This is an optimization exercise on Yosys and OpenROAD, whose aim is small area, a short achievable clock period and few clock cycles, not a production implementation.
At most, simulation tests tie the RTL to the original design; equivalence was not proved.
The series may have gaps, and a smaller design here may also do less where the tests do not look.
The RTL of runs 3 to 5 was laid out without a check of its function.
Power figures rest on the tool's default switching activity, not on a simulated workload.

==> flow/config.mk <==
export PLATFORM = sky130hd
export DESIGN_NAME = CPU
export DESIGN_NICKNAME = CPU
export VERILOG_FILES = /design/flow/design.v
export SDC_FILE = /design/flow/constraint.sdc
export NUM_CORES = 8
export LEC_CHECK = 0
export CAP_MARGIN = 20
export CORE_MARGIN = 2
export CORE_UTILIZATION = 30
export SLEW_MARGIN = 20
==> flow/constraint.sdc <==
create_clock -name core_clock -period 12.0 [get_ports {clk}]
set_input_delay 2.4000 -clock core_clock [delete_from_list [all_inputs] [get_ports {clk}]]
set_output_delay 2.4000 -clock core_clock [all_outputs]
set_load 0.01 [all_outputs]
==> flow/design.v <==
module ALU(
    input [2:0] s,
    input [31:0] a,
    input [31:0] b,
    output reg [31:0] y,
    output reg zero
    );
    parameter ADD = 0, SUB = 1, AND = 2, OR = 3, XOR = 4, NOR = 5, SLT = 6;
    always @ (*)
    begin
      case (s)
        ADD:
        begin
            y = a + b;
            if (a + b == 0) 
                zero = 1;
            else
                zero = 0;
        end
        SUB:
        begin
            y = a + ~b + 32'd1;  
            if (a + ~b + 32'd1 == 0)
                zero = 1;  
            else
                zero = 0;  
        end
        AND:
        begin
            y = a & b;
            if (a & b == 0)
                zero = 1;
            else
                zero = 0;
        end
        OR:
        begin
            y = a | b;
            if (a | b == 0)
                zero = 1;
            else
                zero = 0;            
        end
        XOR:
        begin
            y = (~a & b) | (a & ~b);
            if (((a & b) | (~a & ~b)) == 0)
                zero = 1;
            else 
                zero = 0;
        end
        NOR:
        begin
            y = ~(a | b);
            if (~(a | b) == 0)
                zero = 1;
            else
                zero = 0;
        end
        SLT:
        begin
            if (a[31] == 0 && b[31] == 0) begin
                y = (a < b) ? 1 : 0;
                zero = (a < b) ? 0 : 1;
            end
            else if (a[31] == 1 && b[31] == 1) begin
                y = (a < b) ? 1 : 0;
                zero = (a < b) ? 0 : 1;
            end
            else if (a[31] == 0 && b[31] == 1) begin
                y = 0;
                zero = 1;
            end
            else begin
                y = 1;
                zero = 0;
            end
        end
        default: begin
            y = 0;
            zero = 0;
        end
      endcase
    end
endmodule
module ALUControl(
    input [1:0] ALUOp,
    input [5:0] OP,
    input [5:0] func,
    output reg [2:0] s
);
    always @ (*)
    begin
        if (ALUOp == 2'b00)
            s = 0;
        else if (ALUOp == 2'b01)
            s = 1;
        else if (ALUOp == 2'b10) begin
            if (func == 6'b100000)
                s = 0;
            else if (func == 6'b100010)
                s = 1;
            else if (func == 6'b100100)
                s = 2;
            else if (func == 6'b100101)
                s = 3;
            else if (func == 6'b100110)
                s = 4;
            else if (func == 6'b100111)
                s = 5;
            else if (func == 6'b101010)
                s = 6;
            else s = 0;
        end
        else begin
            if (OP == 6'b001000)
                s = 0;
            else if (OP == 6'b001100)
                s = 2;
            else if (OP == 6'b001101)
                s = 3;
            else if (OP == 6'b001110)
                s = 4;
            else if (OP == 6'b001010)
                s = 6;
            else s = 0;
        end
    end
endmodule  
module ControlUnit(
    input clk,
    input rst,
    input run,
    input [5:0] op,
    output reg PCWriteCond,
    output reg PCWrite,
    output reg IorD,
    output reg MemWrite,
    output reg MemtoReg,
    output reg IRWrite,
    output reg [1:0] PCSource,
    output reg [1:0] ALUOp,
    output reg [1:0] ALUSrcB,
    output reg ALUSrcA,
    output reg RegWrite,
    output reg RegDst,
    output reg EorN
);
    parameter Start = 0, InsFet = 1, InsDec = 2, MemAdrCom = 3, RExe = 4, IExe = 5, BeqCom = 6, 
    BneCom = 7, JumCom = 8, LwMemAcc = 9, SwMemAcc = 10, Rcom = 11, Icom = 12, WriBac = 13;
    reg [3:0] curr_state, next_state;
    always @ (posedge clk, posedge rst)
    begin
        if (rst)
            curr_state <= Start;
        else if (run)
            curr_state <= next_state;
        else curr_state <= curr_state;
    end
    always @ (*)
    begin
        case (curr_state)
            Start: begin
                next_state = InsFet;
            end
            InsFet: begin
                next_state = InsDec;
            end
            InsDec: begin
                if (op[5] == 1) begin
                        next_state = MemAdrCom;
                end
                else if (op == 6'b00_0000) begin
                        next_state = RExe;
                end
                else if (op[3] == 1) begin
                        next_state = IExe;
                end
                else if (op == 6'b00_0100) begin
                        next_state = BeqCom;
                end
                else if (op == 6'b00_0101) begin
                        next_state = BneCom;
                end
                else if (op == 6'b00_0010) begin
                        next_state = JumCom;
                end
                else next_state = InsFet;
            end
            MemAdrCom: begin
                if (op == 6'b10_0011) begin
                    next_state = LwMemAcc;
                end
                else if (op == 6'b10_1011) begin
                    next_state = SwMemAcc;
                end
                else next_state = InsFet;
            end
            RExe: begin
                next_state = Rcom;
            end
            IExe: begin
                next_state = Icom;
            end
            BeqCom: begin
                next_state = InsFet;
            end
            BneCom: begin
                next_state = InsFet;
            end
            JumCom: begin
                next_state = InsFet;
            end
            LwMemAcc: begin
                next_state = WriBac;
            end
            SwMemAcc: begin
                next_state = InsFet;
            end
            Rcom: begin
                next_state = InsFet;
            end
            Icom: begin
                next_state = InsFet;
            end
            WriBac: begin
                next_state = InsFet;
            end
            default: next_state = InsFet;
        endcase
    end
    always @ (curr_state)
    begin
        case (curr_state)
            Start: begin
                PCWriteCond = 1'b0;
                PCWrite = 1'b0;
                MemWrite = 1'b0;
                IRWrite = 1'b0;
                RegWrite = 1'b0;
                IorD = 1'b0;
                MemtoReg = 1'bx;
                PCSource = 2'bxx;
                ALUOp = 2'bxx;
                ALUSrcB = 2'bxx;
                ALUSrcA = 1'bx;
                RegDst = 1'bx;
                EorN = 1'bx;
            end
            InsFet: begin
                PCWriteCond = 1'b0;
                PCWrite = 1'b1;
                MemWrite = 1'b0;
                IRWrite = 1'b1;
                RegWrite = 1'b0;
                IorD = 1'b0;
                MemtoReg = 1'bx;
                PCSource = 2'b00;
                ALUOp = 2'b00;
                ALUSrcB = 2'b01;
                ALUSrcA = 1'b0;
                RegDst = 1'bx;
                EorN = 1'bx;
            end
            InsDec: begin
                PCWriteCond = 1'b0;
                PCWrite = 1'b0;
                MemWrite = 1'b0;
                IRWrite = 1'b0;
                RegWrite = 1'b0;
                IorD = 1'b0;
                MemtoReg = 1'bx;
                PCSource = 2'bxx;
                ALUOp = 2'b00;
                ALUSrcB = 2'b11;
                ALUSrcA = 1'b0;
                RegDst = 1'bx;
                EorN = 1'bx;
            end
            MemAdrCom: begin
                PCWriteCond = 1'b0;
                PCWrite = 1'b0;
                MemWrite = 1'b0;
                IRWrite = 1'b0;
                RegWrite = 1'b0;
                IorD = 1'b0;
                MemtoReg = 1'bx;
                PCSource = 2'bxx;
                ALUOp = 2'b00;
                ALUSrcB = 2'b10;
                ALUSrcA = 1'b1;
                RegDst = 1'bx;
                EorN = 1'bx;
            end 
            RExe: begin
                PCWriteCond = 1'b0;
                PCWrite = 1'b0;
                MemWrite = 1'b0;
                IRWrite = 1'b0;
                RegWrite = 1'b0;
                IorD = 1'b0;
                MemtoReg = 1'bx;
                PCSource = 2'bxx;
                ALUOp = 2'b10;
                ALUSrcB = 2'b00;
                ALUSrcA = 1'b1;
                RegDst = 1'bx;
                EorN = 1'bx;
            end
            IExe: begin
                PCWriteCond = 1'b0;
                PCWrite = 1'b0;
                MemWrite = 1'b0;
                IRWrite = 1'b0;
                RegWrite = 1'b0;
                IorD = 1'b0;
                MemtoReg = 1'bx;
                PCSource = 2'bxx;
                ALUOp = 2'b11;
                ALUSrcB = 2'b10;
                ALUSrcA = 1'b1;
                RegDst = 1'bx;
                EorN = 1'bx;
            end
            BeqCom: begin
                PCWriteCond = 1'b1;
                PCWrite = 1'b0;
                MemWrite = 1'b0;
                IRWrite = 1'b1;
                RegWrite = 1'b0;
                IorD = 1'b0;
                MemtoReg = 1'bx;
                PCSource = 2'b01;
                ALUOp = 2'b01;
                ALUSrcB = 2'b00;
                ALUSrcA = 1'b1;
                RegDst = 1'bX;
                EorN = 1'b1;
            end
            BneCom: begin
                PCWriteCond = 1'b1;
                PCWrite = 1'b0;
                MemWrite = 1'b0;
                IRWrite = 1'b0;
                RegWrite = 1'b0;
                IorD = 1'b0;
                MemtoReg = 1'bx;
                PCSource = 2'b01;
                ALUOp = 2'b01;
                ALUSrcB = 2'b00;
                ALUSrcA = 1'b1;
                RegDst = 1'bx;
                EorN = 1'b0;
            end
            JumCom: begin
                PCWriteCond = 1'b0;
                PCWrite = 1'b1;
                MemWrite = 1'b0;
                IRWrite = 1'b0;
                RegWrite = 1'b0;
                IorD = 1'b0;
                MemtoReg = 1'bx;
                PCSource = 2'b10;
                ALUOp = 2'bxx;
                ALUSrcB = 2'bxx;
                ALUSrcA = 1'bx;
                RegDst = 1'bx;
                EorN = 1'bx;
            end
            LwMemAcc: begin
                PCWriteCond = 1'b0;
                PCWrite = 1'b0;
                MemWrite = 1'b0;
                IRWrite = 1'b0;
                RegWrite = 1'b0;
                IorD = 1'b1;
                MemtoReg = 1'bx;
                PCSource = 2'bxx;
                ALUOp = 2'bxx;
                ALUSrcB = 2'bxx;
                ALUSrcA = 1'bx;
                RegDst = 1'bx;
                EorN = 1'bx;
            end
            SwMemAcc: begin
                PCWriteCond = 1'b0;
                PCWrite = 1'b0;
                MemWrite = 1'b1;
                IRWrite = 1'b0;
                RegWrite = 1'b0;
                IorD = 1'b1;
                MemtoReg = 1'bx;
                PCSource = 2'bxx;
                ALUOp = 2'bxx;
                ALUSrcB = 2'bxx;
                ALUSrcA = 1'bx;
                RegDst = 1'bx;
                EorN = 1'bx;
            end
            Rcom: begin
                PCWriteCond = 1'b0;
                PCWrite = 1'b0;
                MemWrite = 1'b0;
                IRWrite = 1'b0;
                RegWrite = 1'b1;
                IorD = 1'b0;
                MemtoReg = 1'b0;
                PCSource = 2'bxx;
                ALUOp = 2'bxx;
                ALUSrcB = 2'bxx;
                ALUSrcA = 1'bx;
                RegDst = 1'b1;
                EorN = 1'bx;
            end
            Icom: begin
                PCWriteCond = 1'b0;
                PCWrite = 1'b0;
                MemWrite = 1'b0;
                IRWrite = 1'b0;
                RegWrite = 1'b1;
                IorD = 1'b0;
                MemtoReg = 1'b0;
                PCSource = 2'bxx;
                ALUOp = 2'bxx;
                ALUSrcB = 2'bxx;
                ALUSrcA = 1'bx;
                RegDst = 1'b0;
                EorN = 1'bx;
            end
            WriBac: begin
                PCWriteCond = 1'b0;
                PCWrite = 1'b0;
                MemWrite = 1'b0;
                IRWrite = 1'b0;
                RegWrite = 1'b1;
                IorD = 1'b0;
                MemtoReg = 1'b1;
                PCSource = 2'bxx;
                ALUOp = 2'bxx;
                ALUSrcB = 2'bxx;
                ALUSrcA = 1'bx;
                RegDst = 1'b0;
                EorN = 1'bx;
            end
            default: begin
                PCWriteCond = 1'b0;
                PCWrite = 1'b0;
                MemWrite = 1'b0;
                IRWrite = 1'b0;
                RegWrite = 1'b0;
                IorD = 1'b0;
                MemtoReg = 1'bx;
                PCSource = 2'bxx;
                ALUOp = 2'bxx;
                ALUSrcB = 2'bxx;
                ALUSrcA = 1'bx;
                RegDst = 1'bx;
                EorN = 1'bx;
            end
        endcase
    end
endmodule  
module Registers #(parameter ADDR = 5, SIZE = 32, NUM = 1 << ADDR) (
    input [ADDR:1] ra1,
    input [ADDR:1] ra2,
    input [ADDR:1] wa,
    input [ADDR:1] addr,
    input [SIZE:1] wd,
    input we,
    input clk,
    input rst,
    output [SIZE:1] reg_data,
    output [SIZE:1] rd1,
    output [SIZE:1] rd2
);
    reg [SIZE:1] regs [NUM-1:0];
    integer i;
    always @ (posedge rst, posedge clk)
    begin
    if (rst)
        for (i = 0; i < NUM; i = i + 1) begin
            regs[i] <= 0;
        end
     else if (we) begin
        regs[wa] <= wd;
     end
    end
    assign reg_data = regs[addr];
    assign rd1 = regs[ra1];
    assign rd2 = regs[ra2];
endmodule 
module CPU(
    input clk,
    input rst,
    output [7:0] mem_addr,
    output [31:0] mem_wdata,
    output mem_we,
    input [31:0] mem_rdata
);
    wire run = 1'b1;
    wire [7:0] addr = 8'd0;
    wire [31:0] reg_data;
    reg [7:0] PC;
    reg [31:0] IR_q, A, B, ALUOut;
    reg IR_load;
    wire [31:0] IR, MDR;
    wire [1:0] PCSource, ALUOp, ALUSrcB;
    wire PCWriteCond, PCWrite, MemWrite, IRWrite, RegWrite;
    wire IorD, MemtoReg, ALUSrcA,  RegDst, EorN;
    wire zero, zero2, PCEnable;
    wire [7:0] AddrMux;
    wire [4:0] WriRegMux;
    wire [27:0] IRSL;
    wire [31:0] WriDatMux, AMux, BMux, MemData, SigExt, SigExtSL, PCMux, ALURes, rd1, rd2;
    wire [2:0] ALUChoice;
    assign mem_addr = AddrMux;
    assign mem_wdata = B;
    assign mem_we = run && MemWrite;
    assign MemData = mem_rdata;
    assign IR = IR_load ? MemData : IR_q;
    assign MDR = MemData;
    ALU ALU (.s(ALUChoice), .a(AMux), .b(BMux), .y(ALURes), .zero(zero));
    ControlUnit CU (.clk(clk), .rst(rst), .run(run), .op(IR[31:26]), .PCWriteCond(PCWriteCond), .PCWrite(PCWrite),
        .IorD(IorD), .MemWrite(MemWrite), .MemtoReg(MemtoReg), .IRWrite(IRWrite),
        .PCSource(PCSource), .ALUOp(ALUOp), .ALUSrcB(ALUSrcB), .ALUSrcA(ALUSrcA), .RegWrite(RegWrite),
        .RegDst(RegDst), .EorN(EorN));
    Registers Regs (.ra1(IR[25:21]), .ra2(IR[20:16]), .wa(WriRegMux), .addr(addr[4:0]),
        .wd(WriDatMux), .we(run && RegWrite), .clk(clk), .rst(rst), .reg_data(reg_data), .rd1(rd1), .rd2(rd2));               
    ALUControl ALUC (.ALUOp(ALUOp), .OP(IR[31:26]), .func(IR[5:0]), .s(ALUChoice));
    assign AddrMux = (IorD ? ALUOut : PC) / 4;
    assign WriRegMux = RegDst ? IR[15:11] : IR[20:16];
    assign WriDatMux = MemtoReg ? MDR : ALUOut;
    assign AMux = ALUSrcA ? A : PC;
    assign BMux = (ALUSrcB > 1) ? ((ALUSrcB == 2) ? SigExt : SigExtSL) : ((ALUSrcB == 0) ? B : 4);
    assign PCMux = (PCSource > 1) ? {4'b0000, IRSL} : ((PCSource == 0) ? ALURes : ALUOut);
    assign IRSL = {IR[25:0], 2'b00};
    assign SigExt = IR[15] ? {16'b1111_1111_1111_1111, IR[15:0]} : {16'b0000_0000_0000_0000, IR[15:0]};
    assign SigExtSL = SigExt << 2;
    assign PCEnable = PCWrite | (PCWriteCond & zero2);
    assign zero2 = EorN ? zero : ~zero;
    always @ (*)
    begin
        A = rd1;
        B = rd2;
    end
    always @ (posedge clk)
    begin
        if (run)
            ALUOut <= ALURes;
        else
            ALUOut <= ALUOut;
    end
    always @ (posedge clk, posedge rst)
    begin
        if (rst) begin
            PC <= 0;
        end
        else if (PCEnable && run) begin
            PC <= PCMux; 
        end      
        else PC <= PC; 
    end
    always @ (posedge clk, posedge rst)
    begin
        if (rst) begin
            IR_q <= 0;
            IR_load <= 0;
        end
        else begin
            IR_load <= IRWrite && run;
            if (IR_load)
                IR_q <= MemData;
        end
    end
endmodule  
==> flow/run.sh <==
#!/bin/bash
# synth_recipe.tcl (not shown) runs the flow's synth.tcl, then flattens the netlist and writes it again
# the make line also repeats each setting of config.mk as NAME=value (left out here)
make -C /OpenROAD-flow-scripts/flow DESIGN_CONFIG=/design/flow/config.mk WORK_HOME=/design/flow/orfs CLKGATE_MAP_FILE= SYNTH_SCRIPT=/design/flow/synth_recipe.tcl finish
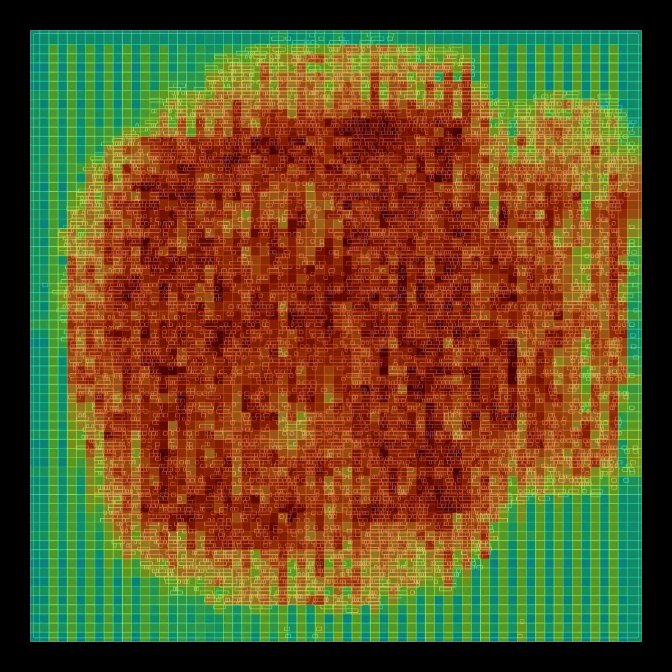
run_1/congestion_map.png
WL/cell: 42.8 um
global routing usage on met1: 46.6%
met3 usage: 19.3%
met2 Use GR: 55.1%
GRT Max-Usage Layer: met2

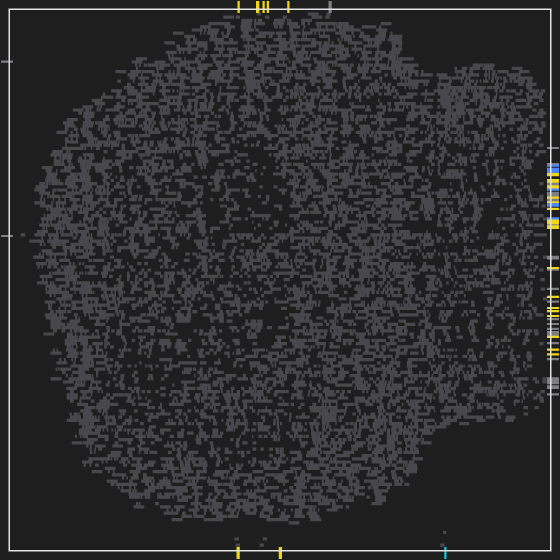
run_1/pinout.png
Pins as bars across the die edge, other pins in grey.
rst -> cyan  # pins 1, direction input, edge bottom
mem_addr -> blue  # pins 8, direction output, edge right
mem_rdata -> yellow  # pins 32, direction input, edge 22 right, 6 top, 4 bottom

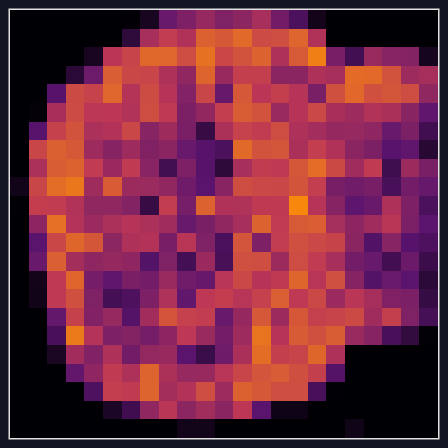
run_1/util_map.png
23 x 23 tiles, from black (low) to pale yellow (high), 0 to 100% covered.
nearly empty tiles = 20%
densest ninth of the die = top middle
fullest tile = 74%
mean over tiles = 34%

==> reports/qor.yml, run 1 <==
outcome:
  outcome: "no timing/DRC/antenna violations"
setup_path:
  worstPathRequired_ps: 12740
  crit_path_top_delay_cell: "clkdlybuf4s50_1"
  worstPathArrival_ps: 12270
  end_kind: "flip-flop"
  crit_fanout: 14
  reg2reg_from: "IR_load"
  rrSetupSlack_ps: 1880
  slowest_delay_ps: 870
  endpoint: "PC[6]"
  crit_cells: 27
  rr_endpoint: "PC[6]"
  crit_path_start: "mem_rdata[17]"
  path_class: "in -> reg"
timing:
  min_period_ps: 11530
  tightestPinTransition_ps: 1320
  period_share_pct: 96.1
  setup_violations: 0
  finalClockSkew_ps: 46.6
  hold_viol: 0
  final_max_slew_viol_count: 0
  slew_headroom_pct: 11.4
  hold_slack_ps: 494
synth:
  post-synth-top-count-cell: "nor2_1"
  netlist_top_cells_area: "dfrtp_1 43%, a21oi_1 9.7%, nor2_1 7.7%"
  synth.top_cell.area_share_pct: 43.1
  synth_edf_count: 0
  synth_fa_ha_area_share_pct: 2.14
  syn_nets: 7312
  synthSimpleGateAreaFrac_pct: 16.1
  synth_top_cell_by_area: "dfrtp_1"
  synth-xor-area-share_pct: 0.550
  netlist_top_cells_count: "1271 x nor2_1, 1206 x a21oi_1, 1069 x dfrtp_1, 575 x a22oi_1, 548 x clkbuf_1"
  postSynth.asyncResetShare_pct: 97.1
  ys_ff_latch: 1101
  synth_area_um2: 62100
  syn_avg_cell_area_um2: 8.66
  synthMuxAreaShare_pct: 1.72
  ys.flop_type: "dfrtp_1"
  synth_compound_gate_area_share_pct: 30.2
  syn_inst: 7173
clock_network:
  cts_tree: "built"
  clockBufferDepth: 3
  cts.sinks: 1101
  cts_buffers: 134
  hold_buffers: 0
  htree_num_levels: 4
  cts_root_buf: "clkbuf_16"
  clk_latency_ps: 880
  path_clk_slew_ps: 60
pwr:
  combPwrFrac_pct: 53.7
  top_power_group: "combinational cells"
  p_sw_share_pct: 52.1
  cellPowerDensity_nw_per_um2: 324
  ir_drop_v: 0.000217
  p_total_w: 0.0241
  p_switching_w: 0.0126
  pg_seq_w: 0.00676
  p_clk_w: 0.00441
  seqPwrFrac_pct: 28.0
  internal_power_w: 0.0116
  clkPwrFrac_pct: 18.3
placed_design:
  dp_hpwl_um: 298000
  dp.cells: 9879
  post_dp_cell_area_um2: 69600
  portBuffers: 74
grt:
  grt_overflow: 0
  antenna_found_initial: 47
  grt_max_degree: 173
  grt_pass1_vias: 64400
finish:
  multi_input_area_um2: 32800
  nNetsFinal: 7459
  layout_commonest_cell: "nor2_1"
  regMostFlops: "Regs.regs"
  bufAreaShareNonClock_pct: 7.48
  final_cell_mix: "1225 x nor2_1, 1205 x a21oi_1, 1068 x dfrtp_1"
  nClkBuffers: 189
  syn2layout_area_growth_pct: 20.1
  n_all_buffers: 658
  comb.multi_input.count: 5250
  drive_gt1_share_pct: 14.8
  inverters: 175
  largest_reg_flops: 1024
  multi_input_area_share_pct: 43.9
  regArea_um2: 27400
  finalCoreUtilization_pct: 36.1
  stdcell_area_um2: 74600
  fillCellCount: 21100
  nFlopsAndLatches: 1101
  seq-cell-share_pct: 36.7
  antenna_cells: 35
  stdcell_count: 10200
  biggestRegsByFlops: "Regs.regs: 1024 flops, ALUOut: 32 flops, IR_q: 32 flops"
drt:
  route.top_layer_used: "met5"
  dr.first_iter.drc_count: 13700
  drc: 0
  wl_met2_um: 171000
  vias_per_cell: 6.98
  routed_wirelength_um: 435000
  drtPass1Iterations: 22
  vias: 71000
floorplanning:
  start_util_pct: 30.1
  die-width_um: 459
  core-area_um2: 206000
  fp.dieArea_um2: 211000
  die_y_um: 459
worst_hold_path:
  hold_start: "IR_q[7]"
  hold_depth: 1
  hold_path_class: "reg -> reg"
flow_run:
  drv_cap: 0
Testbench counts for the RTL of run 1, summed over its fixed seeds: cycles 71,110.
run_1/floorplan.png
The bar under the picture is 100 um long. Pins as bars on the die edge.
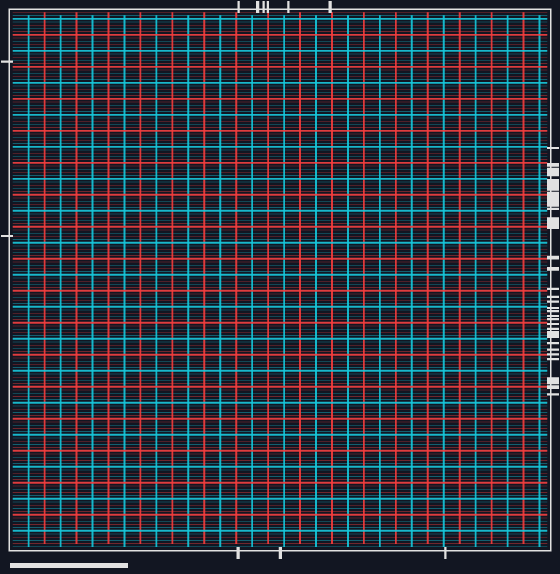

==> run 2: a larger rewrite; changed files in full <==
==> flow/design.v <==
module ALU(
    input [31:0] a,
    input [31:0] b,
    input sub,           
    input f_and,
    input f_or,
    input f_xor,
    input f_nor,
    input f_slt,
    output [31:0] y,
    output [31:0] sum
);
    wire [31:0] bx = sub ? ~b : b;
    assign sum = a + bx + {31'd0, sub};
    wire lt = (a[31] ^ b[31]) ? a[31] : sum[31];
    wire [31:0] lg = ({32{f_and}} & (a & b)) |
                     ({32{f_or}}  & (a | b)) |
                     ({32{f_xor}} & (a ^ b)) |
                     ({32{f_nor}} & ~(a | b));
    wire logic_op = f_and | f_or | f_xor | f_nor;
    assign y = f_slt ? {31'd0, lt} : (logic_op ? lg : sum);
endmodule
module Registers(
    input clk,
    input rst,
    input [4:0] ra1,
    input [4:0] ra2,
    input [4:0] wa,
    input [31:0] wd,
    input we,
    output reg [31:0] rd1,
    output reg [31:0] rd2
);
    reg [31:0] regs [0:31];
    reg [31:0] valid;
    integer k;
    genvar i;
    generate
        for (i = 0; i < 32; i = i + 1) begin : row
            always @(posedge clk)
                if (we && wa == i)
                    regs[i] <= wd;
        end
    endgenerate
    always @(posedge clk, posedge rst)
        if (rst)
            valid <= 32'd0;
        else if (we)
            valid[wa] <= 1'b1;
    wire [31:0] sel1 = valid & (32'd1 << ra1);
    wire [31:0] sel2 = valid & (32'd1 << ra2);
    always @(*) begin
        rd1 = 32'd0;
        rd2 = 32'd0;
        for (k = 0; k < 32; k = k + 1) begin
            rd1 = rd1 | ({32{sel1[k]}} & regs[k]);
            rd2 = rd2 | ({32{sel2[k]}} & regs[k]);
        end
    end
endmodule
module CPU(
    input clk,
    input rst,
    output [7:0] mem_addr,
    output [31:0] mem_wdata,
    output mem_we,
    input [31:0] mem_rdata
);
    reg  [5:0] nf_q;      
    reg        rv_q;      
    reg  [5:0] rpc_q;     
    reg        data_q;    
    reg  [7:0] daddr_q;   
    reg        dload_q;   
    reg  [4:0] lrd_d_q;   
    reg        lwb_q;     
    reg  [4:0] lrd_w_q;   
    reg        we_q;
    reg [31:0] wdata_q;
    reg        e_v;
    reg        e_wr;      
    reg        e_lw, e_sw, e_br, e_bne, e_j;
    reg  [4:0] e_rd, e_rs, e_rt;
    reg        e_urs, e_urt;
    reg        e_bimm, e_sub, e_and, e_or, e_xor, e_nor, e_slt;
    reg  [5:0] e_tgt;
    reg [15:0] e_imm;
    reg [31:0] e_a, e_b;
    wire [31:0] ins = mem_rdata;
    wire [5:0] op = ins[31:26];
    wire [5:0] fn = ins[5:0];
    wire [4:0] rs = ins[25:21];
    wire [4:0] rt = ins[20:16];
    wire d_r   = op == 6'b000000;
    wire d_i   = ~op[5] & op[3];
    wire d_lw  = op == 6'b100011;
    wire d_sw  = op == 6'b101011;
    wire d_beq = op == 6'b000100;
    wire d_bne = op == 6'b000101;
    wire d_j   = op == 6'b000010;
    wire d_br  = d_beq | d_bne;
    wire d_wr  = d_r | d_i;
    wire d_urs = d_r | d_i | d_lw | d_sw | d_br;
    wire d_urt = d_r | d_sw | d_br;
    wire [4:0] d_rd = d_r ? ins[15:11] : rt;
    wire d_sub = d_r & (fn == 6'b100010 || fn == 6'b101010) | (op == 6'b001010);
    wire d_and = d_r & (fn == 6'b100100) | (op == 6'b001100);
    wire d_or  = d_r & (fn == 6'b100101) | (op == 6'b001101);
    wire d_xor = d_r & (fn == 6'b100110) | (op == 6'b001110);
    wire d_nor = d_r & (fn == 6'b100111);
    wire d_slt = d_r & (fn == 6'b101010) | (op == 6'b001010);
    wire d_bimm = ~d_r;
    wire [5:0] d_tgt = d_j ? ins[5:0] : rpc_q + 6'd1 + ins[5:0];
    wire [31:0] res, sum;
    wire [31:0] bsel = e_bimm ? {{16{e_imm[15]}}, e_imm} : e_b;
    ALU alu (.a(e_a), .b(bsel), .sub(e_sub), .f_and(e_and), .f_or(e_or),
             .f_xor(e_xor), .f_nor(e_nor), .f_slt(e_slt), .y(res), .sum(sum));
    wire eq = e_a == e_b;
    wire lhaz = dload_q & ((e_urs & (e_rs == lrd_d_q)) |
                           (e_urt & (e_rt == lrd_d_q)) |
                           (e_wr  & (e_rd == lrd_d_q)));
    wire hold = lwb_q | (e_v & lhaz);
    wire ex = e_v & ~hold;
    wire redirect = ex & (e_j | (e_br & (eq ^ e_bne)));
    wire [5:0] fa = redirect ? e_tgt : nf_q;
    assign mem_addr  = data_q ? daddr_q : {2'b00, fa};
    assign mem_we    = we_q;
    assign mem_wdata = wdata_q;
    wire [31:0] rfa, rfb;
    wire        rf_we = lwb_q | (ex & e_wr);
    wire  [4:0] rf_wa = lwb_q ? lrd_w_q : e_rd;
    wire [31:0] rf_wd = lwb_q ? mem_rdata : res;
    Registers rf (.clk(clk), .rst(rst), .ra1(rs), .ra2(rt), .wa(rf_wa),
                  .wd(rf_wd), .we(rf_we), .rd1(rfa), .rd2(rfb));
    wire byp_a = e_v & e_wr & (e_rd == rs);
    wire byp_b = e_v & e_wr & (e_rd == rt);
    wire [31:0] d_a = byp_a ? res : rfa;
    wire [31:0] d_b = byp_b ? res : rfb;
    always @(posedge clk, posedge rst) begin
        if (rst) begin
            nf_q    <= 6'd0;
            rv_q    <= 1'b0;
            data_q  <= 1'b0;
            dload_q <= 1'b0;
            lwb_q   <= 1'b0;
            we_q    <= 1'b0;
            e_v     <= 1'b0;
        end else begin
            data_q  <= ex & (e_lw | e_sw);
            dload_q <= ex & e_lw;
            we_q    <= ex & e_sw;
            lwb_q   <= dload_q;
            rv_q    <= ~data_q;
            if (data_q)
                nf_q <= redirect ? e_tgt : ((rv_q & hold) ? rpc_q : nf_q);
            else
                nf_q <= fa + 6'd1;
            if (!hold)
                e_v <= rv_q & ~redirect;
        end
    end
    always @(posedge clk) begin
        rpc_q   <= fa;
        daddr_q <= sum[9:2];
        lrd_d_q <= e_rd;
        lrd_w_q <= lrd_d_q;
        wdata_q <= e_b;
        if (hold) begin
            if (lwb_q && e_rs == lrd_w_q) e_a <= mem_rdata;
            if (lwb_q && e_rt == lrd_w_q) e_b <= mem_rdata;
        end else begin
            e_a    <= d_a;
            e_b    <= d_b;
            e_imm  <= ins[15:0];
            e_rs   <= rs;
            e_rt   <= rt;
            e_rd   <= d_rd;
            e_urs  <= d_urs;
            e_urt  <= d_urt;
            e_wr   <= d_wr;
            e_lw   <= d_lw;
            e_sw   <= d_sw;
            e_br   <= d_br;
            e_bne  <= d_bne;
            e_j    <= d_j;
            e_bimm <= d_bimm;
            e_sub  <= d_sub;
            e_and  <= d_and;
            e_or   <= d_or;
            e_xor  <= d_xor;
            e_nor  <= d_nor;
            e_slt  <= d_slt;
            e_tgt  <= d_tgt;
        end
    end
endmodule
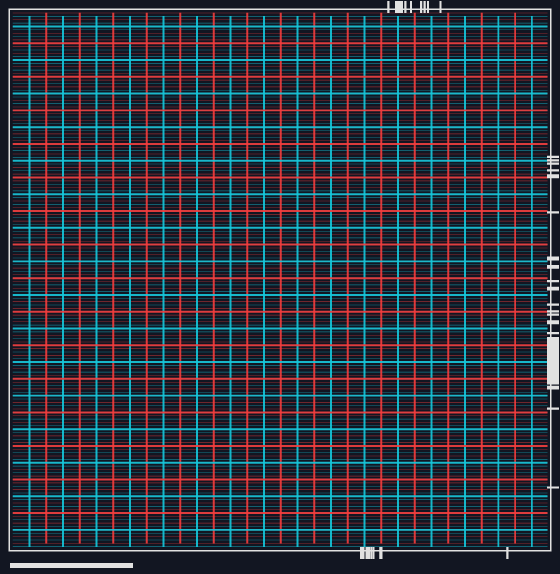
run_2/floorplan.png
The bar under the picture is 100 um long. Pins as bars on the die edge.
VSS -> cyan
VDD -> red
met1 rails = 160
signal pins = 75

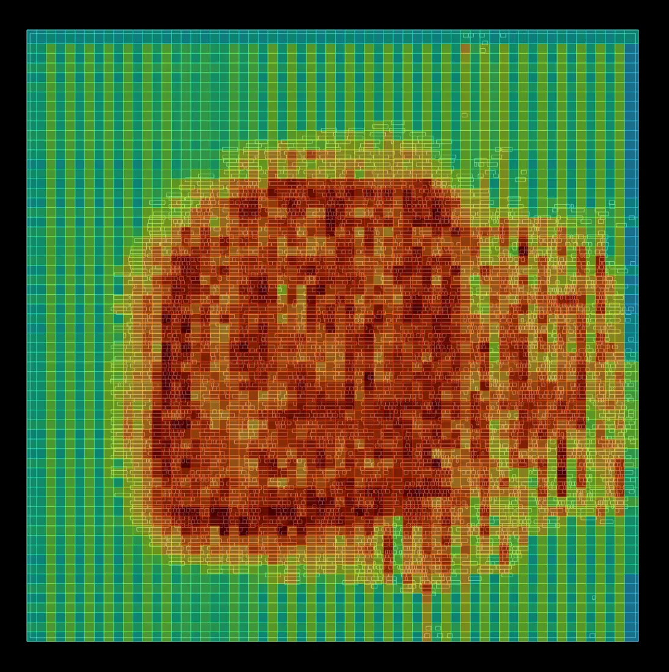
run_2/congestion_map.png
Post-Route Utilization: 34.7%
met2 Use GR: 38.0%
WL/cell: 38.9 um

==> reports/qor.yml, run 2 <==
setup_path:
  rrSetupSlack_ps: 6980  # +5100 ps
  end_kind: "output port"
  crit_path_start: "e_b[21]"
  worstPathArrival_ps: 4740  # -7530 ps
  reg2reg_from: "e_bimm"
  crit_path_top_delay_cell: "o31a_1"
  crit_cells: 9  # -67%
  endpoint: "mem_addr[0]"
  worstPathRequired_ps: 9600  # -3140 ps
  slowest_delay_ps: 680  # -190 ps
  path_class: "reg -> out"
  crit_fanout: 19  # +5
drt:
  vias: 46900  # -34%
  drc: 0  # unchanged
  dr.first_iter.drc_count: 12400  # -9.4%
  wl_met2_um: 107000  # -38%
  route.top_layer_used: "met5"
  drtPass1Iterations: 17  # -23%
  routed_wirelength_um: 265000  # -39%
  vias_per_cell: 6.90  # -1.3%
grt:
  use_met1_pct: 31.2  # -15 points
  grt_overflow: 0  # unchanged
  grt_pass1_vias: 43900  # -32%
  grt_max_degree: 49  # -72%
  antenna_found_initial: 11  # -77%
  use_met3_pct: 14.6  # -4.7 points
pwr:
  internal_power_w: 0.0103  # -11%
  p_sw_share_pct: 35.3  # -17 points
  pg_seq_w: 0.00718  # +6.2%
  clkPwrFrac_pct: 26.0  # +7.7 points
  p_clk_w: 0.00415  # -5.9%
  ir_drop_v: 0.000190  # -12%
  cellPowerDensity_nw_per_um2: 246  # -24%
  top_power_group: "sequential cells"
  p_switching_w: 0.00565  # -55%
  combPwrFrac_pct: 29.2  # -25 points
  seqPwrFrac_pct: 44.9  # +17 points
clock_network:
  path_clk_slew_ps: 60  # about the same
  clk_latency_ps: 810  # -70 ps
  hold_buffers: 0  # unchanged
  cts_tree: "built"
  htree_num_levels: 4  # unchanged
  cts.sinks: 1240  # +13%
  cts_root_buf: "clkbuf_16"
  cts_buffers: 132  # -1.5%
  clockBufferDepth: 3  # unchanged
flow_run:
  drv_cap: 0  # unchanged
finish:
  regArea_um2: 36500  # +33%
  stdcell_area_um2: 65100  # -13%
  stdcell_count: 6808  # -33%
  inverters: 100  # -43%
  multi_input_area_share_pct: 28.9  # -15 points
  nClkBuffers: 163  # -14%
  bufAreaShareNonClock_pct: 3.04  # -4.4 points
  largest_reg_flops: 1024  # unchanged
  comb.multi_input.count: 2491  # -53%
  seq-cell-share_pct: 56.0  # +19 points
  multi_input_area_um2: 18800  # -43%
  antenna_cells: 8  # -77%
  n_all_buffers: 237  # -64%
  fillCellCount: 17900  # -15%
  syn2layout_area_growth_pct: 15.4
  final_cell_mix: "1140 x edfxtp_1, 549 x a22oi_1, 186 x a221oi_1"
  layout_commonest_cell: "edfxtp_1"
  regMostFlops: "rf.regs"
  drive_gt1_share_pct: 12.6  # -2.1 points
  nNetsFinal: 4344  # -42%
  nFlopsAndLatches: 1240  # +13%
synth:
  post-synth-top-count-cell: "edfxtp_1"
  synth_compound_gate_area_share_pct: 18.8  # -11 points
  syn_avg_cell_area_um2: 13.5  # +56%
  synth_top_cell_by_area: "edfxtp_1"
  syn_inst: 4169  # -42%
  synth-seq-area-share_pct: 64.6
  ys_ff_latch: 1240  # +13%
  synth_top_family_by_area: "compound AO/OA/AOI/OAI gates"
  synth_fa_ha_area_share_pct: 2.42  # +0.28 points
  ys.flop_type: "edfxtp_1"
  postSynth.asyncResetShare_pct: 3.55  # -94 points
  synth_edf_count: 1140  # +1140
  syn_nets: 4311  # -41%
  netlist_top_cells_area: "edfxtp_1 61%, a22oi_1 7.3%, a221oi_1 2.9%"
  synth_area_um2: 56400  # -9.2%
floorplanning:
  die_y_um: 438  # -4.7%
  die-width_um: 438  # -4.7%
  fp.dieArea_um2: 192000  # -9.1%
placed_design:
  portBuffers: 74  # unchanged
  dp_hpwl_um: 145000  # -51%
  post_dp_cell_area_um2: 60700  # -13%
  dp.cells: 6561  # -34%
timing:
  setup_violations: 0  # unchanged
  period_share_pct: 59.5  # -37 points
  hold_viol: 0  # unchanged
  slew_headroom_pct: 9.88  # -1.5 points
  final_max_slew_viol_count: 0  # unchanged
  finalClockSkew_ps: 48.8  # +2.25 ps
  tightestPinTransition_ps: 1340  # +16.5 ps
  hold_slack_ps: 416  # -78.0 ps
  min_period_ps: 7140  # -4380 ps
worst_hold_path:
  hold_path_class: "reg -> reg"
  hold_depth: 0  # -1
  hold_start: "lrd_d_q[2]"
outcome:
  outcome: "no timing/DRC/antenna violations"
Testbench counts for the RTL of run 2, summed over its fixed seeds: cycles 24,867.
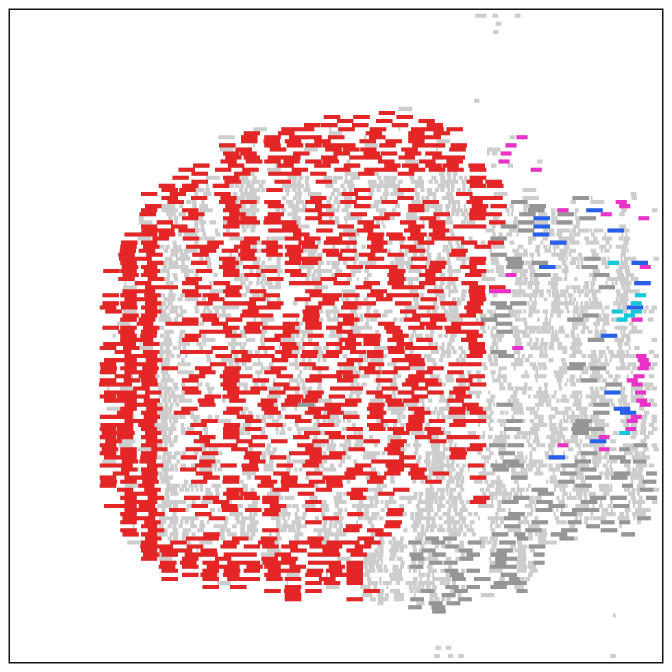
run_2/ff_map.png
Other sequential cells in the stronger grey, the rest of the logic in the fainter grey.
rf.regs -> red  # placed flops 1024
daddr_q -> cyan  # placed flops 8, where right middle
e_imm -> blue  # placed flops 16
wdata_q -> magenta  # placed flops 32, where right middle

run_2/pinout.png
Pins as bars across the die edge, other pins in grey.
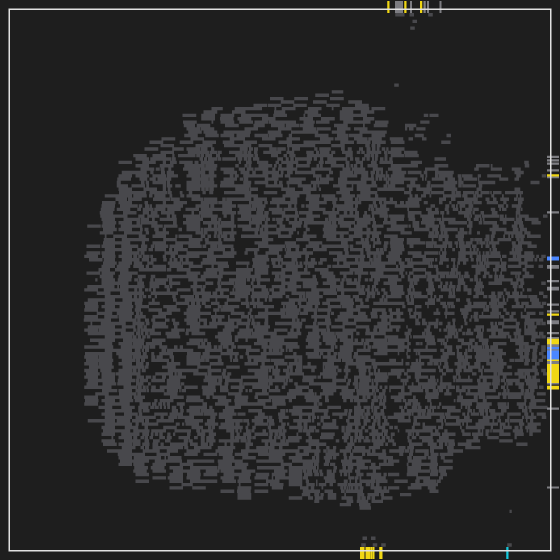

==> run 3: a larger rewrite; changed files in full <==
removed: flow/run.sh
==> flow/design.v <==
module ALU(
    input [31:0] a,
    input [31:0] b,
    input sub,           
    input f_and,
    input f_or,
    input f_xor,
    input f_nor,
    input f_slt,
    output [31:0] y,
    output [31:0] sum
);
    wire [31:0] bx = sub ? ~b : b;
    assign sum = a + bx + {31'd0, sub};
    wire lt = (a[31] ^ b[31]) ? a[31] : sum[31];
    wire [31:0] lg = ({32{f_and}} & (a & b)) |
                     ({32{f_or}}  & (a | b)) |
                     ({32{f_xor}} & (a ^ b)) |
                     ({32{f_nor}} & ~(a | b));
    wire logic_op = f_and | f_or | f_xor | f_nor;
    assign y = f_slt ? {31'd0, lt} : (logic_op ? lg : sum);
endmodule
module Registers(
    input clk,
    input rst,
    input [4:0] ra1,
    input [4:0] ra2,
    input en1,
    input en2,
    input [4:0] wa,
    input [31:0] wd,
    input we,
    output reg [31:0] rd1,
    output reg [31:0] rd2
);
    reg [31:0] regs [0:31];
    reg [31:0] valid;
    integer k;
    genvar i;
    generate
        for (i = 0; i < 32; i = i + 1) begin : row
            always @(posedge clk)
                if (we && wa == i)
                    regs[i] <= wd;
        end
    endgenerate
    always @(posedge clk, posedge rst)
        if (rst)
            valid <= 32'd0;
        else if (we)
            valid[wa] <= 1'b1;
    wire [3:0] h1 = 4'd1 << ra1[4:3];
    wire [7:0] l1 = 8'd1 << ra1[2:0];
    wire [3:0] h2 = 4'd1 << ra2[4:3];
    wire [7:0] l2 = 8'd1 << ra2[2:0];
    reg [31:0] g1 [0:3];
    reg [31:0] g2 [0:3];
    integer j;
    always @(*) begin
        for (j = 0; j < 4; j = j + 1) begin
            g1[j] = 32'd0; g2[j] = 32'd0;
            for (k = 0; k < 8; k = k + 1) begin
                g1[j] = g1[j] | ({32{l1[k] & valid[8*j+k]}} & regs[8*j+k]);
                g2[j] = g2[j] | ({32{l2[k] & valid[8*j+k]}} & regs[8*j+k]);
            end
        end
        rd1 = 32'd0; rd2 = 32'd0;
        for (j = 0; j < 4; j = j + 1) begin
            rd1 = rd1 | ({32{h1[j] & en1}} & g1[j]);
            rd2 = rd2 | ({32{h2[j] & en2}} & g2[j]);
        end
    end
endmodule
module CPU(
    input clk,
    input rst,
    output [7:0] mem_addr,
    output [31:0] mem_wdata,
    output mem_we,
    input [31:0] mem_rdata
);
    reg  [7:0] addr_q;    
    reg        data_q;    
    reg        dload_q;   
    reg  [4:0] lrd_d_q;   
    reg        lwb_q;     
    reg  [4:0] lrd_w_q;   
    reg        we_q;
    reg [31:0] wdata_q;
    reg  [5:0] nf_q;      
    reg        rv_q;      
    reg  [5:0] rpc_q;     
    reg        rpred_q;   
    reg        btb_v;
    reg  [5:0] btb_pc, btb_tgt;
    reg        e_v;
    reg        e_wr;      
    reg        e_lw, e_sw, e_br, e_bne;
    reg  [4:0] e_rd, e_rs, e_rt;
    reg        e_urs, e_urt;
    reg        e_bimm, e_sub, e_and, e_or, e_xor, e_nor, e_slt;
    reg  [5:0] e_tgt;     
    reg  [5:0] e_btgt;    
    reg  [5:0] e_pc;
    reg        e_back;    
    reg        e_mis;     
    reg        e_ceq;     
    reg [15:0] e_imm;
    reg [31:0] e_a, e_b;
    wire [31:0] ins = mem_rdata;
    wire [5:0] op = ins[31:26];
    wire [5:0] fn = ins[5:0];
    wire [4:0] rs = ins[25:21];
    wire [4:0] rt = ins[20:16];
    wire d_r   = op == 6'b000000;
    wire d_i   = ~op[5] & op[3];
    wire d_lw  = op == 6'b100011;
    wire d_sw  = op == 6'b101011;
    wire d_beq = op == 6'b000100;
    wire d_bne = op == 6'b000101;
    wire d_j   = op == 6'b000010;
    wire d_br  = d_beq | d_bne;
    wire d_wr  = d_r | d_i;
    wire d_urs = d_r | d_i | d_lw | d_sw | d_br;
    wire d_urt = d_r | d_sw | d_br;
    wire [4:0] d_rd = d_r ? ins[15:11] : rt;
    wire d_sub = d_r & (fn == 6'b100010 || fn == 6'b101010) | (op == 6'b001010);
    wire d_and = d_r & (fn == 6'b100100) | (op == 6'b001100);
    wire d_or  = d_r & (fn == 6'b100101) | (op == 6'b001101);
    wire d_xor = d_r & (fn == 6'b100110) | (op == 6'b001110);
    wire d_nor = d_r & (fn == 6'b100111);
    wire d_slt = d_r & (fn == 6'b101010) | (op == 6'b001010);
    wire d_bimm = ~d_r;
    wire [5:0] d_pc1 = rpc_q + 6'd1;
    wire [5:0] d_btgt = d_j ? ins[5:0] : d_pc1 + ins[5:0];
    wire d_back = d_br & ins[15] & ~rpred_q;
    wire d_pred = rpred_q | d_back;
    wire [5:0] d_tgt = d_pred ? d_pc1 : d_btgt;
    wire d_mis = d_br ? 1'b0 : (d_j ? ~d_pred : d_pred);
    wire d_ceq = d_bne ? d_pred : ~d_pred;
    wire [5:0] fa = addr_q[5:0];
    wire [31:0] res, sum;
    wire [31:0] bsel = e_bimm ? {{16{e_imm[15]}}, e_imm} : e_b;
    ALU alu (.a(e_a), .b(bsel), .sub(e_sub), .f_and(e_and), .f_or(e_or),
             .f_xor(e_xor), .f_nor(e_nor), .f_slt(e_slt), .y(res), .sum(sum));
    wire eq = e_a == e_b;
    wire lhaz = dload_q & ((e_urs & (e_rs == lrd_d_q)) |
                           (e_urt & (e_rt == lrd_d_q)) |
                           (e_wr  & (e_rd == lrd_d_q)));
    wire hold = lwb_q | (e_v & lhaz);
    wire ex = e_v & ~hold;
    wire redirect = ex & (e_mis | (e_br & (eq == e_ceq)));
    wire near = ~data_q & (e_tgt == fa);
    wire refetch = redirect & ~near;
    wire taken_back = ex & e_br & e_back & (eq ^ e_bne);
    wire memop = ex & (e_lw | e_sw);
    wire hit = btb_v & ~data_q & (fa == btb_pc);
    wire [5:0] seq = data_q ? nf_q : (hit ? btb_tgt : fa + 6'd1);
    wire d_redir = rv_q & d_back & ~hold & ~redirect;
    wire [5:0] resume = refetch ? e_tgt :
                        (rv_q & hold) ? rpc_q :
                        d_redir ? d_btgt : seq;
    assign mem_addr  = addr_q;
    assign mem_we    = we_q;
    assign mem_wdata = wdata_q;
    wire [31:0] rfa, rfb;
    wire        rf_we = lwb_q | (ex & e_wr);
    wire  [4:0] rf_wa = lwb_q ? lrd_w_q : e_rd;
    wire [31:0] rf_wd = lwb_q ? mem_rdata : res;
    wire byp_a = e_v & e_wr & (e_rd == rs);
    wire byp_b = e_v & e_wr & (e_rd == rt);
    wire en_a = ~hold & ~byp_a;
    wire en_b = ~hold & ~byp_b;
    wire fix_a = lwb_q & (e_rs == lrd_w_q);
    wire fix_b = lwb_q & (e_rt == lrd_w_q);
    wire [31:0] oth_a = hold ? (fix_a ? mem_rdata : e_a) : res;
    wire [31:0] oth_b = hold ? (fix_b ? mem_rdata : e_b) : res;
    Registers rf (.clk(clk), .rst(rst), .ra1(rs), .ra2(rt), .en1(en_a), .en2(en_b),
                  .wa(rf_wa), .wd(rf_wd), .we(rf_we), .rd1(rfa), .rd2(rfb));
    wire [31:0] a_next = rfa | (oth_a & {32{~en_a}});
    wire [31:0] b_next = rfb | (oth_b & {32{~en_b}});
    always @(posedge clk, posedge rst) begin
        if (rst) begin
            addr_q  <= 8'd0;
            data_q  <= 1'b0;
            dload_q <= 1'b0;
            lwb_q   <= 1'b0;
            we_q    <= 1'b0;
            rv_q    <= 1'b0;
            e_v     <= 1'b0;
            btb_v   <= 1'b0;
        end else begin
            addr_q  <= memop ? sum[9:2] : {2'b00, resume};
            data_q  <= memop;
            dload_q <= ex & e_lw;
            we_q    <= ex & e_sw;
            lwb_q   <= dload_q;
            rv_q    <= ~data_q & ~refetch & ~d_redir;
            if (!hold)
                e_v <= rv_q & ~redirect;
            if (taken_back)
                btb_v <= 1'b1;
        end
    end
    always @(posedge clk) begin
        nf_q    <= resume;
        rpc_q   <= fa;
        rpred_q <= hit;
        lrd_d_q <= e_rd;
        lrd_w_q <= lrd_d_q;
        wdata_q <= e_b;
        e_a     <= a_next;
        e_b     <= b_next;
        if (taken_back) begin
            btb_pc  <= e_pc;
            btb_tgt <= e_btgt;
        end
        if (!hold) begin
            e_imm  <= ins[15:0];
            e_rs   <= rs;
            e_rt   <= rt;
            e_rd   <= d_rd;
            e_urs  <= d_urs;
            e_urt  <= d_urt;
            e_wr   <= d_wr;
            e_lw   <= d_lw;
            e_sw   <= d_sw;
            e_br   <= d_br;
            e_bne  <= d_bne;
            e_bimm <= d_bimm;
            e_sub  <= d_sub;
            e_and  <= d_and;
            e_or   <= d_or;
            e_xor  <= d_xor;
            e_nor  <= d_nor;
            e_slt  <= d_slt;
            e_tgt  <= d_tgt;
            e_btgt <= d_btgt;
            e_pc   <= rpc_q;
            e_back <= ins[15];
            e_mis  <= d_mis;
            e_ceq  <= d_ceq;
        end
    end
endmodule
==> flow/flow/run.sh <==
#!/bin/bash
# Standard ORFS layout, with the timing repair steps aiming for 8 ns of
# setup slack at the design's 12 ns clock (the design's constraints are
# unchanged; only how hard the repair works).
set -euo pipefail
bash standard.sh SETUP_SLACK_MARGIN=8 finish > standard_finish.log 2>&1
==> flow/standard.sh <==
#!/bin/bash
# synth_recipe.tcl (not shown) runs the flow's synth.tcl, then flattens the netlist and writes it again
# the make line also repeats each setting of config.mk as NAME=value (left out here)
make -C /OpenROAD-flow-scripts/flow DESIGN_CONFIG=/design/flow/config.mk WORK_HOME=/design/flow/orfs CLKGATE_MAP_FILE= SYNTH_SCRIPT=/design/flow/synth_recipe.tcl "${@:-finish}"
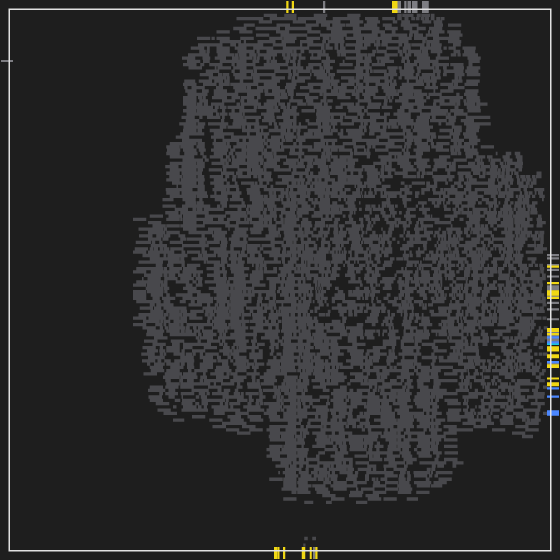
run_3/pinout.png
Pins as bars across the die edge, other pins in grey.
mem_rdata -> yellow  # pins 32, direction input, edge 19 right, 8 bottom, 5 top
mem_addr -> blue  # pins 8, direction output, edge right
rst -> cyan  # pins 1, direction input, edge right
all pins by edge = 45 right, 20 top, 9 bottom, 1 left

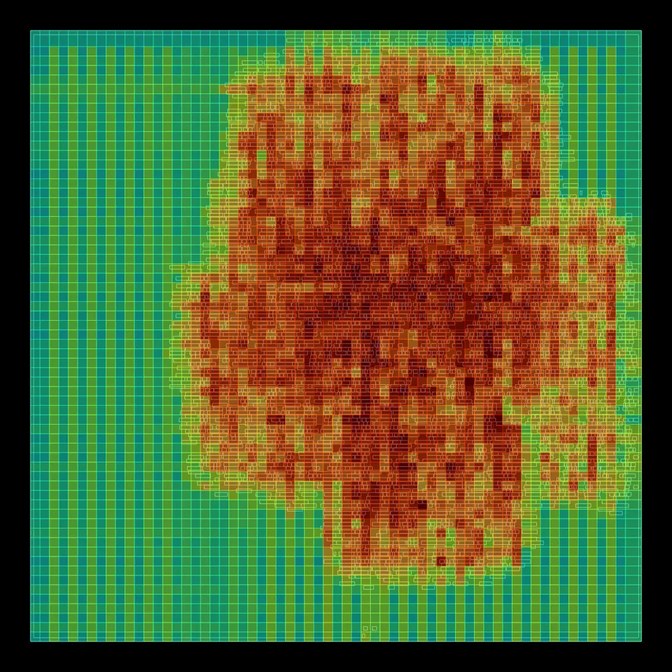
run_3/congestion_map.png
global routing usage on met1: 31.9%
met2 Use GR: 36.1%

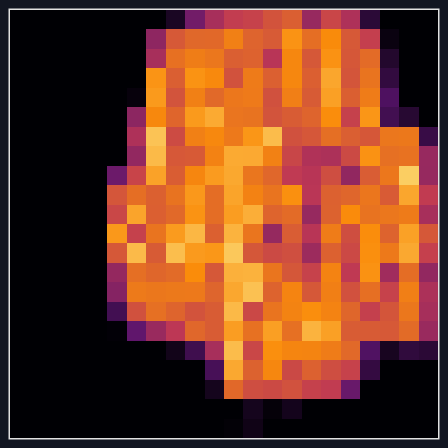
run_3/util_map.png
22 x 22 tiles, from black (low) to pale yellow (high), 0 to 100% covered.
emptiest ninth of the die = bottom left
mean over tiles = 37%
tiles over 75% full = 12%
fullest tile = 89%
densest ninth of the die = middle
nearly empty tiles = 39%

==> reports/qor.yml, run 3 <==
outcome:
  outcome: "no timing/DRC/antenna violations"
finish:
  final_cell_mix: "1101 x edfxtp_1, 528 x a22oi_1, 297 x buf_4"
  seq-cell-share_pct: 47.8  # -8.2 points
  comb.multi_input.count: 2748  # +10%
  n_all_buffers: 599  # +150%
  multi_input_area_um2: 24500  # +30%
  largest_reg_flops: 1024  # unchanged
  multi_input_area_share_pct: 32.0  # +3.1 points
  bufAreaShareNonClock_pct: 9.67  # +6.6 points
  regArea_um2: 36600  # +0.48%
  antenna_cells: 5  # -3
  layout_commonest_cell: "edfxtp_1"
  regMostFlops: "rf.regs"
  stdcell_area_um2: 76700  # +18%
  nNetsFinal: 4992  # +15%
  finalCoreUtilization_pct: 39.4  # +4.6 points
  fillCellCount: 17800  # -0.80%
  syn2layout_area_growth_pct: 30.6
setup_path:
  endpoint: "e_b[30]"
  path_class: "in -> reg"
  slowest_delay_ps: 930  # +250 ps
  end_kind: "flip-flop"
  reg2reg_from: "e_slt"
  rrSetupSlack_ps: 7490  # +510 ps
  crit_path_start: "mem_rdata[17]"
  worstPathArrival_ps: 5310  # +570 ps
  crit_path_top_delay_cell: "o211ai_1"
clock_network:
  path_clk_slew_ps: 70  # about the same
  cts_root_buf: "clkbuf_16"
  cts_buffers: 133  # +0.76%
  cts_tree: "built"
  htree_num_levels: 4  # unchanged
  hold_buffers: 0  # unchanged
  clockBufferDepth: 3  # unchanged
  cts.sinks: 1267  # +2.2%
drt:
  drtPass1Iterations: 13  # -4
  vias: 49700  # +5.9%
  drc: 0  # unchanged
  wl_met2_um: 112000  # +4.6%
  wl_per_cell_um: 36.4  # -6.4%
  dr.first_iter.drc_count: 10300  # -17%
  routed_wirelength_um: 276000  # +4.2%
  route.top_layer_used: "met5"
grt:
  grt_max_degree: 74  # +51%
  grt_pass1_vias: 44000  # +0.13%
  antenna_found_initial: 21  # +10
  grt_overflow: 0  # unchanged
synth:
  ys.flop_type: "edfxtp_1"
  synth_area_um2: 58700  # +4.1%
  netlist_top_cells_area: "edfxtp_1 56%, a22oi_1 6.9%, dfxtp_1 4.1%"
  postSynth.asyncResetShare_pct: 3.71  # +0.16 points
  syn_inst: 4469  # +7.2%
  ys_ff_latch: 1267  # +2.2%
  post-synth-top-count-cell: "edfxtp_1"
  synth_fa_ha_area_share_pct: 2.45  # +0.033 points
  syn_avg_cell_area_um2: 13.1  # -2.9%
  syn_nets: 4617  # +7.1%
  synth_top_cell_by_area: "edfxtp_1"
  synthSimpleGateAreaFrac_pct: 6.55
  synth_edf_count: 1101  # -3.4%
pwr:
  internal_power_w: 0.0114  # +9.8%
  powerComb_w: 0.00762
  pg_seq_w: 0.00699  # -3%
  p_sw_share_pct: 39.8  # +4.4 points
  clkPwrFrac_pct: 22.5  # -3.5 points
  cellPowerDensity_nw_per_um2: 246  # +0.13%
  top_power_group: "combinational cells"
  ir_drop_v: 0.000200  # +5.3%
worst_hold_path:
  hold_depth: 0  # unchanged
  hold_path_class: "reg -> reg"
placed_design:
  dp_hpwl_um: 151000  # +4.1%
  post_dp_cell_area_um2: 63900  # +5.2%
  portBuffers: 74  # unchanged
timing:
  period_share_pct: 38.3  # -21 points
  setup_violations: 0  # unchanged
  slew_headroom_pct: 6.28  # -3.6 points
  tightestPinTransition_ps: 1400  # +62.9 ps
  hold_viol: 0  # unchanged
  hold_slack_ps: 419  # +2.11 ps
  final_max_slew_viol_count: 0  # unchanged
  min_period_ps: 4600  # -2540 ps
  finalClockSkew_ps: 53.2  # +4.32 ps
  rsz0062_at_grt: "true"
floorplanning:
  fp.dieArea_um2: 199000  # +4.0%
  die-width_um: 446  # +2.0%
  die_y_um: 446  # +2.0%
flow_run:
  drv_cap: 0  # unchanged
run_3/floorplan.png
The bar under the picture is 100 um long. Pins as bars on the die edge.
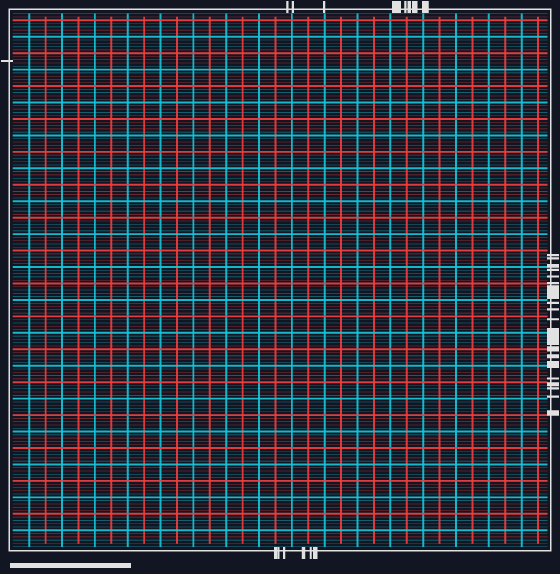

==> run 4, diff against run 3 <==
==> flow/run.sh (new file) <==
#!/bin/bash
# synth_recipe.tcl (not shown) runs the flow's synth.tcl, then flattens the netlist and writes it again
# the make line also repeats each setting of config.mk as NAME=value (left out here)
make -C /OpenROAD-flow-scripts/flow DESIGN_CONFIG=/design/flow/config.mk WORK_HOME=/design/flow/orfs CLKGATE_MAP_FILE= SYNTH_SCRIPT=/design/flow/synth_recipe.tcl finish
--- a/flow/config.mk
+++ b/flow/config.mk
@@ -8,4 +8,5 @@
 export CAP_MARGIN = 20
 export CORE_MARGIN = 2
 export CORE_UTILIZATION = 30
+export SETUP_SLACK_MARGIN = 5
 export SLEW_MARGIN = 20
removed: flow/flow/run.sh
removed: flow/standard.sh
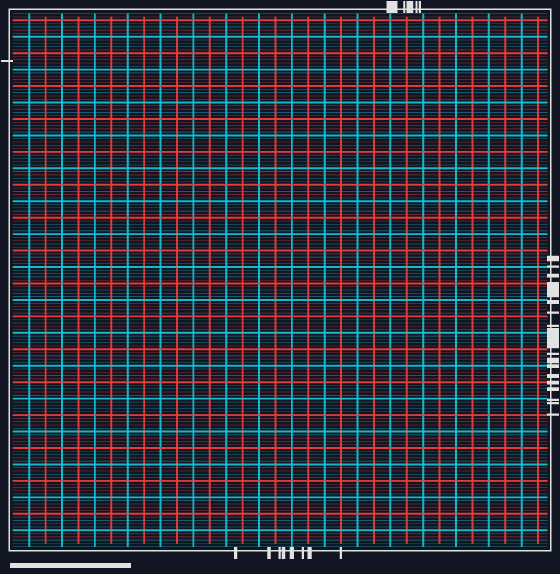
run_4/floorplan.png
The bar under the picture is 100 um long. Pins as bars on the die edge.
VSS -> cyan
VDD -> red
signal pins = 75
met5 straps = 32
met1 rails = 163

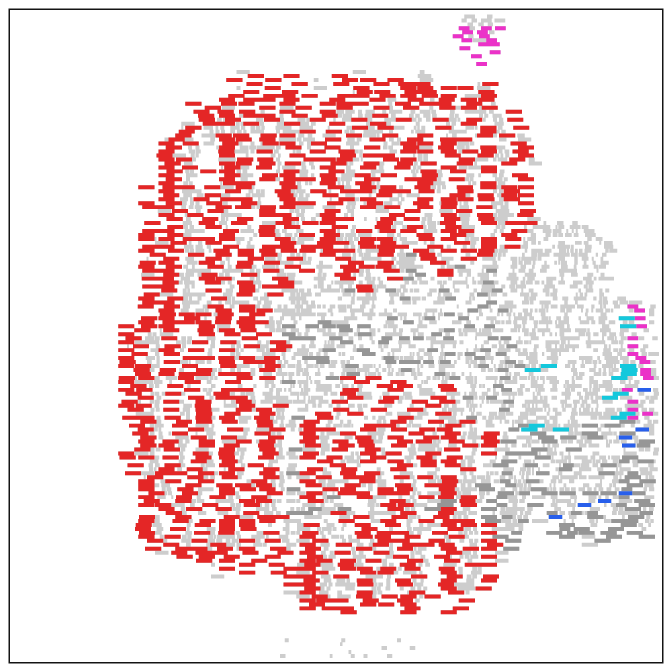
run_4/ff_map.png
Other sequential cells in the stronger grey, the rest of the logic in the fainter grey.
rf.regs -> red  # placed flops 1024
addr_q -> blue  # placed flops 8
e_imm -> cyan  # placed flops 15, where right middle
wdata_q -> magenta  # placed flops 32

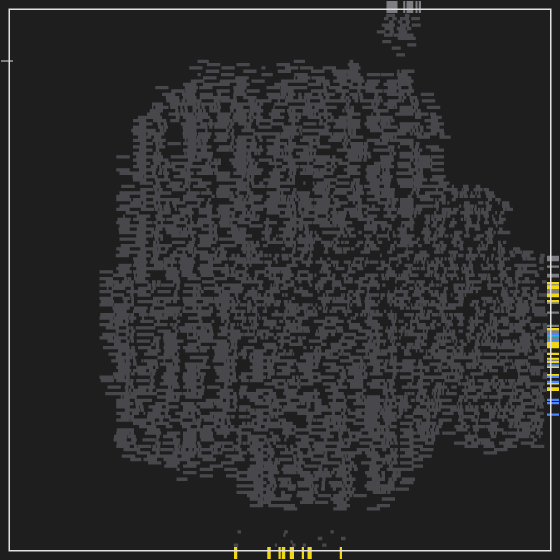
run_4/pinout.png
Pins as bars across the die edge, other pins in grey.
rst -> cyan  # pins 1, direction input, edge right
mem_addr -> blue  # pins 8, direction output, edge right
mem_rdata -> yellow  # pins 32, direction input, edge 19 right, 13 bottom

==> reports/qor.yml, run 4 <==
finish:
  multi_input_area_share_pct: 30.8  # -1.2 points
  stdcell_area_um2: 67500  # -12%
  multi_input_area_um2: 20800  # -15%
  comb.multi_input.count: 2734  # -0.51%
  regMostFlops: "rf.regs"
  nNetsFinal: 4621  # -7.4%
  antenna_cells: 10  # +5
  final-clk-cell-share_pct: 6.68
  seq-cell-share_pct: 54.2  # +6.5 points
  largest_reg_flops: 1024  # unchanged
  stdcell_count: 7217
  finalCoreUtilization_pct: 34.7  # -4.7 points
  drive_gt1_share_pct: 10.8
  final_cell_mix: "1101 x edfxtp_1, 543 x a22oi_1, 270 x a221oi_1"
  fillCellCount: 18700  # +5.3%
  regArea_um2: 36600  # about the same
  bufAreaShareNonClock_pct: 2.88  # -6.8 points
  n_all_buffers: 240  # -60%
floorplanning:
  core-area_um2: 195000
  die_y_um: 446  # unchanged
  die-width_um: 446  # unchanged
  fp.dieArea_um2: 199000  # unchanged
setup_path:
  crit_path_start: "mem_rdata[21]"
  rrSetupSlack_ps: 6450  # -1040 ps
  end_kind: "flip-flop"
  worstPathArrival_ps: 6290  # +980 ps
  crit_path_top_delay_cell: "or3_1"
  reg2reg_from: "e_bimm"
  crit_top_cell: "or3_1"
  slowest_delay_ps: 630  # -300 ps
  endpoint: "e_a[19]"
  path_class: "in -> reg"
timing:
  hold_slack_ps: 421  # +2.51 ps
  final_max_slew_viol_count: 0  # unchanged
  rsz0062_at_grt: "false"
  setup_ws_ps: 6390
  finalClockSkew_ps: 49.3  # -3.87 ps
  min_period_ps: 5610  # +1010 ps
  slew_headroom_pct: 18.3  # +12 points
  tightestPinTransition_ps: 1220  # -182 ps
  period_share_pct: 46.8  # +8.4 points
  hold_viol: 0  # unchanged
  setup_violations: 0  # unchanged
pwr:
  p_sw_share_pct: 38.6  # -1.2 points
  p_total_w: 0.0166
  pg_seq_w: 0.00698  # about the same
  internal_power_w: 0.0102  # -10%
  powerComb_w: 0.00535  # -30%
  leakagePower_nw: 21.8
  cellPowerDensity_nw_per_um2: 246  # about the same
  top_power_group: "sequential cells"
  ir_drop_v: 0.000215  # +7.5%
grt:
  grt_pass1_vias: 42700  # -3.0%
  grtUsageMet2_pct: 33.7  # -2.4 points
  antenna_found_initial: 26  # +24%
  use_met1_pct: 29.8  # -2.1 points
  grt_overflow: 0  # unchanged
  grt_max_degree: 70  # -5.4%
synth:
  synth_fa_ha_area_share_pct: 2.45  # unchanged
  syn_nets: 4617  # unchanged
  post-synth-top-count-cell: "edfxtp_1"
  syn_avg_cell_area_um2: 13.1  # unchanged
  postSynth.asyncResetShare_pct: 3.71  # unchanged
  ys.flop_type: "edfxtp_1"
  ys_ff_latch: 1267  # unchanged
  syn_inst: 4469  # unchanged
  synthSimpleGateAreaFrac_pct: 6.55  # unchanged
  netlist_top_cells_area: "edfxtp_1 56%, a22oi_1 6.9%, dfxtp_1 4.1%"
  synth_area_um2: 58700  # unchanged
  synth_edf_count: 1101  # unchanged
placed_design:
  portBuffers: 74  # unchanged
  dp.cells: 6960
  post_dp_cell_area_um2: 63000  # -1.4%
  dp_hpwl_um: 148000  # -2.3%
drt:
  route.top_layer_used: "met5"
  wl_met2_um: 101000  # -9.8%
  drtPass1Iterations: 11  # -2
  dr.first_iter.drc_count: 8394  # -19%
  wl_per_cell_um: 33.4  # -8.2%
  drc: 0  # unchanged
  vias: 45800  # -7.8%
  routed_wirelength_um: 241000  # -13%
  vias_per_cell: 6.35
worst_hold_path:
  hold_path_class: "reg -> reg"
  hold_depth: 0  # unchanged
clock_network:
  path_clk_slew_ps: 70  # about the same
  cts_tree: "built"
  htree_num_levels: 4  # unchanged
  cts_buffers: 135  # +1.5%
  cts_root_buf: "clkbuf_16"
  hold_buffers: 0  # unchanged
  cts.sinks: 1267  # unchanged
  clockBufferDepth: 3  # unchanged
outcome:
  outcome: "no timing/DRC/antenna violations"
flow_run:
  drv_cap: 0  # unchanged
run_4/congestion_map.png
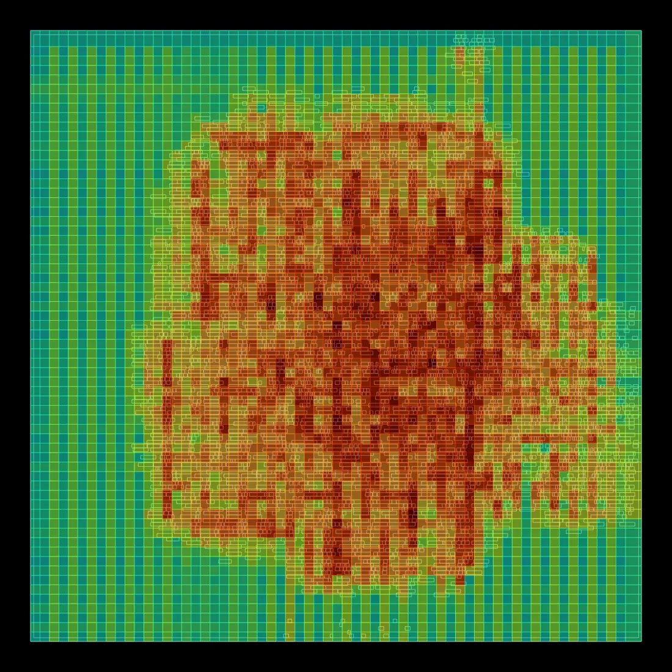

==> run 5, diff against run 4 <==
==> flow/flow/run.sh (new file) <==
#!/bin/bash
# Standard ORFS layout, with the timing repair steps aiming for 7 ns of
# setup slack at the design's 12 ns clock (the design's constraints are
# unchanged; only how hard the repair works).
set -euo pipefail
bash standard.sh SETUP_SLACK_MARGIN=7 finish > standard_finish.log 2>&1
==> flow/standard.sh (new file) <==
#!/bin/bash
# synth_recipe.tcl (not shown) runs the flow's synth.tcl, then flattens the netlist and writes it again
# the make line also repeats each setting of config.mk as NAME=value (left out here)
make -C /OpenROAD-flow-scripts/flow DESIGN_CONFIG=/design/flow/config.mk WORK_HOME=/design/flow/orfs CLKGATE_MAP_FILE= SYNTH_SCRIPT=/design/flow/synth_recipe.tcl "${@:-finish}"
--- a/flow/config.mk
+++ b/flow/config.mk
@@ -8,5 +8,4 @@
 export CAP_MARGIN = 20
 export CORE_MARGIN = 2
 export CORE_UTILIZATION = 30
-export SETUP_SLACK_MARGIN = 5
 export SLEW_MARGIN = 20
removed: flow/run.sh
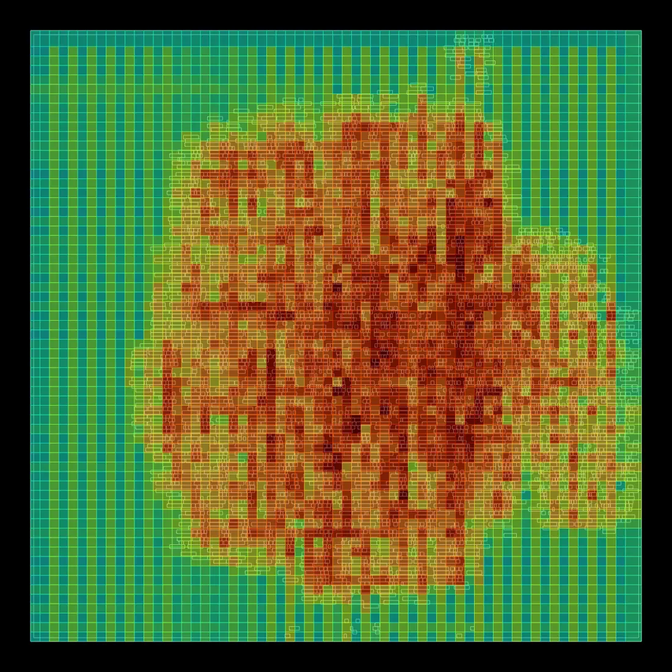
run_5/congestion_map.png
global routing usage on met1: 30.3%
overall global routing resource usage: 23.7%
Post-Route Utilization: 34.7%

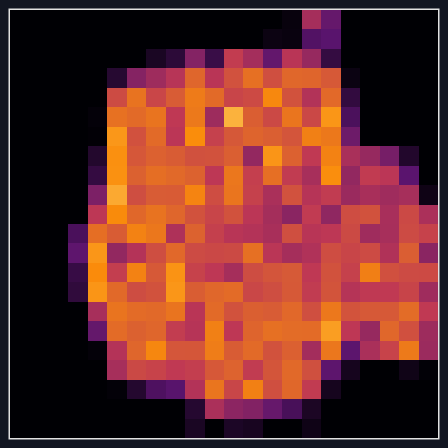
run_5/util_map.png
22 x 22 tiles, from black (low) to pale yellow (high), 0 to 100% covered.
mean over tiles = 32%
nearly empty tiles = 37%
emptiest ninth of the die = top left
fullest tile = 83%
tiles over 75% full = 2.9%
densest ninth of the die = middle

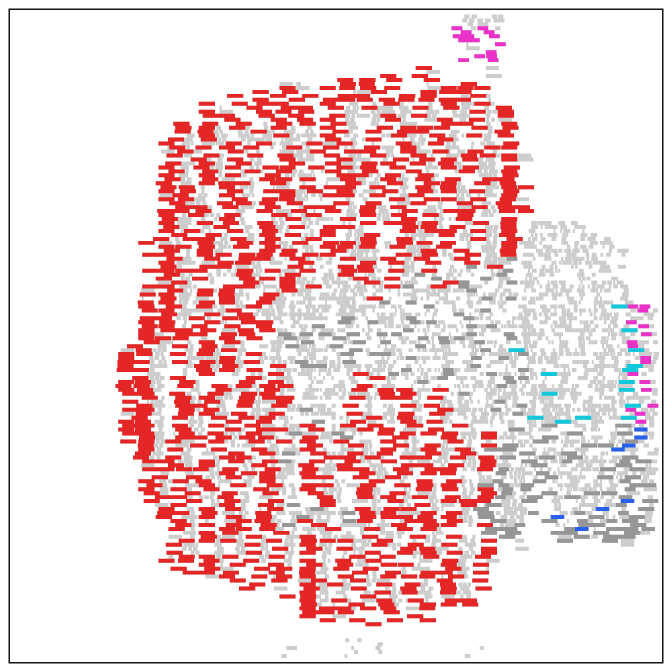
run_5/ff_map.png
Other sequential cells in the stronger grey, the rest of the logic in the fainter grey.
addr_q -> blue  # placed flops 8
e_imm -> cyan  # placed flops 15, where right middle
wdata_q -> magenta  # placed flops 32
rf.regs -> red  # placed flops 1024

==> reports/qor.yml, run 5 <==
floorplanning:
  die-width_um: 446  # unchanged
  core-area_um2: 195000  # unchanged
  die_y_um: 446  # unchanged
finish:
  stdcell_area_um2: 67500  # about the same
  stdcell_count: 7215  # -0.028%
  multi_input_area_share_pct: 31.0  # +0.20 points
  fillCellCount: 18700  # -0.085%
  multi_input_area_um2: 20900  # +0.65%
  antenna_cells: 10  # unchanged
  largest_reg_flops: 1024  # unchanged
  bufAreaShareNonClock_pct: 2.94  # +0.061 points
  drive_gt1_share_pct: 11.3  # +0.48 points
  regMostFlops: "rf.regs"
  nNetsFinal: 4627  # +0.13%
  n_all_buffers: 243  # +1.3%
pwr:
  top_power_group: "sequential cells"
  leakagePower_nw: 21.8  # about the same
  p_sw_share_pct: 38.8  # +0.26 points
  cellPowerDensity_nw_per_um2: 246  # about the same
  p_total_w: 0.0166  # about the same
  internal_power_w: 0.0101  # -0.50%
  powerComb_w: 0.00545  # +2%
  pg_seq_w: 0.00698  # about the same
  ir_drop_v: 0.000220  # +2.5%
setup_path:
  crit_path_top_delay_cell: "o211ai_1"
  slowest_delay_ps: 860  # +230 ps
  end_kind: "flip-flop"
  rrSetupSlack_ps: 7220  # +770 ps
synth:
  postSynth.asyncResetShare_pct: 3.71  # unchanged
  ys_ff_latch: 1267  # unchanged
  synth_fa_ha_area_share_pct: 2.45  # unchanged
  netlist_top_cells_area: "edfxtp_1 56%, a22oi_1 6.9%, dfxtp_1 4.1%"
  synth_edf_count: 1101  # unchanged
  synth_area_um2: 58700  # unchanged
  ys.flop_type: "edfxtp_1"
  syn_avg_cell_area_um2: 13.1  # unchanged
  synthSimpleGateAreaFrac_pct: 6.55  # unchanged
clock_network:
  path_clk_slew_ps: 60  # about the same
  cts.sinks: 1267  # unchanged
  clockBufferDepth: 3  # unchanged
  cts_tree: "built"
  hold_buffers: 0  # unchanged
drt:
  vias: 46100  # +0.63%
  routed_wirelength_um: 245000  # +1.7%
  drc: 0  # unchanged
  wl_met2_um: 102000  # +1.8%
  dr.first_iter.drc_count: 8615  # +2.6%
  route.top_layer_used: "met5"
  vias_per_cell: 6.39  # +0.66%
  drtPass1Iterations: 8  # -3
timing:
  slew_headroom_pct: 23.8  # +5.5 points
  period_share_pct: 43.0  # -3.8 points
  final_max_slew_viol_count: 0  # unchanged
  min_period_ps: 5160  # -454 ps
  hold_slack_ps: 417  # -3.88 ps
  setup_violations: 0  # unchanged
  setup_ws_ps: 6840  # +454 ps
  hold_viol: 0  # unchanged
grt:
  grt_max_degree: 76  # +8.6%
  grt_overflow: 0  # unchanged
  grtUsageMet2_pct: 34.3  # +0.62 points
  antenna_found_initial: 19  # -27%
  grt_pass1_vias: 42500  # -0.29%
flow_run:
  drv_cap: 0  # unchanged
placed_design:
  portBuffers: 74  # unchanged
  dp.cells: 6963  # +0.043%
outcome:
  outcome: "no timing/DRC/antenna violations"
worst_hold_path:
  hold_path_class: "reg -> reg"
run_5/floorplan.png
The bar under the picture is 100 um long. Pins as bars on the die edge.
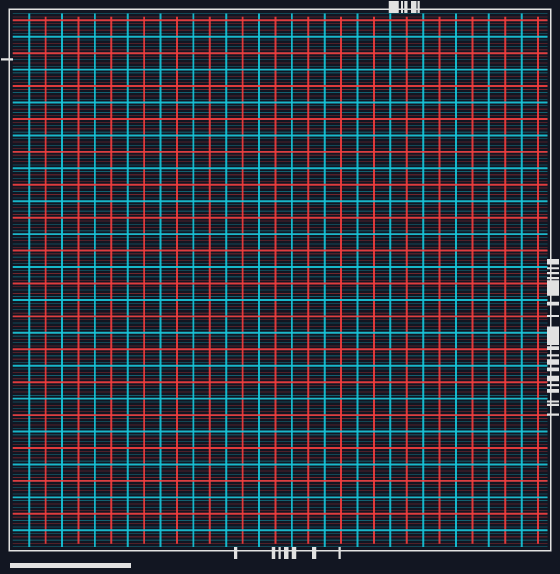

--- run 6 (changed files replaced; the others as in run 5) ---
==> flow/design.v <==
module ALU(
    input [31:0] a,
    input [31:0] b,
    input sub,
    input selL,
    input f_and,
    input f_or,
    input f_xor,
    input f_nor,
    input f_slt,
    output [31:0] y
);
    wire [31:0] bx = b ^ {32{sub}};
    wire [31:0] sum = a + bx + {31'd0, sub};
    wire lt = (a[31] ^ b[31]) ? a[31] : sum[31];
    wire [31:0] lg = ({32{f_and}} & (a & b)) |
                     ({32{f_or}}  & (a | b)) |
                     ({32{f_xor}} & (a ^ b)) |
                     ({32{f_nor}} & ~(a | b));
    assign y[31:1] = selL ? lg[31:1] : sum[31:1];
    assign y[0] = f_slt ? lt : (selL ? lg[0] : sum[0]);
endmodule
module Registers(
    input clk,
    input rst,
    input [4:0] ra1,
    input [4:0] ra2,
    input en1,
    input en2,
    input [4:0] wa,
    input [31:0] wd,
    input we,
    output reg [31:0] rd1,
    output reg [31:0] rd2
);
    reg [31:0] regs [0:31];
    reg [31:0] valid;
    integer k;
    genvar i;
    generate
        for (i = 0; i < 32; i = i + 1) begin : row
            always @(posedge clk)
                if (we && wa == i)
                    regs[i] <= wd;
        end
    endgenerate
    always @(posedge clk, posedge rst)
        if (rst)
            valid <= 32'd0;
        else if (we)
            valid[wa] <= 1'b1;
    wire [3:0] h1 = 4'd1 << ra1[4:3];
    wire [7:0] l1 = 8'd1 << ra1[2:0];
    wire [3:0] h2 = 4'd1 << ra2[4:3];
    wire [7:0] l2 = 8'd1 << ra2[2:0];
    reg [31:0] g1 [0:3];
    reg [31:0] g2 [0:3];
    integer j;
    always @(*) begin
        for (j = 0; j < 4; j = j + 1) begin
            g1[j] = 32'd0; g2[j] = 32'd0;
            for (k = 0; k < 8; k = k + 1) begin
                g1[j] = g1[j] | ({32{l1[k] & valid[8*j+k]}} & regs[8*j+k]);
                g2[j] = g2[j] | ({32{l2[k] & valid[8*j+k]}} & regs[8*j+k]);
            end
        end
        rd1 = 32'd0; rd2 = 32'd0;
        for (j = 0; j < 4; j = j + 1) begin
            rd1 = rd1 | ({32{h1[j] & en1}} & g1[j]);
            rd2 = rd2 | ({32{h2[j] & en2}} & g2[j]);
        end
    end
endmodule
module CPU(
    input clk,
    input rst,
    output [7:0] mem_addr,
    output [31:0] mem_wdata,
    output mem_we,
    input [31:0] mem_rdata
);
    reg  [7:0] addr_q;    
    reg        data_q;    
    reg        dload_q;   
    reg  [4:0] lrd_d_q;   
    reg        lwb_q;     
    reg  [4:0] lrd_w_q;   
    reg        we_q;
    reg [31:0] wdata_q;
    reg  [5:0] nf_q;      
    reg        rv_q;      
    reg  [5:0] rpc_q;     
    reg        rpred_q;   
    reg        btb_v;
    reg  [5:0] btb_pc, btb_tgt;
    reg        e_v;
    reg        e_wr;      
    reg        e_lw, e_sw, e_br, e_bne;
    reg  [4:0] e_rd, e_rs, e_rt;
    reg        e_urs, e_urt;
    reg        e_sub, e_selL, e_and, e_or, e_xor, e_nor, e_slt;
    reg        e_fa, e_fb;    
    reg  [5:0] e_tgt;     
    reg  [5:0] e_btgt;    
    reg  [5:0] e_pc;
    reg        e_back;    
    reg        e_mis;     
    reg        e_ceq;     
    reg  [9:0] e_imm;     
    reg [31:0] e_a, e_b;
    reg        w_v;
    reg  [4:0] w_rd;
    reg [31:0] r_q;
    wire [31:0] ins = mem_rdata;
    wire [5:0] op = ins[31:26];
    wire [5:0] fn = ins[5:0];
    wire [4:0] rs = ins[25:21];
    wire [4:0] rt = ins[20:16];
    wire d_r   = op == 6'b000000;
    wire d_i   = ~op[5] & op[3];
    wire d_lw  = op == 6'b100011;
    wire d_sw  = op == 6'b101011;
    wire d_beq = op == 6'b000100;
    wire d_bne = op == 6'b000101;
    wire d_j   = op == 6'b000010;
    wire d_br  = d_beq | d_bne;
    wire d_wr  = d_r | d_i;
    wire d_urs = d_r | d_i | d_lw | d_sw | d_br;
    wire d_urt = d_r | d_sw | d_br;
    wire [4:0] d_rd = d_r ? ins[15:11] : rt;
    wire d_sub = d_r & (fn == 6'b100010 || fn == 6'b101010) | (op == 6'b001010);
    wire d_and = d_r & (fn == 6'b100100) | (op == 6'b001100);
    wire d_or  = d_r & (fn == 6'b100101) | (op == 6'b001101);
    wire d_xor = d_r & (fn == 6'b100110) | (op == 6'b001110);
    wire d_nor = d_r & (fn == 6'b100111);
    wire d_slt = d_r & (fn == 6'b101010) | (op == 6'b001010);
    wire d_selL = d_and | d_or | d_xor | d_nor | d_slt;
    wire [5:0] d_pc1 = rpc_q + 6'd1;
    wire [5:0] d_btgt = d_j ? ins[5:0] : d_pc1 + ins[5:0];
    wire d_back = d_br & ins[15] & ~rpred_q;
    wire d_pred = rpred_q | d_back;
    wire [5:0] d_tgt = d_pred ? d_pc1 : d_btgt;
    wire d_mis = d_br ? 1'b0 : (d_j ? ~d_pred : d_pred);
    wire d_ceq = d_bne ? d_pred : ~d_pred;
    wire [31:0] a = e_fa ? r_q : e_a;
    wire [31:0] b = e_fb ? r_q : e_b;
    wire [31:0] res;
    ALU alu (.a(a), .b(b), .sub(e_sub), .selL(e_selL), .f_and(e_and), .f_or(e_or),
             .f_xor(e_xor), .f_nor(e_nor), .f_slt(e_slt), .y(res));
    wire eq = a == b;
    wire [9:0] daddr = a[9:0] + e_imm;
    wire lhaz = dload_q & ((e_urs & (e_rs == lrd_d_q)) |
                           (e_urt & (e_rt == lrd_d_q)) |
                           (e_wr  & (e_rd == lrd_d_q)));
    wire hold = lwb_q | (e_v & lhaz);
    wire ex = e_v & ~hold;
    wire redirect = ex & (e_mis | (e_br & (eq == e_ceq)));
    wire [5:0] fa = addr_q[5:0];
    wire near = ~data_q & (e_tgt == fa);
    wire refetch = redirect & ~near;
    wire taken_back = ex & e_br & e_back & (eq ^ e_bne);
    wire memop = ex & (e_lw | e_sw);
    wire hit = btb_v & ~data_q & (fa == btb_pc);
    wire [5:0] seq = data_q ? nf_q : (hit ? btb_tgt : fa + 6'd1);
    wire d_redir = rv_q & d_back & ~hold & ~redirect;
    wire [5:0] resume = refetch ? e_tgt :
                        (rv_q & hold) ? rpc_q :
                        d_redir ? d_btgt : seq;
    assign mem_addr  = addr_q;
    assign mem_we    = we_q;
    assign mem_wdata = wdata_q;
    wire [31:0] rfa, rfb;
    wire byp_a = w_v & (w_rd == rs);
    wire byp_b = w_v & (w_rd == rt);
    wire en_a = ~hold & ~byp_a;
    wire en_b = ~hold & ~byp_b & ~d_i;
    wire fix_a = lwb_q & e_urs & (e_rs == lrd_w_q);
    wire fix_b = lwb_q & e_urt & (e_rt == lrd_w_q);
    wire [31:0] se = {{16{ins[15]}}, ins[15:0]};
    wire [31:0] oth_a = hold ? (fix_a ? mem_rdata : a) : r_q;
    wire [31:0] oth_b = hold ? (fix_b ? mem_rdata : b) : (d_i ? se : r_q);
    Registers rf (.clk(clk), .rst(rst), .ra1(rs), .ra2(rt), .en1(en_a), .en2(en_b),
                  .wa(w_rd), .wd(r_q), .we(w_v), .rd1(rfa), .rd2(rfb));
    wire [31:0] a_next = rfa | (oth_a & {32{~en_a}});
    wire [31:0] b_next = rfb | (oth_b & {32{~en_b}});
    always @(posedge clk, posedge rst) begin
        if (rst) begin
            addr_q  <= 8'd0;
            data_q  <= 1'b0;
            dload_q <= 1'b0;
            lwb_q   <= 1'b0;
            we_q    <= 1'b0;
            rv_q    <= 1'b0;
            e_v     <= 1'b0;
            w_v     <= 1'b0;
            btb_v   <= 1'b0;
        end else begin
            addr_q  <= memop ? daddr[9:2] : {2'b00, resume};
            data_q  <= memop;
            dload_q <= ex & e_lw;
            we_q    <= ex & e_sw;
            lwb_q   <= dload_q;
            rv_q    <= ~data_q & ~refetch & ~d_redir;
            w_v     <= lwb_q | (ex & e_wr);
            if (!hold)
                e_v <= rv_q & ~redirect;
            if (taken_back)
                btb_v <= 1'b1;
        end
    end
    always @(posedge clk) begin
        nf_q    <= resume;
        rpc_q   <= fa;
        rpred_q <= hit;
        lrd_d_q <= e_rd;
        lrd_w_q <= lrd_d_q;
        wdata_q <= b;
        r_q     <= lwb_q ? mem_rdata : res;
        w_rd    <= lwb_q ? lrd_w_q : e_rd;
        e_a     <= a_next;
        e_b     <= b_next;
        if (taken_back) begin
            btb_pc  <= e_pc;
            btb_tgt <= e_btgt;
        end
        if (hold) begin
            e_fa <= 1'b0;
            e_fb <= 1'b0;
        end else begin
            e_fa   <= e_v & e_wr & (e_rd == rs);
            e_fb   <= e_v & e_wr & (e_rd == rt) & ~d_i;
            e_imm  <= ins[9:0];
            e_rs   <= rs;
            e_rt   <= rt;
            e_rd   <= d_rd;
            e_urs  <= d_urs;
            e_urt  <= d_urt;
            e_wr   <= d_wr;
            e_lw   <= d_lw;
            e_sw   <= d_sw;
            e_br   <= d_br;
            e_bne  <= d_bne;
            e_sub  <= d_sub;
            e_selL <= d_selL;
            e_and  <= d_and;
            e_or   <= d_or;
            e_xor  <= d_xor;
            e_nor  <= d_nor;
            e_slt  <= d_slt;
            e_tgt  <= d_tgt;
            e_btgt <= d_btgt;
            e_pc   <= rpc_q;
            e_back <= ins[15];
            e_mis  <= d_mis;
            e_ceq  <= d_ceq;
        end
    end
endmodule
==> flow/flow/run.sh <==
#!/bin/bash
# Standard ORFS layout, with the timing repair steps aiming for 8 ns of
# setup slack at the design's 12 ns clock (the design's constraints are
# unchanged; only how hard the repair works).
set -euo pipefail
bash standard.sh SETUP_SLACK_MARGIN=8 finish > standard_finish.log 2>&1
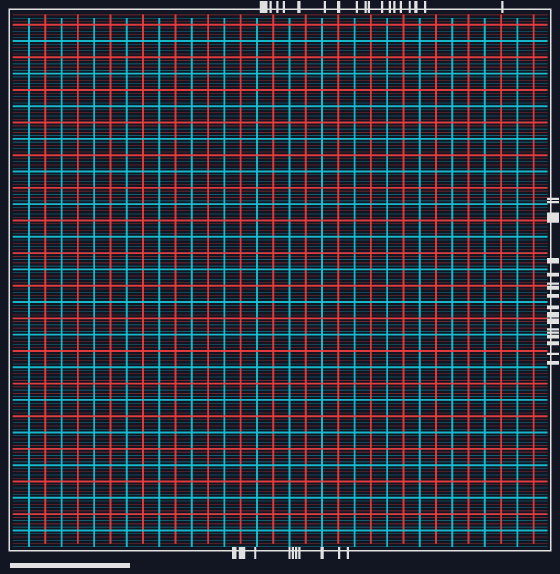
run_6/floorplan.png
The bar under the picture is 100 um long. Pins as bars on the die edge.
VDD -> red
VSS -> cyan
met1 rails = 164
met4 straps = 32
met5 straps = 32

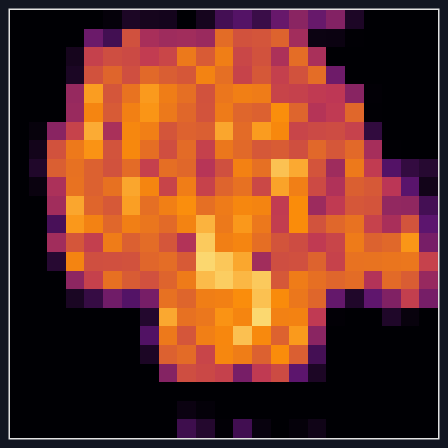
run_6/util_map.png
23 x 23 tiles, from black (low) to pale yellow (high), 0 to 100% covered.
densest ninth of the die = middle
fullest tile = 91%
nearly empty tiles = 36%
emptiest ninth of the die = bottom left
mean over tiles = 35%
tiles over 75% full = 6.8%

==> reports/qor.yml, run 6 <==
outcome:
  outcome: "no timing/DRC/antenna violations"
finish:
  multi_input_area_share_pct: 30.7  # -0.24 points
  stdcell_area_um2: 74700  # +11%
  bufAreaShareNonClock_pct: 8.28  # +5.3 points
  nNetsFinal: 4931  # +6.6%
  fillCellCount: 18200  # -2.5%
  regMostFlops: "rf.regs"
  n_all_buffers: 482  # +98%
  multi_input_area_um2: 23000  # +9.8%
  finalCoreUtilization_pct: 37.8  # +3.1 points
  drive_gt1_share_pct: 23.2  # +12 points
  largest_reg_flops: 1024  # unchanged
  inverters: 95
  antenna_cells: 17  # +7
drt:
  routed_wirelength_um: 275000  # +12%
  vias: 48900  # +6.1%
  vias_per_cell: 6.48  # +1.3%
  drc: 0  # unchanged
  dr.first_iter.drc_count: 9867  # +15%
  wl_met2_um: 114000  # +11%
  route.top_layer_used: "met5"
setup_path:
  crit_path_start: "mem_rdata[24]"
  end_kind: "flip-flop"
  crit_path_top_delay_cell: "o211ai_1"
  worst-path-buf-inv: 4
  rrSetupSlack_ps: 8000  # +780 ps
  reg2reg_from: "e_fb"
  slowest_delay_ps: 680  # -180 ps
timing:
  setup_ws_ps: 7400  # +558 ps
  slew_headroom_pct: 25.2  # +1.4 points
  hold_viol: 0  # unchanged
  period_share_pct: 38.3  # -4.6 points
  hold_slack_ps: 410  # -6.85 ps
  setup_violations: 0  # unchanged
  final_max_slew_viol_count: 0  # unchanged
  min_period_ps: 4600  # -558 ps
synth:
  synth_area_um2: 59700  # +1.7%
  ys_ff_latch: 1302  # +2.8%
  ys.flop_type: "edfxtp_1"
  postSynth.asyncResetShare_pct: 3.69  # -0.023 points
  synth_fa_ha_area_share_pct: 2.48  # +0.021 points
  synth_top_cell_by_area: "edfxtp_1"
  syn_avg_cell_area_um2: 13.1  # about the same
  synthSimpleGateAreaFrac_pct: 5.81  # -0.75 points
  synth_edf_count: 1096  # -0.45%
  synth_top_family_by_area: "compound AO/OA/AOI/OAI gates"
  netlist_top_cells_area: "edfxtp_1 55%, a22oi_1 6.5%, dfxtp_1 5.3%"
placed_design:
  dp.cells: 7035  # +1.0%
  portBuffers: 74  # unchanged
floorplanning:
  die_y_um: 450  # +0.85%
  core-area_um2: 198000  # +1.5%
  die-width_um: 450  # +0.85%
clock_network:
  cts_root_buf: "clkbuf_16"
  clockBufferDepth: 3  # unchanged
  hold_buffers: 0  # unchanged
  cts_tree: "built"
  clk_latency_ps: 840
  path_clk_slew_ps: 60  # about the same
flow_run:
  drv_cap: 0  # unchanged
pwr:
  p_clk_w: 0.00435
  cellPowerDensity_nw_per_um2: 204  # -17%
  top_power_group: "sequential cells"
  ir_drop_v: 0.000154  # -30%
  powerComb_w: 0.00474  # -13%
  p_total_w: 0.0152  # -8.2%
  pg_seq_w: 0.00613  # -12%
  internal_power_w: 0.00978  # -3.6%
  leakagePower_nw: 25.8  # +18%
  p_sw_share_pct: 35.7  # -3.1 points
grt:
  grt_pass1_vias: 45000  # +5.7%
  grt_overflow: 0  # unchanged
  grt_busiest_layer: "met2"
  antenna_found_initial: 28  # +9
  grt_max_degree: 65  # -14%
worst_hold_path:
  hold_path_class: "reg -> reg"
Testbench counts for the RTL of run 6, summed over its fixed seeds: cycles 23,353.
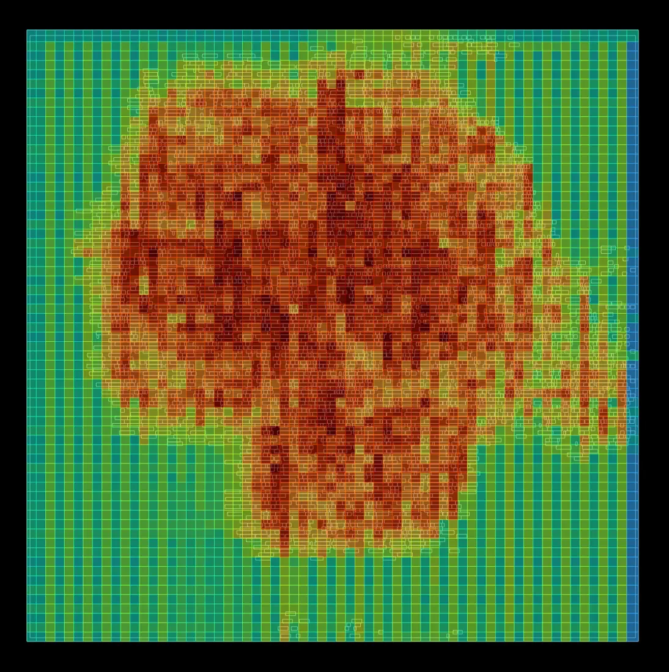
run_6/congestion_map.png
global routing usage on met1: 30.9%
overall global routing resource usage: 25.5%
met2 Use GR: 36.7%
met3 usage: 10.2%
WL/cell: 36.4 um

run_6/pinout.png
Pins as bars across the die edge, other pins in grey.
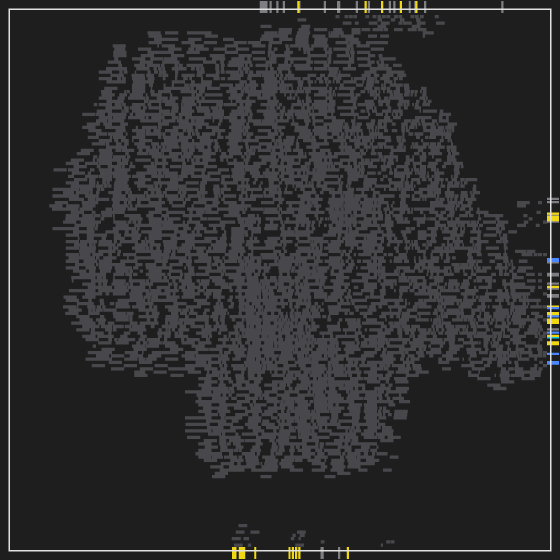

==> run 7, diff against run 6 <==
--- a/flow/config.mk
+++ b/flow/config.mk
@@ -7,5 +7,7 @@
 export LEC_CHECK = 0
 export CAP_MARGIN = 20
 export CORE_MARGIN = 2
-export CORE_UTILIZATION = 30
+export CORE_UTILIZATION = 50
+export CTS_BUF_LIST = sky130_fd_sc_hd__clkbuf_8
+export PLACE_DENSITY = 0.8
 export SLEW_MARGIN = 20
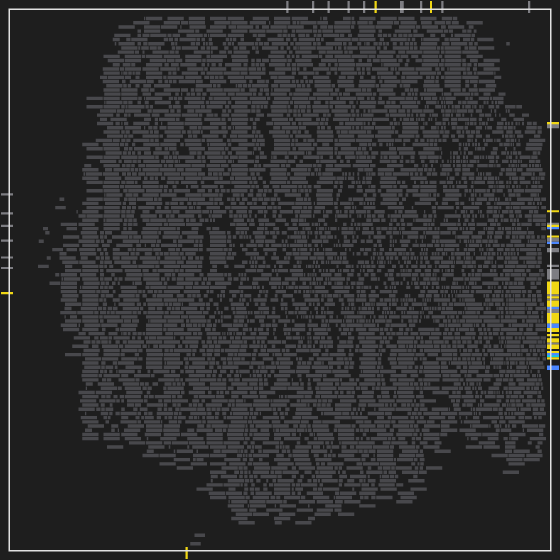
run_7/pinout.png
Pins as bars across the die edge, other pins in grey.
rst -> cyan  # pins 1, direction input, edge right
mem_addr -> blue  # pins 8, direction output, edge right
mem_rdata -> yellow  # pins 32, direction input, edge 28 right, 2 top, 1 left, 1 bottom
all pins by edge = 55 right, 12 top, 7 left, 1 bottom

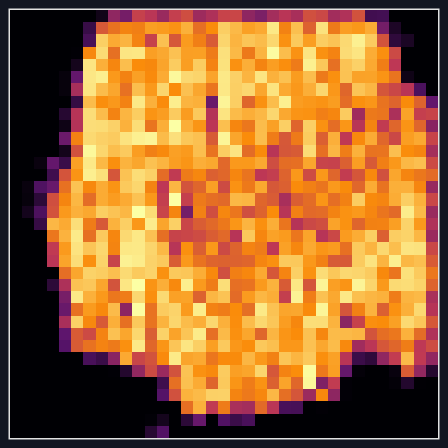
run_7/util_map.png
35 x 35 tiles, from black (low) to pale yellow (high), 0 to 100% covered.
emptiest ninth of the die = bottom left
fullest tile = 100%
nearly empty tiles = 22%
mean over tiles = 56%

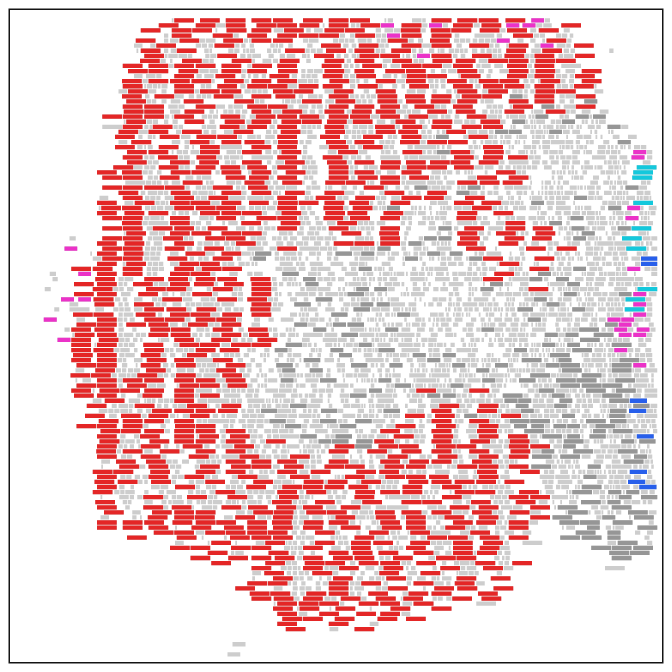
run_7/ff_map.png
Other sequential cells in the stronger grey, the rest of the logic in the fainter grey.
e_imm -> cyan  # placed flops 10
addr_q -> blue  # placed flops 8
rf.regs -> red  # placed flops 1024
wdata_q -> magenta  # placed flops 32
not coloured = 228

==> reports/qor.yml, run 7 <==
synth:
  synth_edf_count: 1096  # unchanged
  synthSimpleGateAreaFrac_pct: 5.81  # unchanged
  synth_area_um2: 59700  # unchanged
  synth_top_cell_by_area: "edfxtp_1"
  postSynth.asyncResetShare_pct: 3.69  # unchanged
  ys_ff_latch: 1302  # unchanged
  netlist_top_cells_area: "edfxtp_1 55%, a22oi_1 6.5%, dfxtp_1 5.3%"
  synth_top_family_by_area: "compound AO/OA/AOI/OAI gates"
  ys.flop_type: "edfxtp_1"
finish:
  stdcell_area_um2: 70200  # -6.0%
  finalCoreUtilization_pct: 59.4  # +22 points
  largest_reg_flops: 1024  # unchanged
  multi_input_area_um2: 22500  # -1.9%
  regMostFlops: "rf.regs"
  multi_input_area_share_pct: 32.1  # +1.3 points
  fillCellCount: 8709  # -52%
  n_all_buffers: 321  # -33%
  inverters: 95  # unchanged
  bufAreaShareNonClock_pct: 5.50  # -2.8 points
  drive_gt1_share_pct: 19.9  # -3.3 points
  antenna_cells: 14  # -3
flow_run:
  drv_cap: 0  # unchanged
timing:
  final_max_slew_viol_count: 0  # unchanged
  slew_headroom_pct: 16.8  # -8.4 points
  setup_violations: 0  # unchanged
  hold_slack_ps: 410  # +0.0960 ps
  hold_viol: 0  # unchanged
  period_share_pct: 36.1  # -2.3 points
drt:
  routed_wirelength_um: 243000  # -12%
  wl_per_cell_um: 38.0  # +4.2%
  dr.first_iter.drc_count: 11500  # +17%
  drc: 0  # unchanged
  vias_per_cell: 7.66  # +18%
  route.top_layer_used: "met5"
  wl_met2_um: 95900  # -16%
grt:
  global_route.usage.total_pct: 38.1  # +13 points
  grt_busiest_layer: "met2"
  use_met1_pct: 46.1  # +15 points
  grt_overflow: 0  # unchanged
  grt_max_degree: 65  # unchanged
  grt_pass1_vias: 44900  # -0.21%
  antenna_found_initial: 22  # -21%
clock_network:
  path_clk_slew_ps: 70  # about the same
  clk_latency_ps: 990  # +150 ps
  hold_buffers: 0  # unchanged
  clockBufferDepth: 3  # unchanged
  cts_tree: "built"
floorplanning:
  die-width_um: 350  # -22%
setup_path:
  slowest_delay_ps: 560  # -120 ps
  reg2reg_from: "e_fb"
  worst-path-buf-inv: 2  # -2
  end_kind: "flip-flop"
  crit_path_top_delay_cell: "o211ai_1"
  rrSetupSlack_ps: 8010  # about the same
  crit_path_start: "mem_rdata[16]"
pwr:
  powerComb_w: 0.00462  # -3%
  leakagePower_nw: 24.5  # -4.9%
  cellPowerDensity_nw_per_um2: 209  # +2.8%
  p_clk_w: 0.00396  # -9.0%
  pg_seq_w: 0.00613  # about the same
  top_power_group: "sequential cells"
  internal_power_w: 0.00937  # -4.2%
  p_total_w: 0.0147  # -3.3%
  ir_drop_v: 0.000138  # -10%
  p_sw_share_pct: 36.3  # +0.56 points
placed_design:
  place_congestion: 1.09
  portBuffers: 74  # unchanged
  dp.cells: 5921  # -16%
worst_hold_path:
  hold_path_class: "reg -> reg"
outcome:
  outcome: "no timing/DRC/antenna violations"
run_7/congestion_map.png
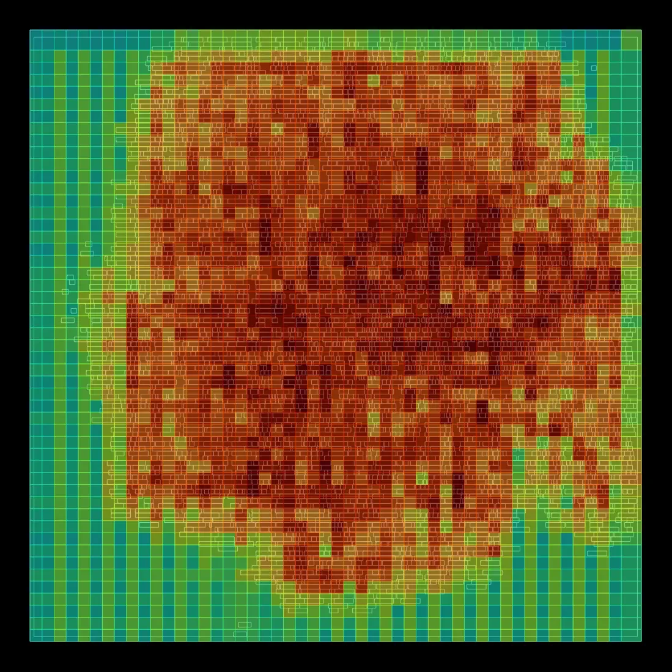

==> run 8, diff against run 7 <==
--- a/flow/config.mk
+++ b/flow/config.mk
@@ -9,5 +9,4 @@
 export CORE_MARGIN = 2
 export CORE_UTILIZATION = 50
 export CTS_BUF_LIST = sky130_fd_sc_hd__clkbuf_8
-export PLACE_DENSITY = 0.8
 export SLEW_MARGIN = 20
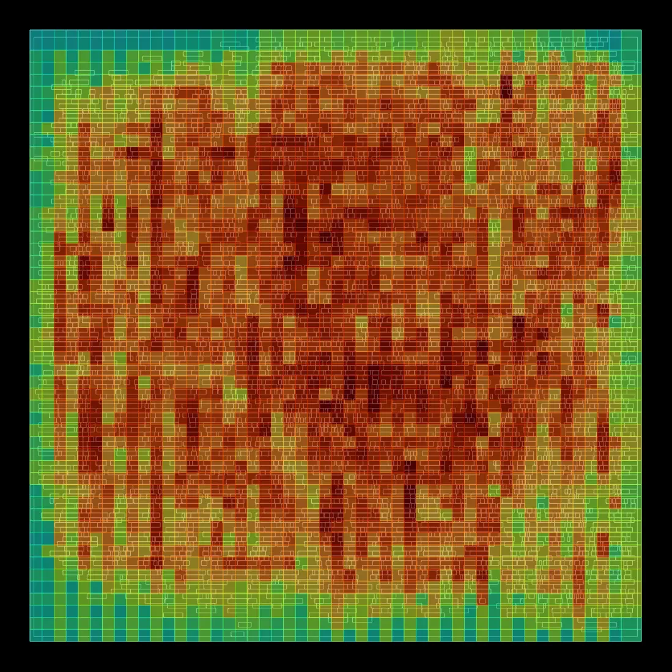
run_8/congestion_map.png
met2 Use GR: 56.7%
met3 usage: 17.7%
Post-Route Utilization: 60.1%

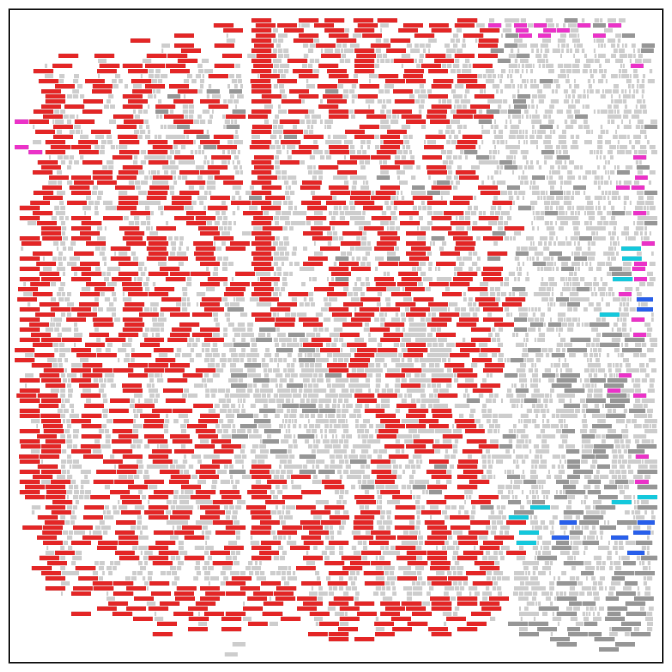
run_8/ff_map.png
Other sequential cells in the stronger grey, the rest of the logic in the fainter grey.
addr_q -> blue  # placed flops 8, where bottom right
wdata_q -> magenta  # placed flops 32
rf.regs -> red  # placed flops 1024, where all over the die
e_imm -> cyan  # placed flops 10
not coloured = 228

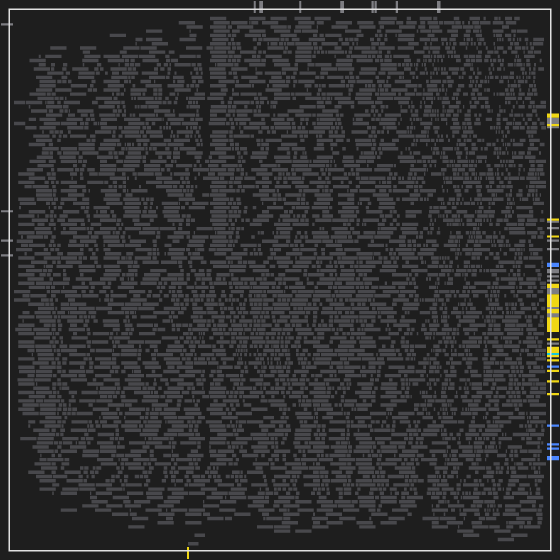
run_8/pinout.png
Pins as bars across the die edge, other pins in grey.
mem_addr -> blue  # pins 8, direction output, edge right
mem_rdata -> yellow  # pins 32, direction input, edge 31 right, 1 bottom
rst -> cyan  # pins 1, direction input, edge right

==> reports/qor.yml, run 8 <==
finish:
  multi_input_area_share_pct: 31.4  # -0.62 points
  drive_gt1_share_pct: 21.7  # +1.8 points
  stdcell_area_um2: 71100  # +1.2%
  largest_reg_flops: 1024  # unchanged
  antenna_cells: 7  # -7
  n_all_buffers: 416  # +30%
  multi_input_area_um2: 22400  # -0.74%
  inverters: 95  # unchanged
  fillCellCount: 9276  # +6.5%
  bufAreaShareNonClock_pct: 7.01  # +1.5 points
drt:
  wl_met2_um: 108000  # +12%
  wl_per_cell_um: 40.3  # +6.1%
  route.top_layer_used: "met5"
  drc: 0  # unchanged
  vias_per_cell: 7.41  # -3.1%
flow_run:
  drv_cap: 0  # unchanged
pwr:
  p_sw_share_pct: 36.6  # +0.34 points
  top_power_group: "sequential cells"
  p_clk_w: 0.00387  # -2%
  ir_drop_v: 0.000182  # +32%
  cellPowerDensity_nw_per_um2: 206  # -1.8%
  powerComb_w: 0.00461  # about the same
  internal_power_w: 0.00927  # -1.1%
outcome:
  outcome: "no timing/DRC/antenna violations"
setup_path:
  reg2reg_from: "e_fa"
  end_kind: "flip-flop"
  crit_path_start: "mem_rdata[17]"
  worst-path-buf-inv: 3  # +1
clock_network:
  hold_buffers: 0  # unchanged
  path_clk_slew_ps: 60  # about the same
  cts_tree: "built"
grt:
  grt_busiest_layer: "met2"
  grt_max_degree: 88  # +35%
  grt_overflow: 0  # unchanged
  grt_pass1_vias: 44300  # -1.3%
  use_met1_pct: 52.1  # +5.9 points
  antenna_found_initial: 15  # -32%
timing:
  slew_headroom_pct: 17.0  # +0.21 points
  setup_violations: 0  # unchanged
  final_max_slew_viol_count: 0  # unchanged
  hold_slack_ps: 387  # -23.3 ps
  hold_viol: 0  # unchanged
synth:
  synth_area_um2: 59700  # unchanged
  netlist_top_cells_area: "edfxtp_1 55%, a22oi_1 6.5%, dfxtp_1 5.3%"
  synthSimpleGateAreaFrac_pct: 5.81  # unchanged
  synth_edf_count: 1096  # unchanged
  synth_top_cell_by_area: "edfxtp_1"
  postSynth.asyncResetShare_pct: 3.69  # unchanged
placed_design:
  place_congestion: 0.954  # -12%
  portBuffers: 74  # unchanged
run_8/floorplan.png
The bar under the picture is 100 um long. Pins as bars on the die edge.
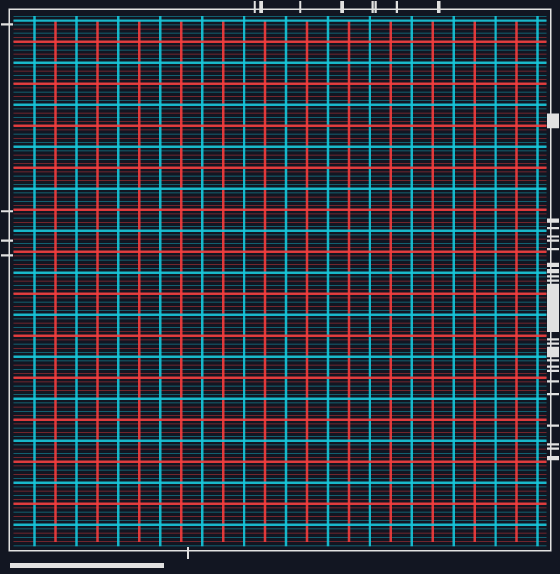

==> run 9, diff against run 8 <==
==> flow/flow/run.sh (replaced) <==
#!/bin/bash
# Standard ORFS layout, with the timing repair steps aiming for 8.5 ns of
# setup slack at the design's 12 ns clock (the design's constraints are
# unchanged; only how hard the repair works).
set -euo pipefail
bash standard.sh SETUP_SLACK_MARGIN=8.5 finish > standard_finish.log 2>&1
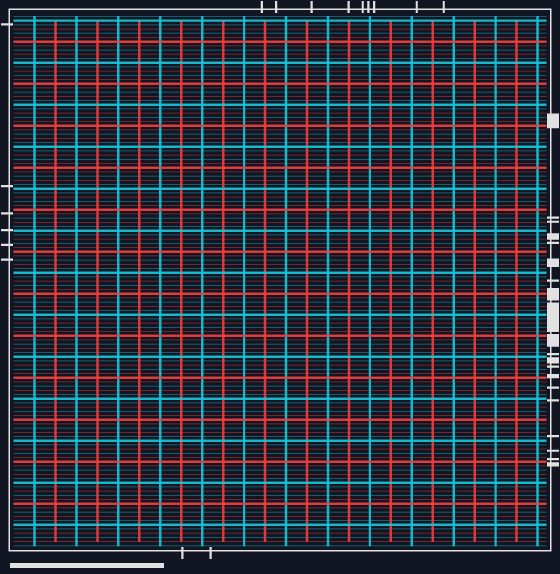
run_9/floorplan.png
The bar under the picture is 100 um long. Pins as bars on the die edge.
VDD -> red
VSS -> cyan
met5 straps = 25
rows = 126
met4 straps = 25

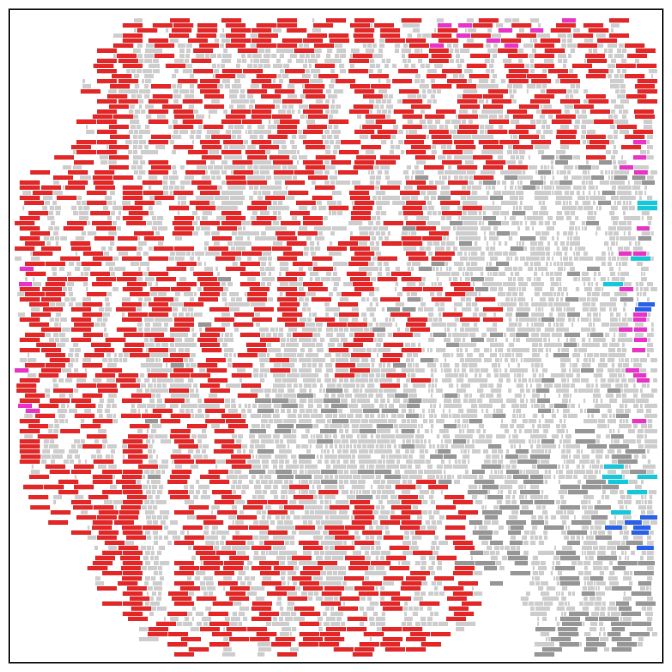
run_9/ff_map.png
Other sequential cells in the stronger grey, the rest of the logic in the fainter grey.
rf.regs -> red  # placed flops 1024
wdata_q -> magenta  # placed flops 32
addr_q -> blue  # placed flops 8, where bottom right
e_imm -> cyan  # placed flops 10

==> reports/qor.yml, run 9 <==
timing:
  slew_headroom_pct: 10.6  # -6.4 points
  hold_slack_ps: 409  # +21.5 ps
  final_max_slew_viol_count: 0  # unchanged
  hold_viol: 0  # unchanged
clock_network:
  hold_buffers: 0  # unchanged
  path_clk_slew_ps: 70  # about the same
  cts_tree: "built"
finish:
  antenna_cells: 11  # +4
  largest_reg_flops: 1024  # unchanged
  multi_input_area_um2: 24700  # +10%
  finalCoreUtilization_pct: 65.6  # +5.5 points
  multi_input_area_share_pct: 31.8  # +0.34 points
  inverters: 95  # unchanged
  drive_gt1_share_pct: 32.4  # +11 points
  bufAreaShareNonClock_pct: 11.7  # +4.7 points
  fillCellCount: 8399  # -9.5%
drt:
  drc: 0  # unchanged
  route.top_layer_used: "met5"
  wl_per_cell_um: 41.9  # +4.0%
  wl_met2_um: 113000  # +5.2%
setup_path:
  end_kind: "flip-flop"
pwr:
  internal_power_w: 0.00980  # +5.7%
  top_power_group: "sequential cells"
  ir_drop_v: 0.000167  # -8.0%
  cellPowerDensity_nw_per_um2: 200  # -2.6%
  p_clk_w: 0.00391  # +1%
  powerComb_w: 0.00545  # +18%
grt:
  use_met3_pct: 20.8  # +3.1 points
  grtUsageMet2_pct: 61.3  # +4.6 points
  antenna_found_initial: 29  # +14
  grt_busiest_layer: "met2"
  grt_max_degree: 93  # +5.7%
flow_run:
  drv_cap: 0  # unchanged
synth:
  synth_edf_count: 1096  # unchanged
  postSynth.asyncResetShare_pct: 3.69  # unchanged
  synthSimpleGateAreaFrac_pct: 5.81  # unchanged
  netlist_top_cells_area: "edfxtp_1 55%, a22oi_1 6.5%, dfxtp_1 5.3%"
  synth_top_cell_by_area: "edfxtp_1"
placed_design:
  portBuffers: 74  # unchanged
outcome:
  outcome: "no timing/DRC/antenna violations"
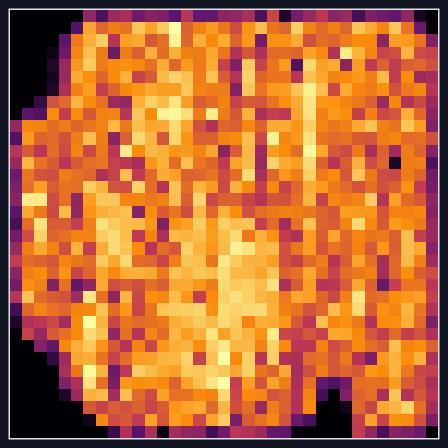
run_9/util_map.png
35 x 35 tiles, from black (low) to pale yellow (high), 0 to 100% covered.
fullest tile = 100%
nearly empty tiles = 6.6%
tiles over 75% full = 33%

run_9/pinout.png
Pins as bars across the die edge, other pins in grey.
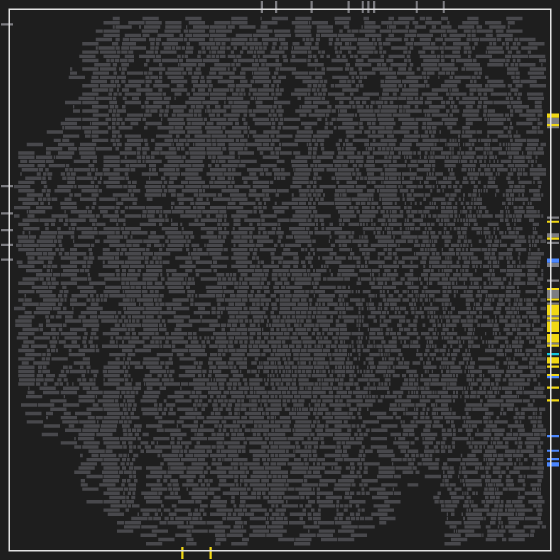

==> run 10, diff against run 9 <==
==> flow/flow/run.sh (replaced) <==
#!/bin/bash
# Standard ORFS layout, with the timing repair steps aiming for 7.5 ns of
# setup slack at the design's 12 ns clock (the design's constraints are
# unchanged; only how hard the repair works).
set -euo pipefail
bash standard.sh SETUP_SLACK_MARGIN=7.5 finish > standard_finish.log 2>&1
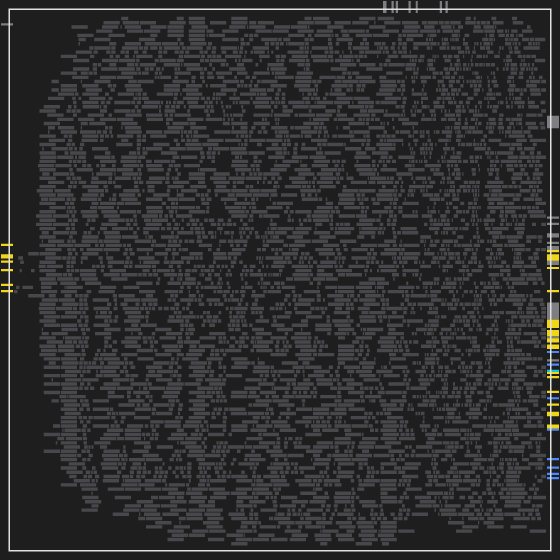
run_10/pinout.png
Pins as bars across the die edge, other pins in grey.
mem_addr -> blue  # pins 8, direction output, edge right
mem_rdata -> yellow  # pins 32, direction input, edge 25 right, 7 left
rst -> cyan  # pins 1, direction input, edge right

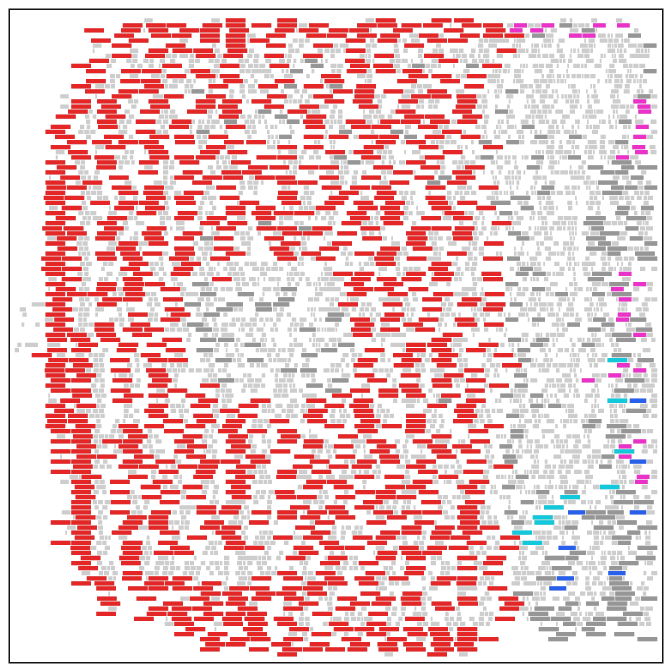
run_10/ff_map.png
Other sequential cells in the stronger grey, the rest of the logic in the fainter grey.
rf.regs -> red  # placed flops 1024
addr_q -> blue  # placed flops 8, where bottom right
e_imm -> cyan  # placed flops 10, where bottom right
wdata_q -> magenta  # placed flops 32, where a column on the right

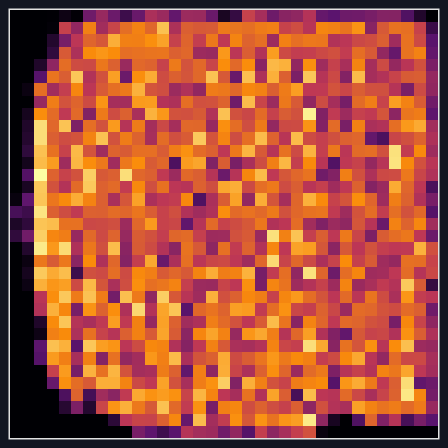
run_10/util_map.png
35 x 35 tiles, from black (low) to pale yellow (high), 0 to 100% covered.
emptiest ninth of the die = bottom left
fullest tile = 100%
mean over tiles = 53%
tiles over 75% full = 15%

==> reports/qor.yml, run 10 <==
outcome:
  outcome: "no timing/DRC/antenna violations"
synth:
  synth.top_cell.area_share_pct: 55.1
  synth_edf_count: 1096  # unchanged
  synth_top_cell_by_area: "edfxtp_1"
  synthSimpleGateAreaFrac_pct: 5.81  # unchanged
  netlist_top_cells_area: "edfxtp_1 55%, a22oi_1 6.5%, dfxtp_1 5.3%"
  postSynth.asyncResetShare_pct: 3.69  # unchanged
flow_run:
  drv_cap: 0  # unchanged
setup_path:
  rr_endpoint: "addr_q[3]"
  end_kind: "flip-flop"
  rrSetupSlack_ps: 7550
finish:
  drive_gt1_share_pct: 13.3  # -19 points
  inverters: 95  # unchanged
  stdcell_area_um2: 67000
  antenna_cells: 9  # -2
  fillCellCount: 9587  # +14%
  finalCoreUtilization_pct: 56.6  # -9.0 points
  multi_input_area_share_pct: 31.3  # -0.52 points
  multi_input_area_um2: 20900  # -15%
  largest_reg_flops: 1024  # unchanged
grt:
  grtUsageMet2_pct: 53.2  # -8.1 points
  use_met3_pct: 15.6  # -5.2 points
  grt_max_degree: 65  # -30%
  grt_busiest_layer: "met2"
  antenna_found_initial: 21  # -28%
pwr:
  p_total_w: 0.0140
  p_clk_w: 0.00373  # -5%
  ir_drop_v: 0.000155  # -7.7%
  internal_power_w: 0.00897  # -8.5%
  cellPowerDensity_nw_per_um2: 209  # +4.2%
  top_power_group: "sequential cells"
  powerComb_w: 0.00413  # -24%
placed_design:
  portBuffers: 74  # unchanged
  pre_cts_slack_ps: 5580
timing:
  setup_tns_ps: 0
  slew_headroom_pct: 17.2  # +6.6 points
  hold_slack_ps: 415  # +6.48 ps
  final_max_slew_viol_count: 0  # unchanged
  hold_viol: 0  # unchanged
  finalClockSkew_ps: 59.9
worst_hold_path:
  whs_endpoint: "lrd_w_q[0]"
clock_network:
  cts_root_buf: "clkbuf_8"
  hold_buffers: 0  # unchanged
  path_clk_slew_ps: 70  # about the same
  cts_tree: "built"
  post_cts_resized: 74
drt:
  vias: 46100
  wl_met2_um: 98400  # -13%
  route.top_layer_used: "met5"
  drc: 0  # unchanged
  wl_per_cell_um: 37.9  # -9.6%
run_10/congestion_map.png
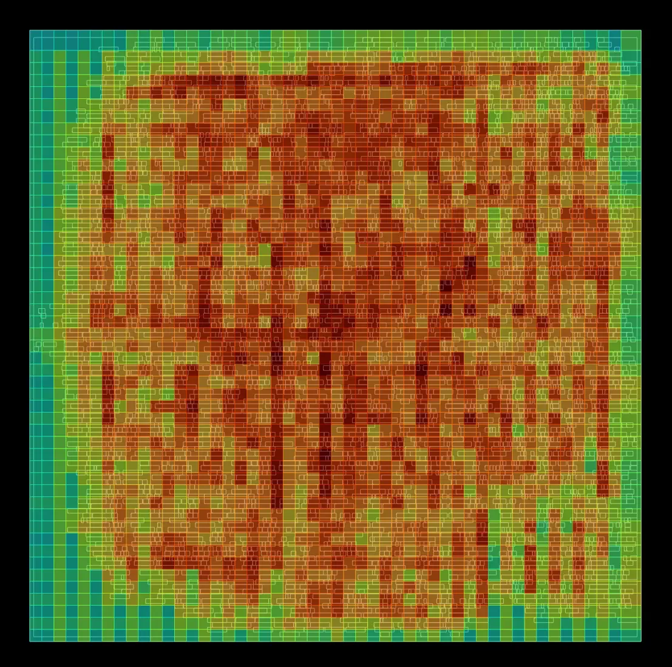

==> run 11, diff against run 10 <==
==> flow/flow/run.sh (replaced) <==
#!/bin/bash
# Standard ORFS layout. The timing repair steps aim for 8 ns of setup slack
# at the design's 12 ns clock up to clock tree synthesis, and for 9 ns in
# the repair after global routing (the design's constraints are unchanged;
# only how hard the repair works).
set -euo pipefail
bash standard.sh SETUP_SLACK_MARGIN=8 cts > standard_cts.log 2>&1
bash standard.sh SETUP_SLACK_MARGIN=9 finish > standard_finish.log 2>&1
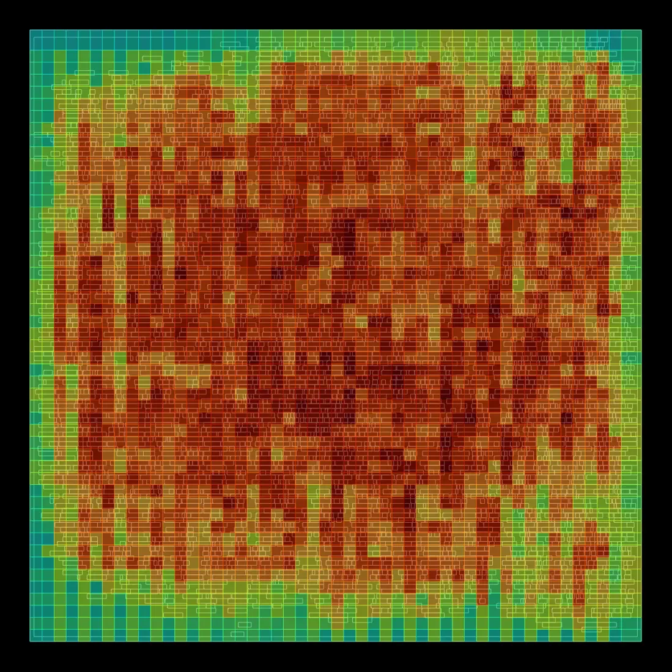
run_11/congestion_map.png
global routing usage on met1: 52.1%
overall global routing resource usage: 41.0%
Post-Route Utilization: 63.9%
WL/cell: 41.2 um

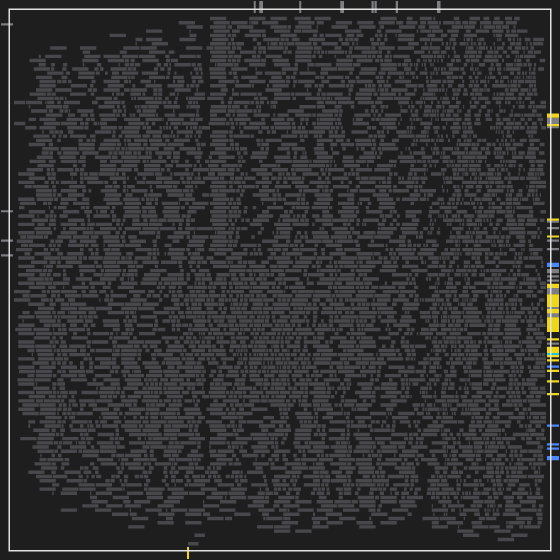
run_11/pinout.png
Pins as bars across the die edge, other pins in grey.
mem_addr -> blue  # pins 8, direction output, edge right
rst -> cyan  # pins 1, direction input, edge right
mem_rdata -> yellow  # pins 32, direction input, edge 31 right, 1 bottom
all pins by edge = 59 right, 11 top, 4 left, 1 bottom

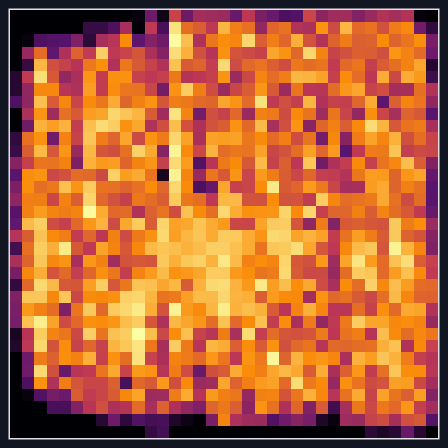
run_11/util_map.png
35 x 35 tiles, from black (low) to pale yellow (high), 0 to 100% covered.
nearly empty tiles = 5.5%
densest ninth of the die = middle
mean over tiles = 60%

==> reports/qor.yml, run 11 <==
outcome:
  outcome: "no timing/DRC/antenna violations"
pwr:
  combPwrFrac_pct: 34.1
  top_power_group: "sequential cells"
  p_total_w: 0.0153  # +9.1%
  internal_power_w: 0.00962  # +7.3%
  p_clk_w: 0.00388  # +4%
  pg_seq_w: 0.00618
  cellPowerDensity_nw_per_um2: 202  # -3.2%
  powerComb_w: 0.00521  # +26%
  ir_drop_v: 0.000185  # +20%
finish:
  inverters: 95  # unchanged
  antenna_cells: 5  # -4
  regArea_um2: 37300
  largest_reg_flops: 1024  # unchanged
  drive_gt1_share_pct: 29.5  # +16 points
  layout_commonest_cell: "edfxtp_1"
  nFlopsAndLatches: 1302
  multi_input_area_um2: 24200  # +15%
  syn2layout_area_growth_pct: 26.5
  bufAreaShareNonClock_pct: 10.0
  final_cell_mix: "1096 x edfxtp_1, 495 x a22oi_1, 269 x buf_4"
  fillCellCount: 8749  # -8.7%
  stdcell_area_um2: 75500  # +13%
  multi_input_area_share_pct: 32.0  # +0.74 points
drt:
  route.top_layer_used: "met5"
  drtPass1Iterations: 7
  wl_met2_um: 113000  # +15%
  drc: 0  # unchanged
  vias_per_cell: 7.48
  dr.first_iter.drc_count: 10200
  vias: 50100  # +8.6%
clock_network:
  path_clk_slew_ps: 60  # about the same
  clockBufferDepth: 3
  cts_root_buf: "clkbuf_8"
  post_cts_resized: 477  # +540%
  hold_buffers: 0  # unchanged
  clk_latency_ps: 1010
  cts_tree: "built"
setup_path:
  crit_cells: 9
  crit_chain: "buf_12 -> buf_12 -> and3b_2 -> and2_4 -> buf_12 -> a221oi_2 -> nand4_1 -> o211ai_1 -> a31oi_1"
  endpoint: "e_b[23]"
  crit_fanout: 11
  r2r_cells: 16
  slowest_delay_ps: 850
  rrSetupSlack_ps: 8140  # +590 ps
  end_kind: "flip-flop"
  crit_path_top_delay_cell: "nand4_1"
  rr_endpoint: "addr_q[3]"
worst_hold_path:
  whs_endpoint: "lwb_q"
  hold_depth: 0
  hold_path_class: "reg -> reg"
  hold_start: "dload_q"
synth:
  postSynth.asyncResetShare_pct: 3.69  # unchanged
  synth_top_cell_by_area: "edfxtp_1"
  synth.top_cell.area_share_pct: 55.1  # unchanged
  netlist_top_cells_area: "edfxtp_1 55%, a22oi_1 6.5%, dfxtp_1 5.3%"
  synth_compound_gate_area_share_pct: 21.0
  syn_inst: 4550
  synth-seq-area-share_pct: 62.4
  syn_nets: 4701
  synthSimpleGateAreaFrac_pct: 5.81  # unchanged
  post-synth-top-count-cell: "edfxtp_1"
  synth_edf_count: 1096  # unchanged
  syn_avg_cell_area_um2: 13.1
  ys_ff_latch: 1302
timing:
  hold_slack_ps: 392  # -22.7 ps
  rsz0062_at_grt: "true"
  min_period_ps: 4340
  slew_headroom_pct: 18.8  # +1.5 points
  setup_ws_ps: 7660
  setup_tns_ps: 0  # unchanged
  hold_viol: 0  # unchanged
  tightestPinTransition_ps: 1220
  final_max_slew_viol_count: 0  # unchanged
  finalClockSkew_ps: 66.8  # +6.99 ps
grt:
  grt_busiest_layer: "met2"
  grt_max_degree: 88  # +35%
  use_met3_pct: 17.7  # +2.1 points
  grtUsageMet2_pct: 56.7  # +3.5 points
  antenna_found_initial: 20  # -4.8%
floorplanning:
  start_util_pct: 50.5
  die-width_um: 350
  core-area_um2: 118000
placed_design:
  portBuffers: 74  # unchanged
  pre_cts_slack_ps: 6000  # +420 ps
  dp.cells: 5928
  post_dp_cell_area_um2: 62800
flow_run:
  drv_cap: 0  # unchanged

[what the ideal ports hide]
Ports are ideal in the flow. The routed layouts listed here were re-timed in OpenROAD. Step 1 sets driving cells, clkbuf_16 on the clock port and buf_2 on the other inputs (assumed; they add their load-dependent delay and slew). Step 2 adds t to the input delays and takes it off the output delays; t is the mean of the earliest and latest rising clock arrival at the registers after step 1. Input paths then give back, and output paths get back, about the clock's delay inside the block. Three values: no drivers, after step 1, after step 2; two values: the first two.
run | t (ns) | setup slack, ns | latest minus earliest clock arrival (ns)
run 1 | 0.950 | 0.473 / 0.540 / -0.410 | 0.047 / 0.047
run 2 | 0.856 | 4.856 / 4.780 / 4.986 | 0.055 / 0.054
run 3 | 0.897 | 7.398 / 7.246 / 6.349 | 0.054 / 0.053
run 4 | 0.895 | 6.388 / 6.451 / 5.556 | 0.050 / 0.050
run 5 | 0.901 | 6.842 / 6.870 / 5.969 | 0.050 / 0.049
run 6 | 0.893 | 7.399 / 7.452 / 6.560 | 0.060 / 0.059
run 7 | 1.028 | 7.670 / 7.637 / 6.609 | 0.079 / 0.078
run 8 | 1.040 | 7.637 / 7.660 / 6.620 | 0.072 / 0.072
run 9 | 1.033 | 7.723 / 7.734 / 6.701 | 0.083 / 0.082
run 10 | 1.031 | 7.403 / 7.418 / 6.387 | 0.068 / 0.068
run 11 | 1.050 | 7.658 / 7.670 / 6.620 | 0.067 / 0.067
With both steps, setup timing fails in run 1, where it was met with ideal ports. For run 7, which loses most, drivers alone change the setup slack by -0.033 ns; drivers and shift together by -1.061 ns.
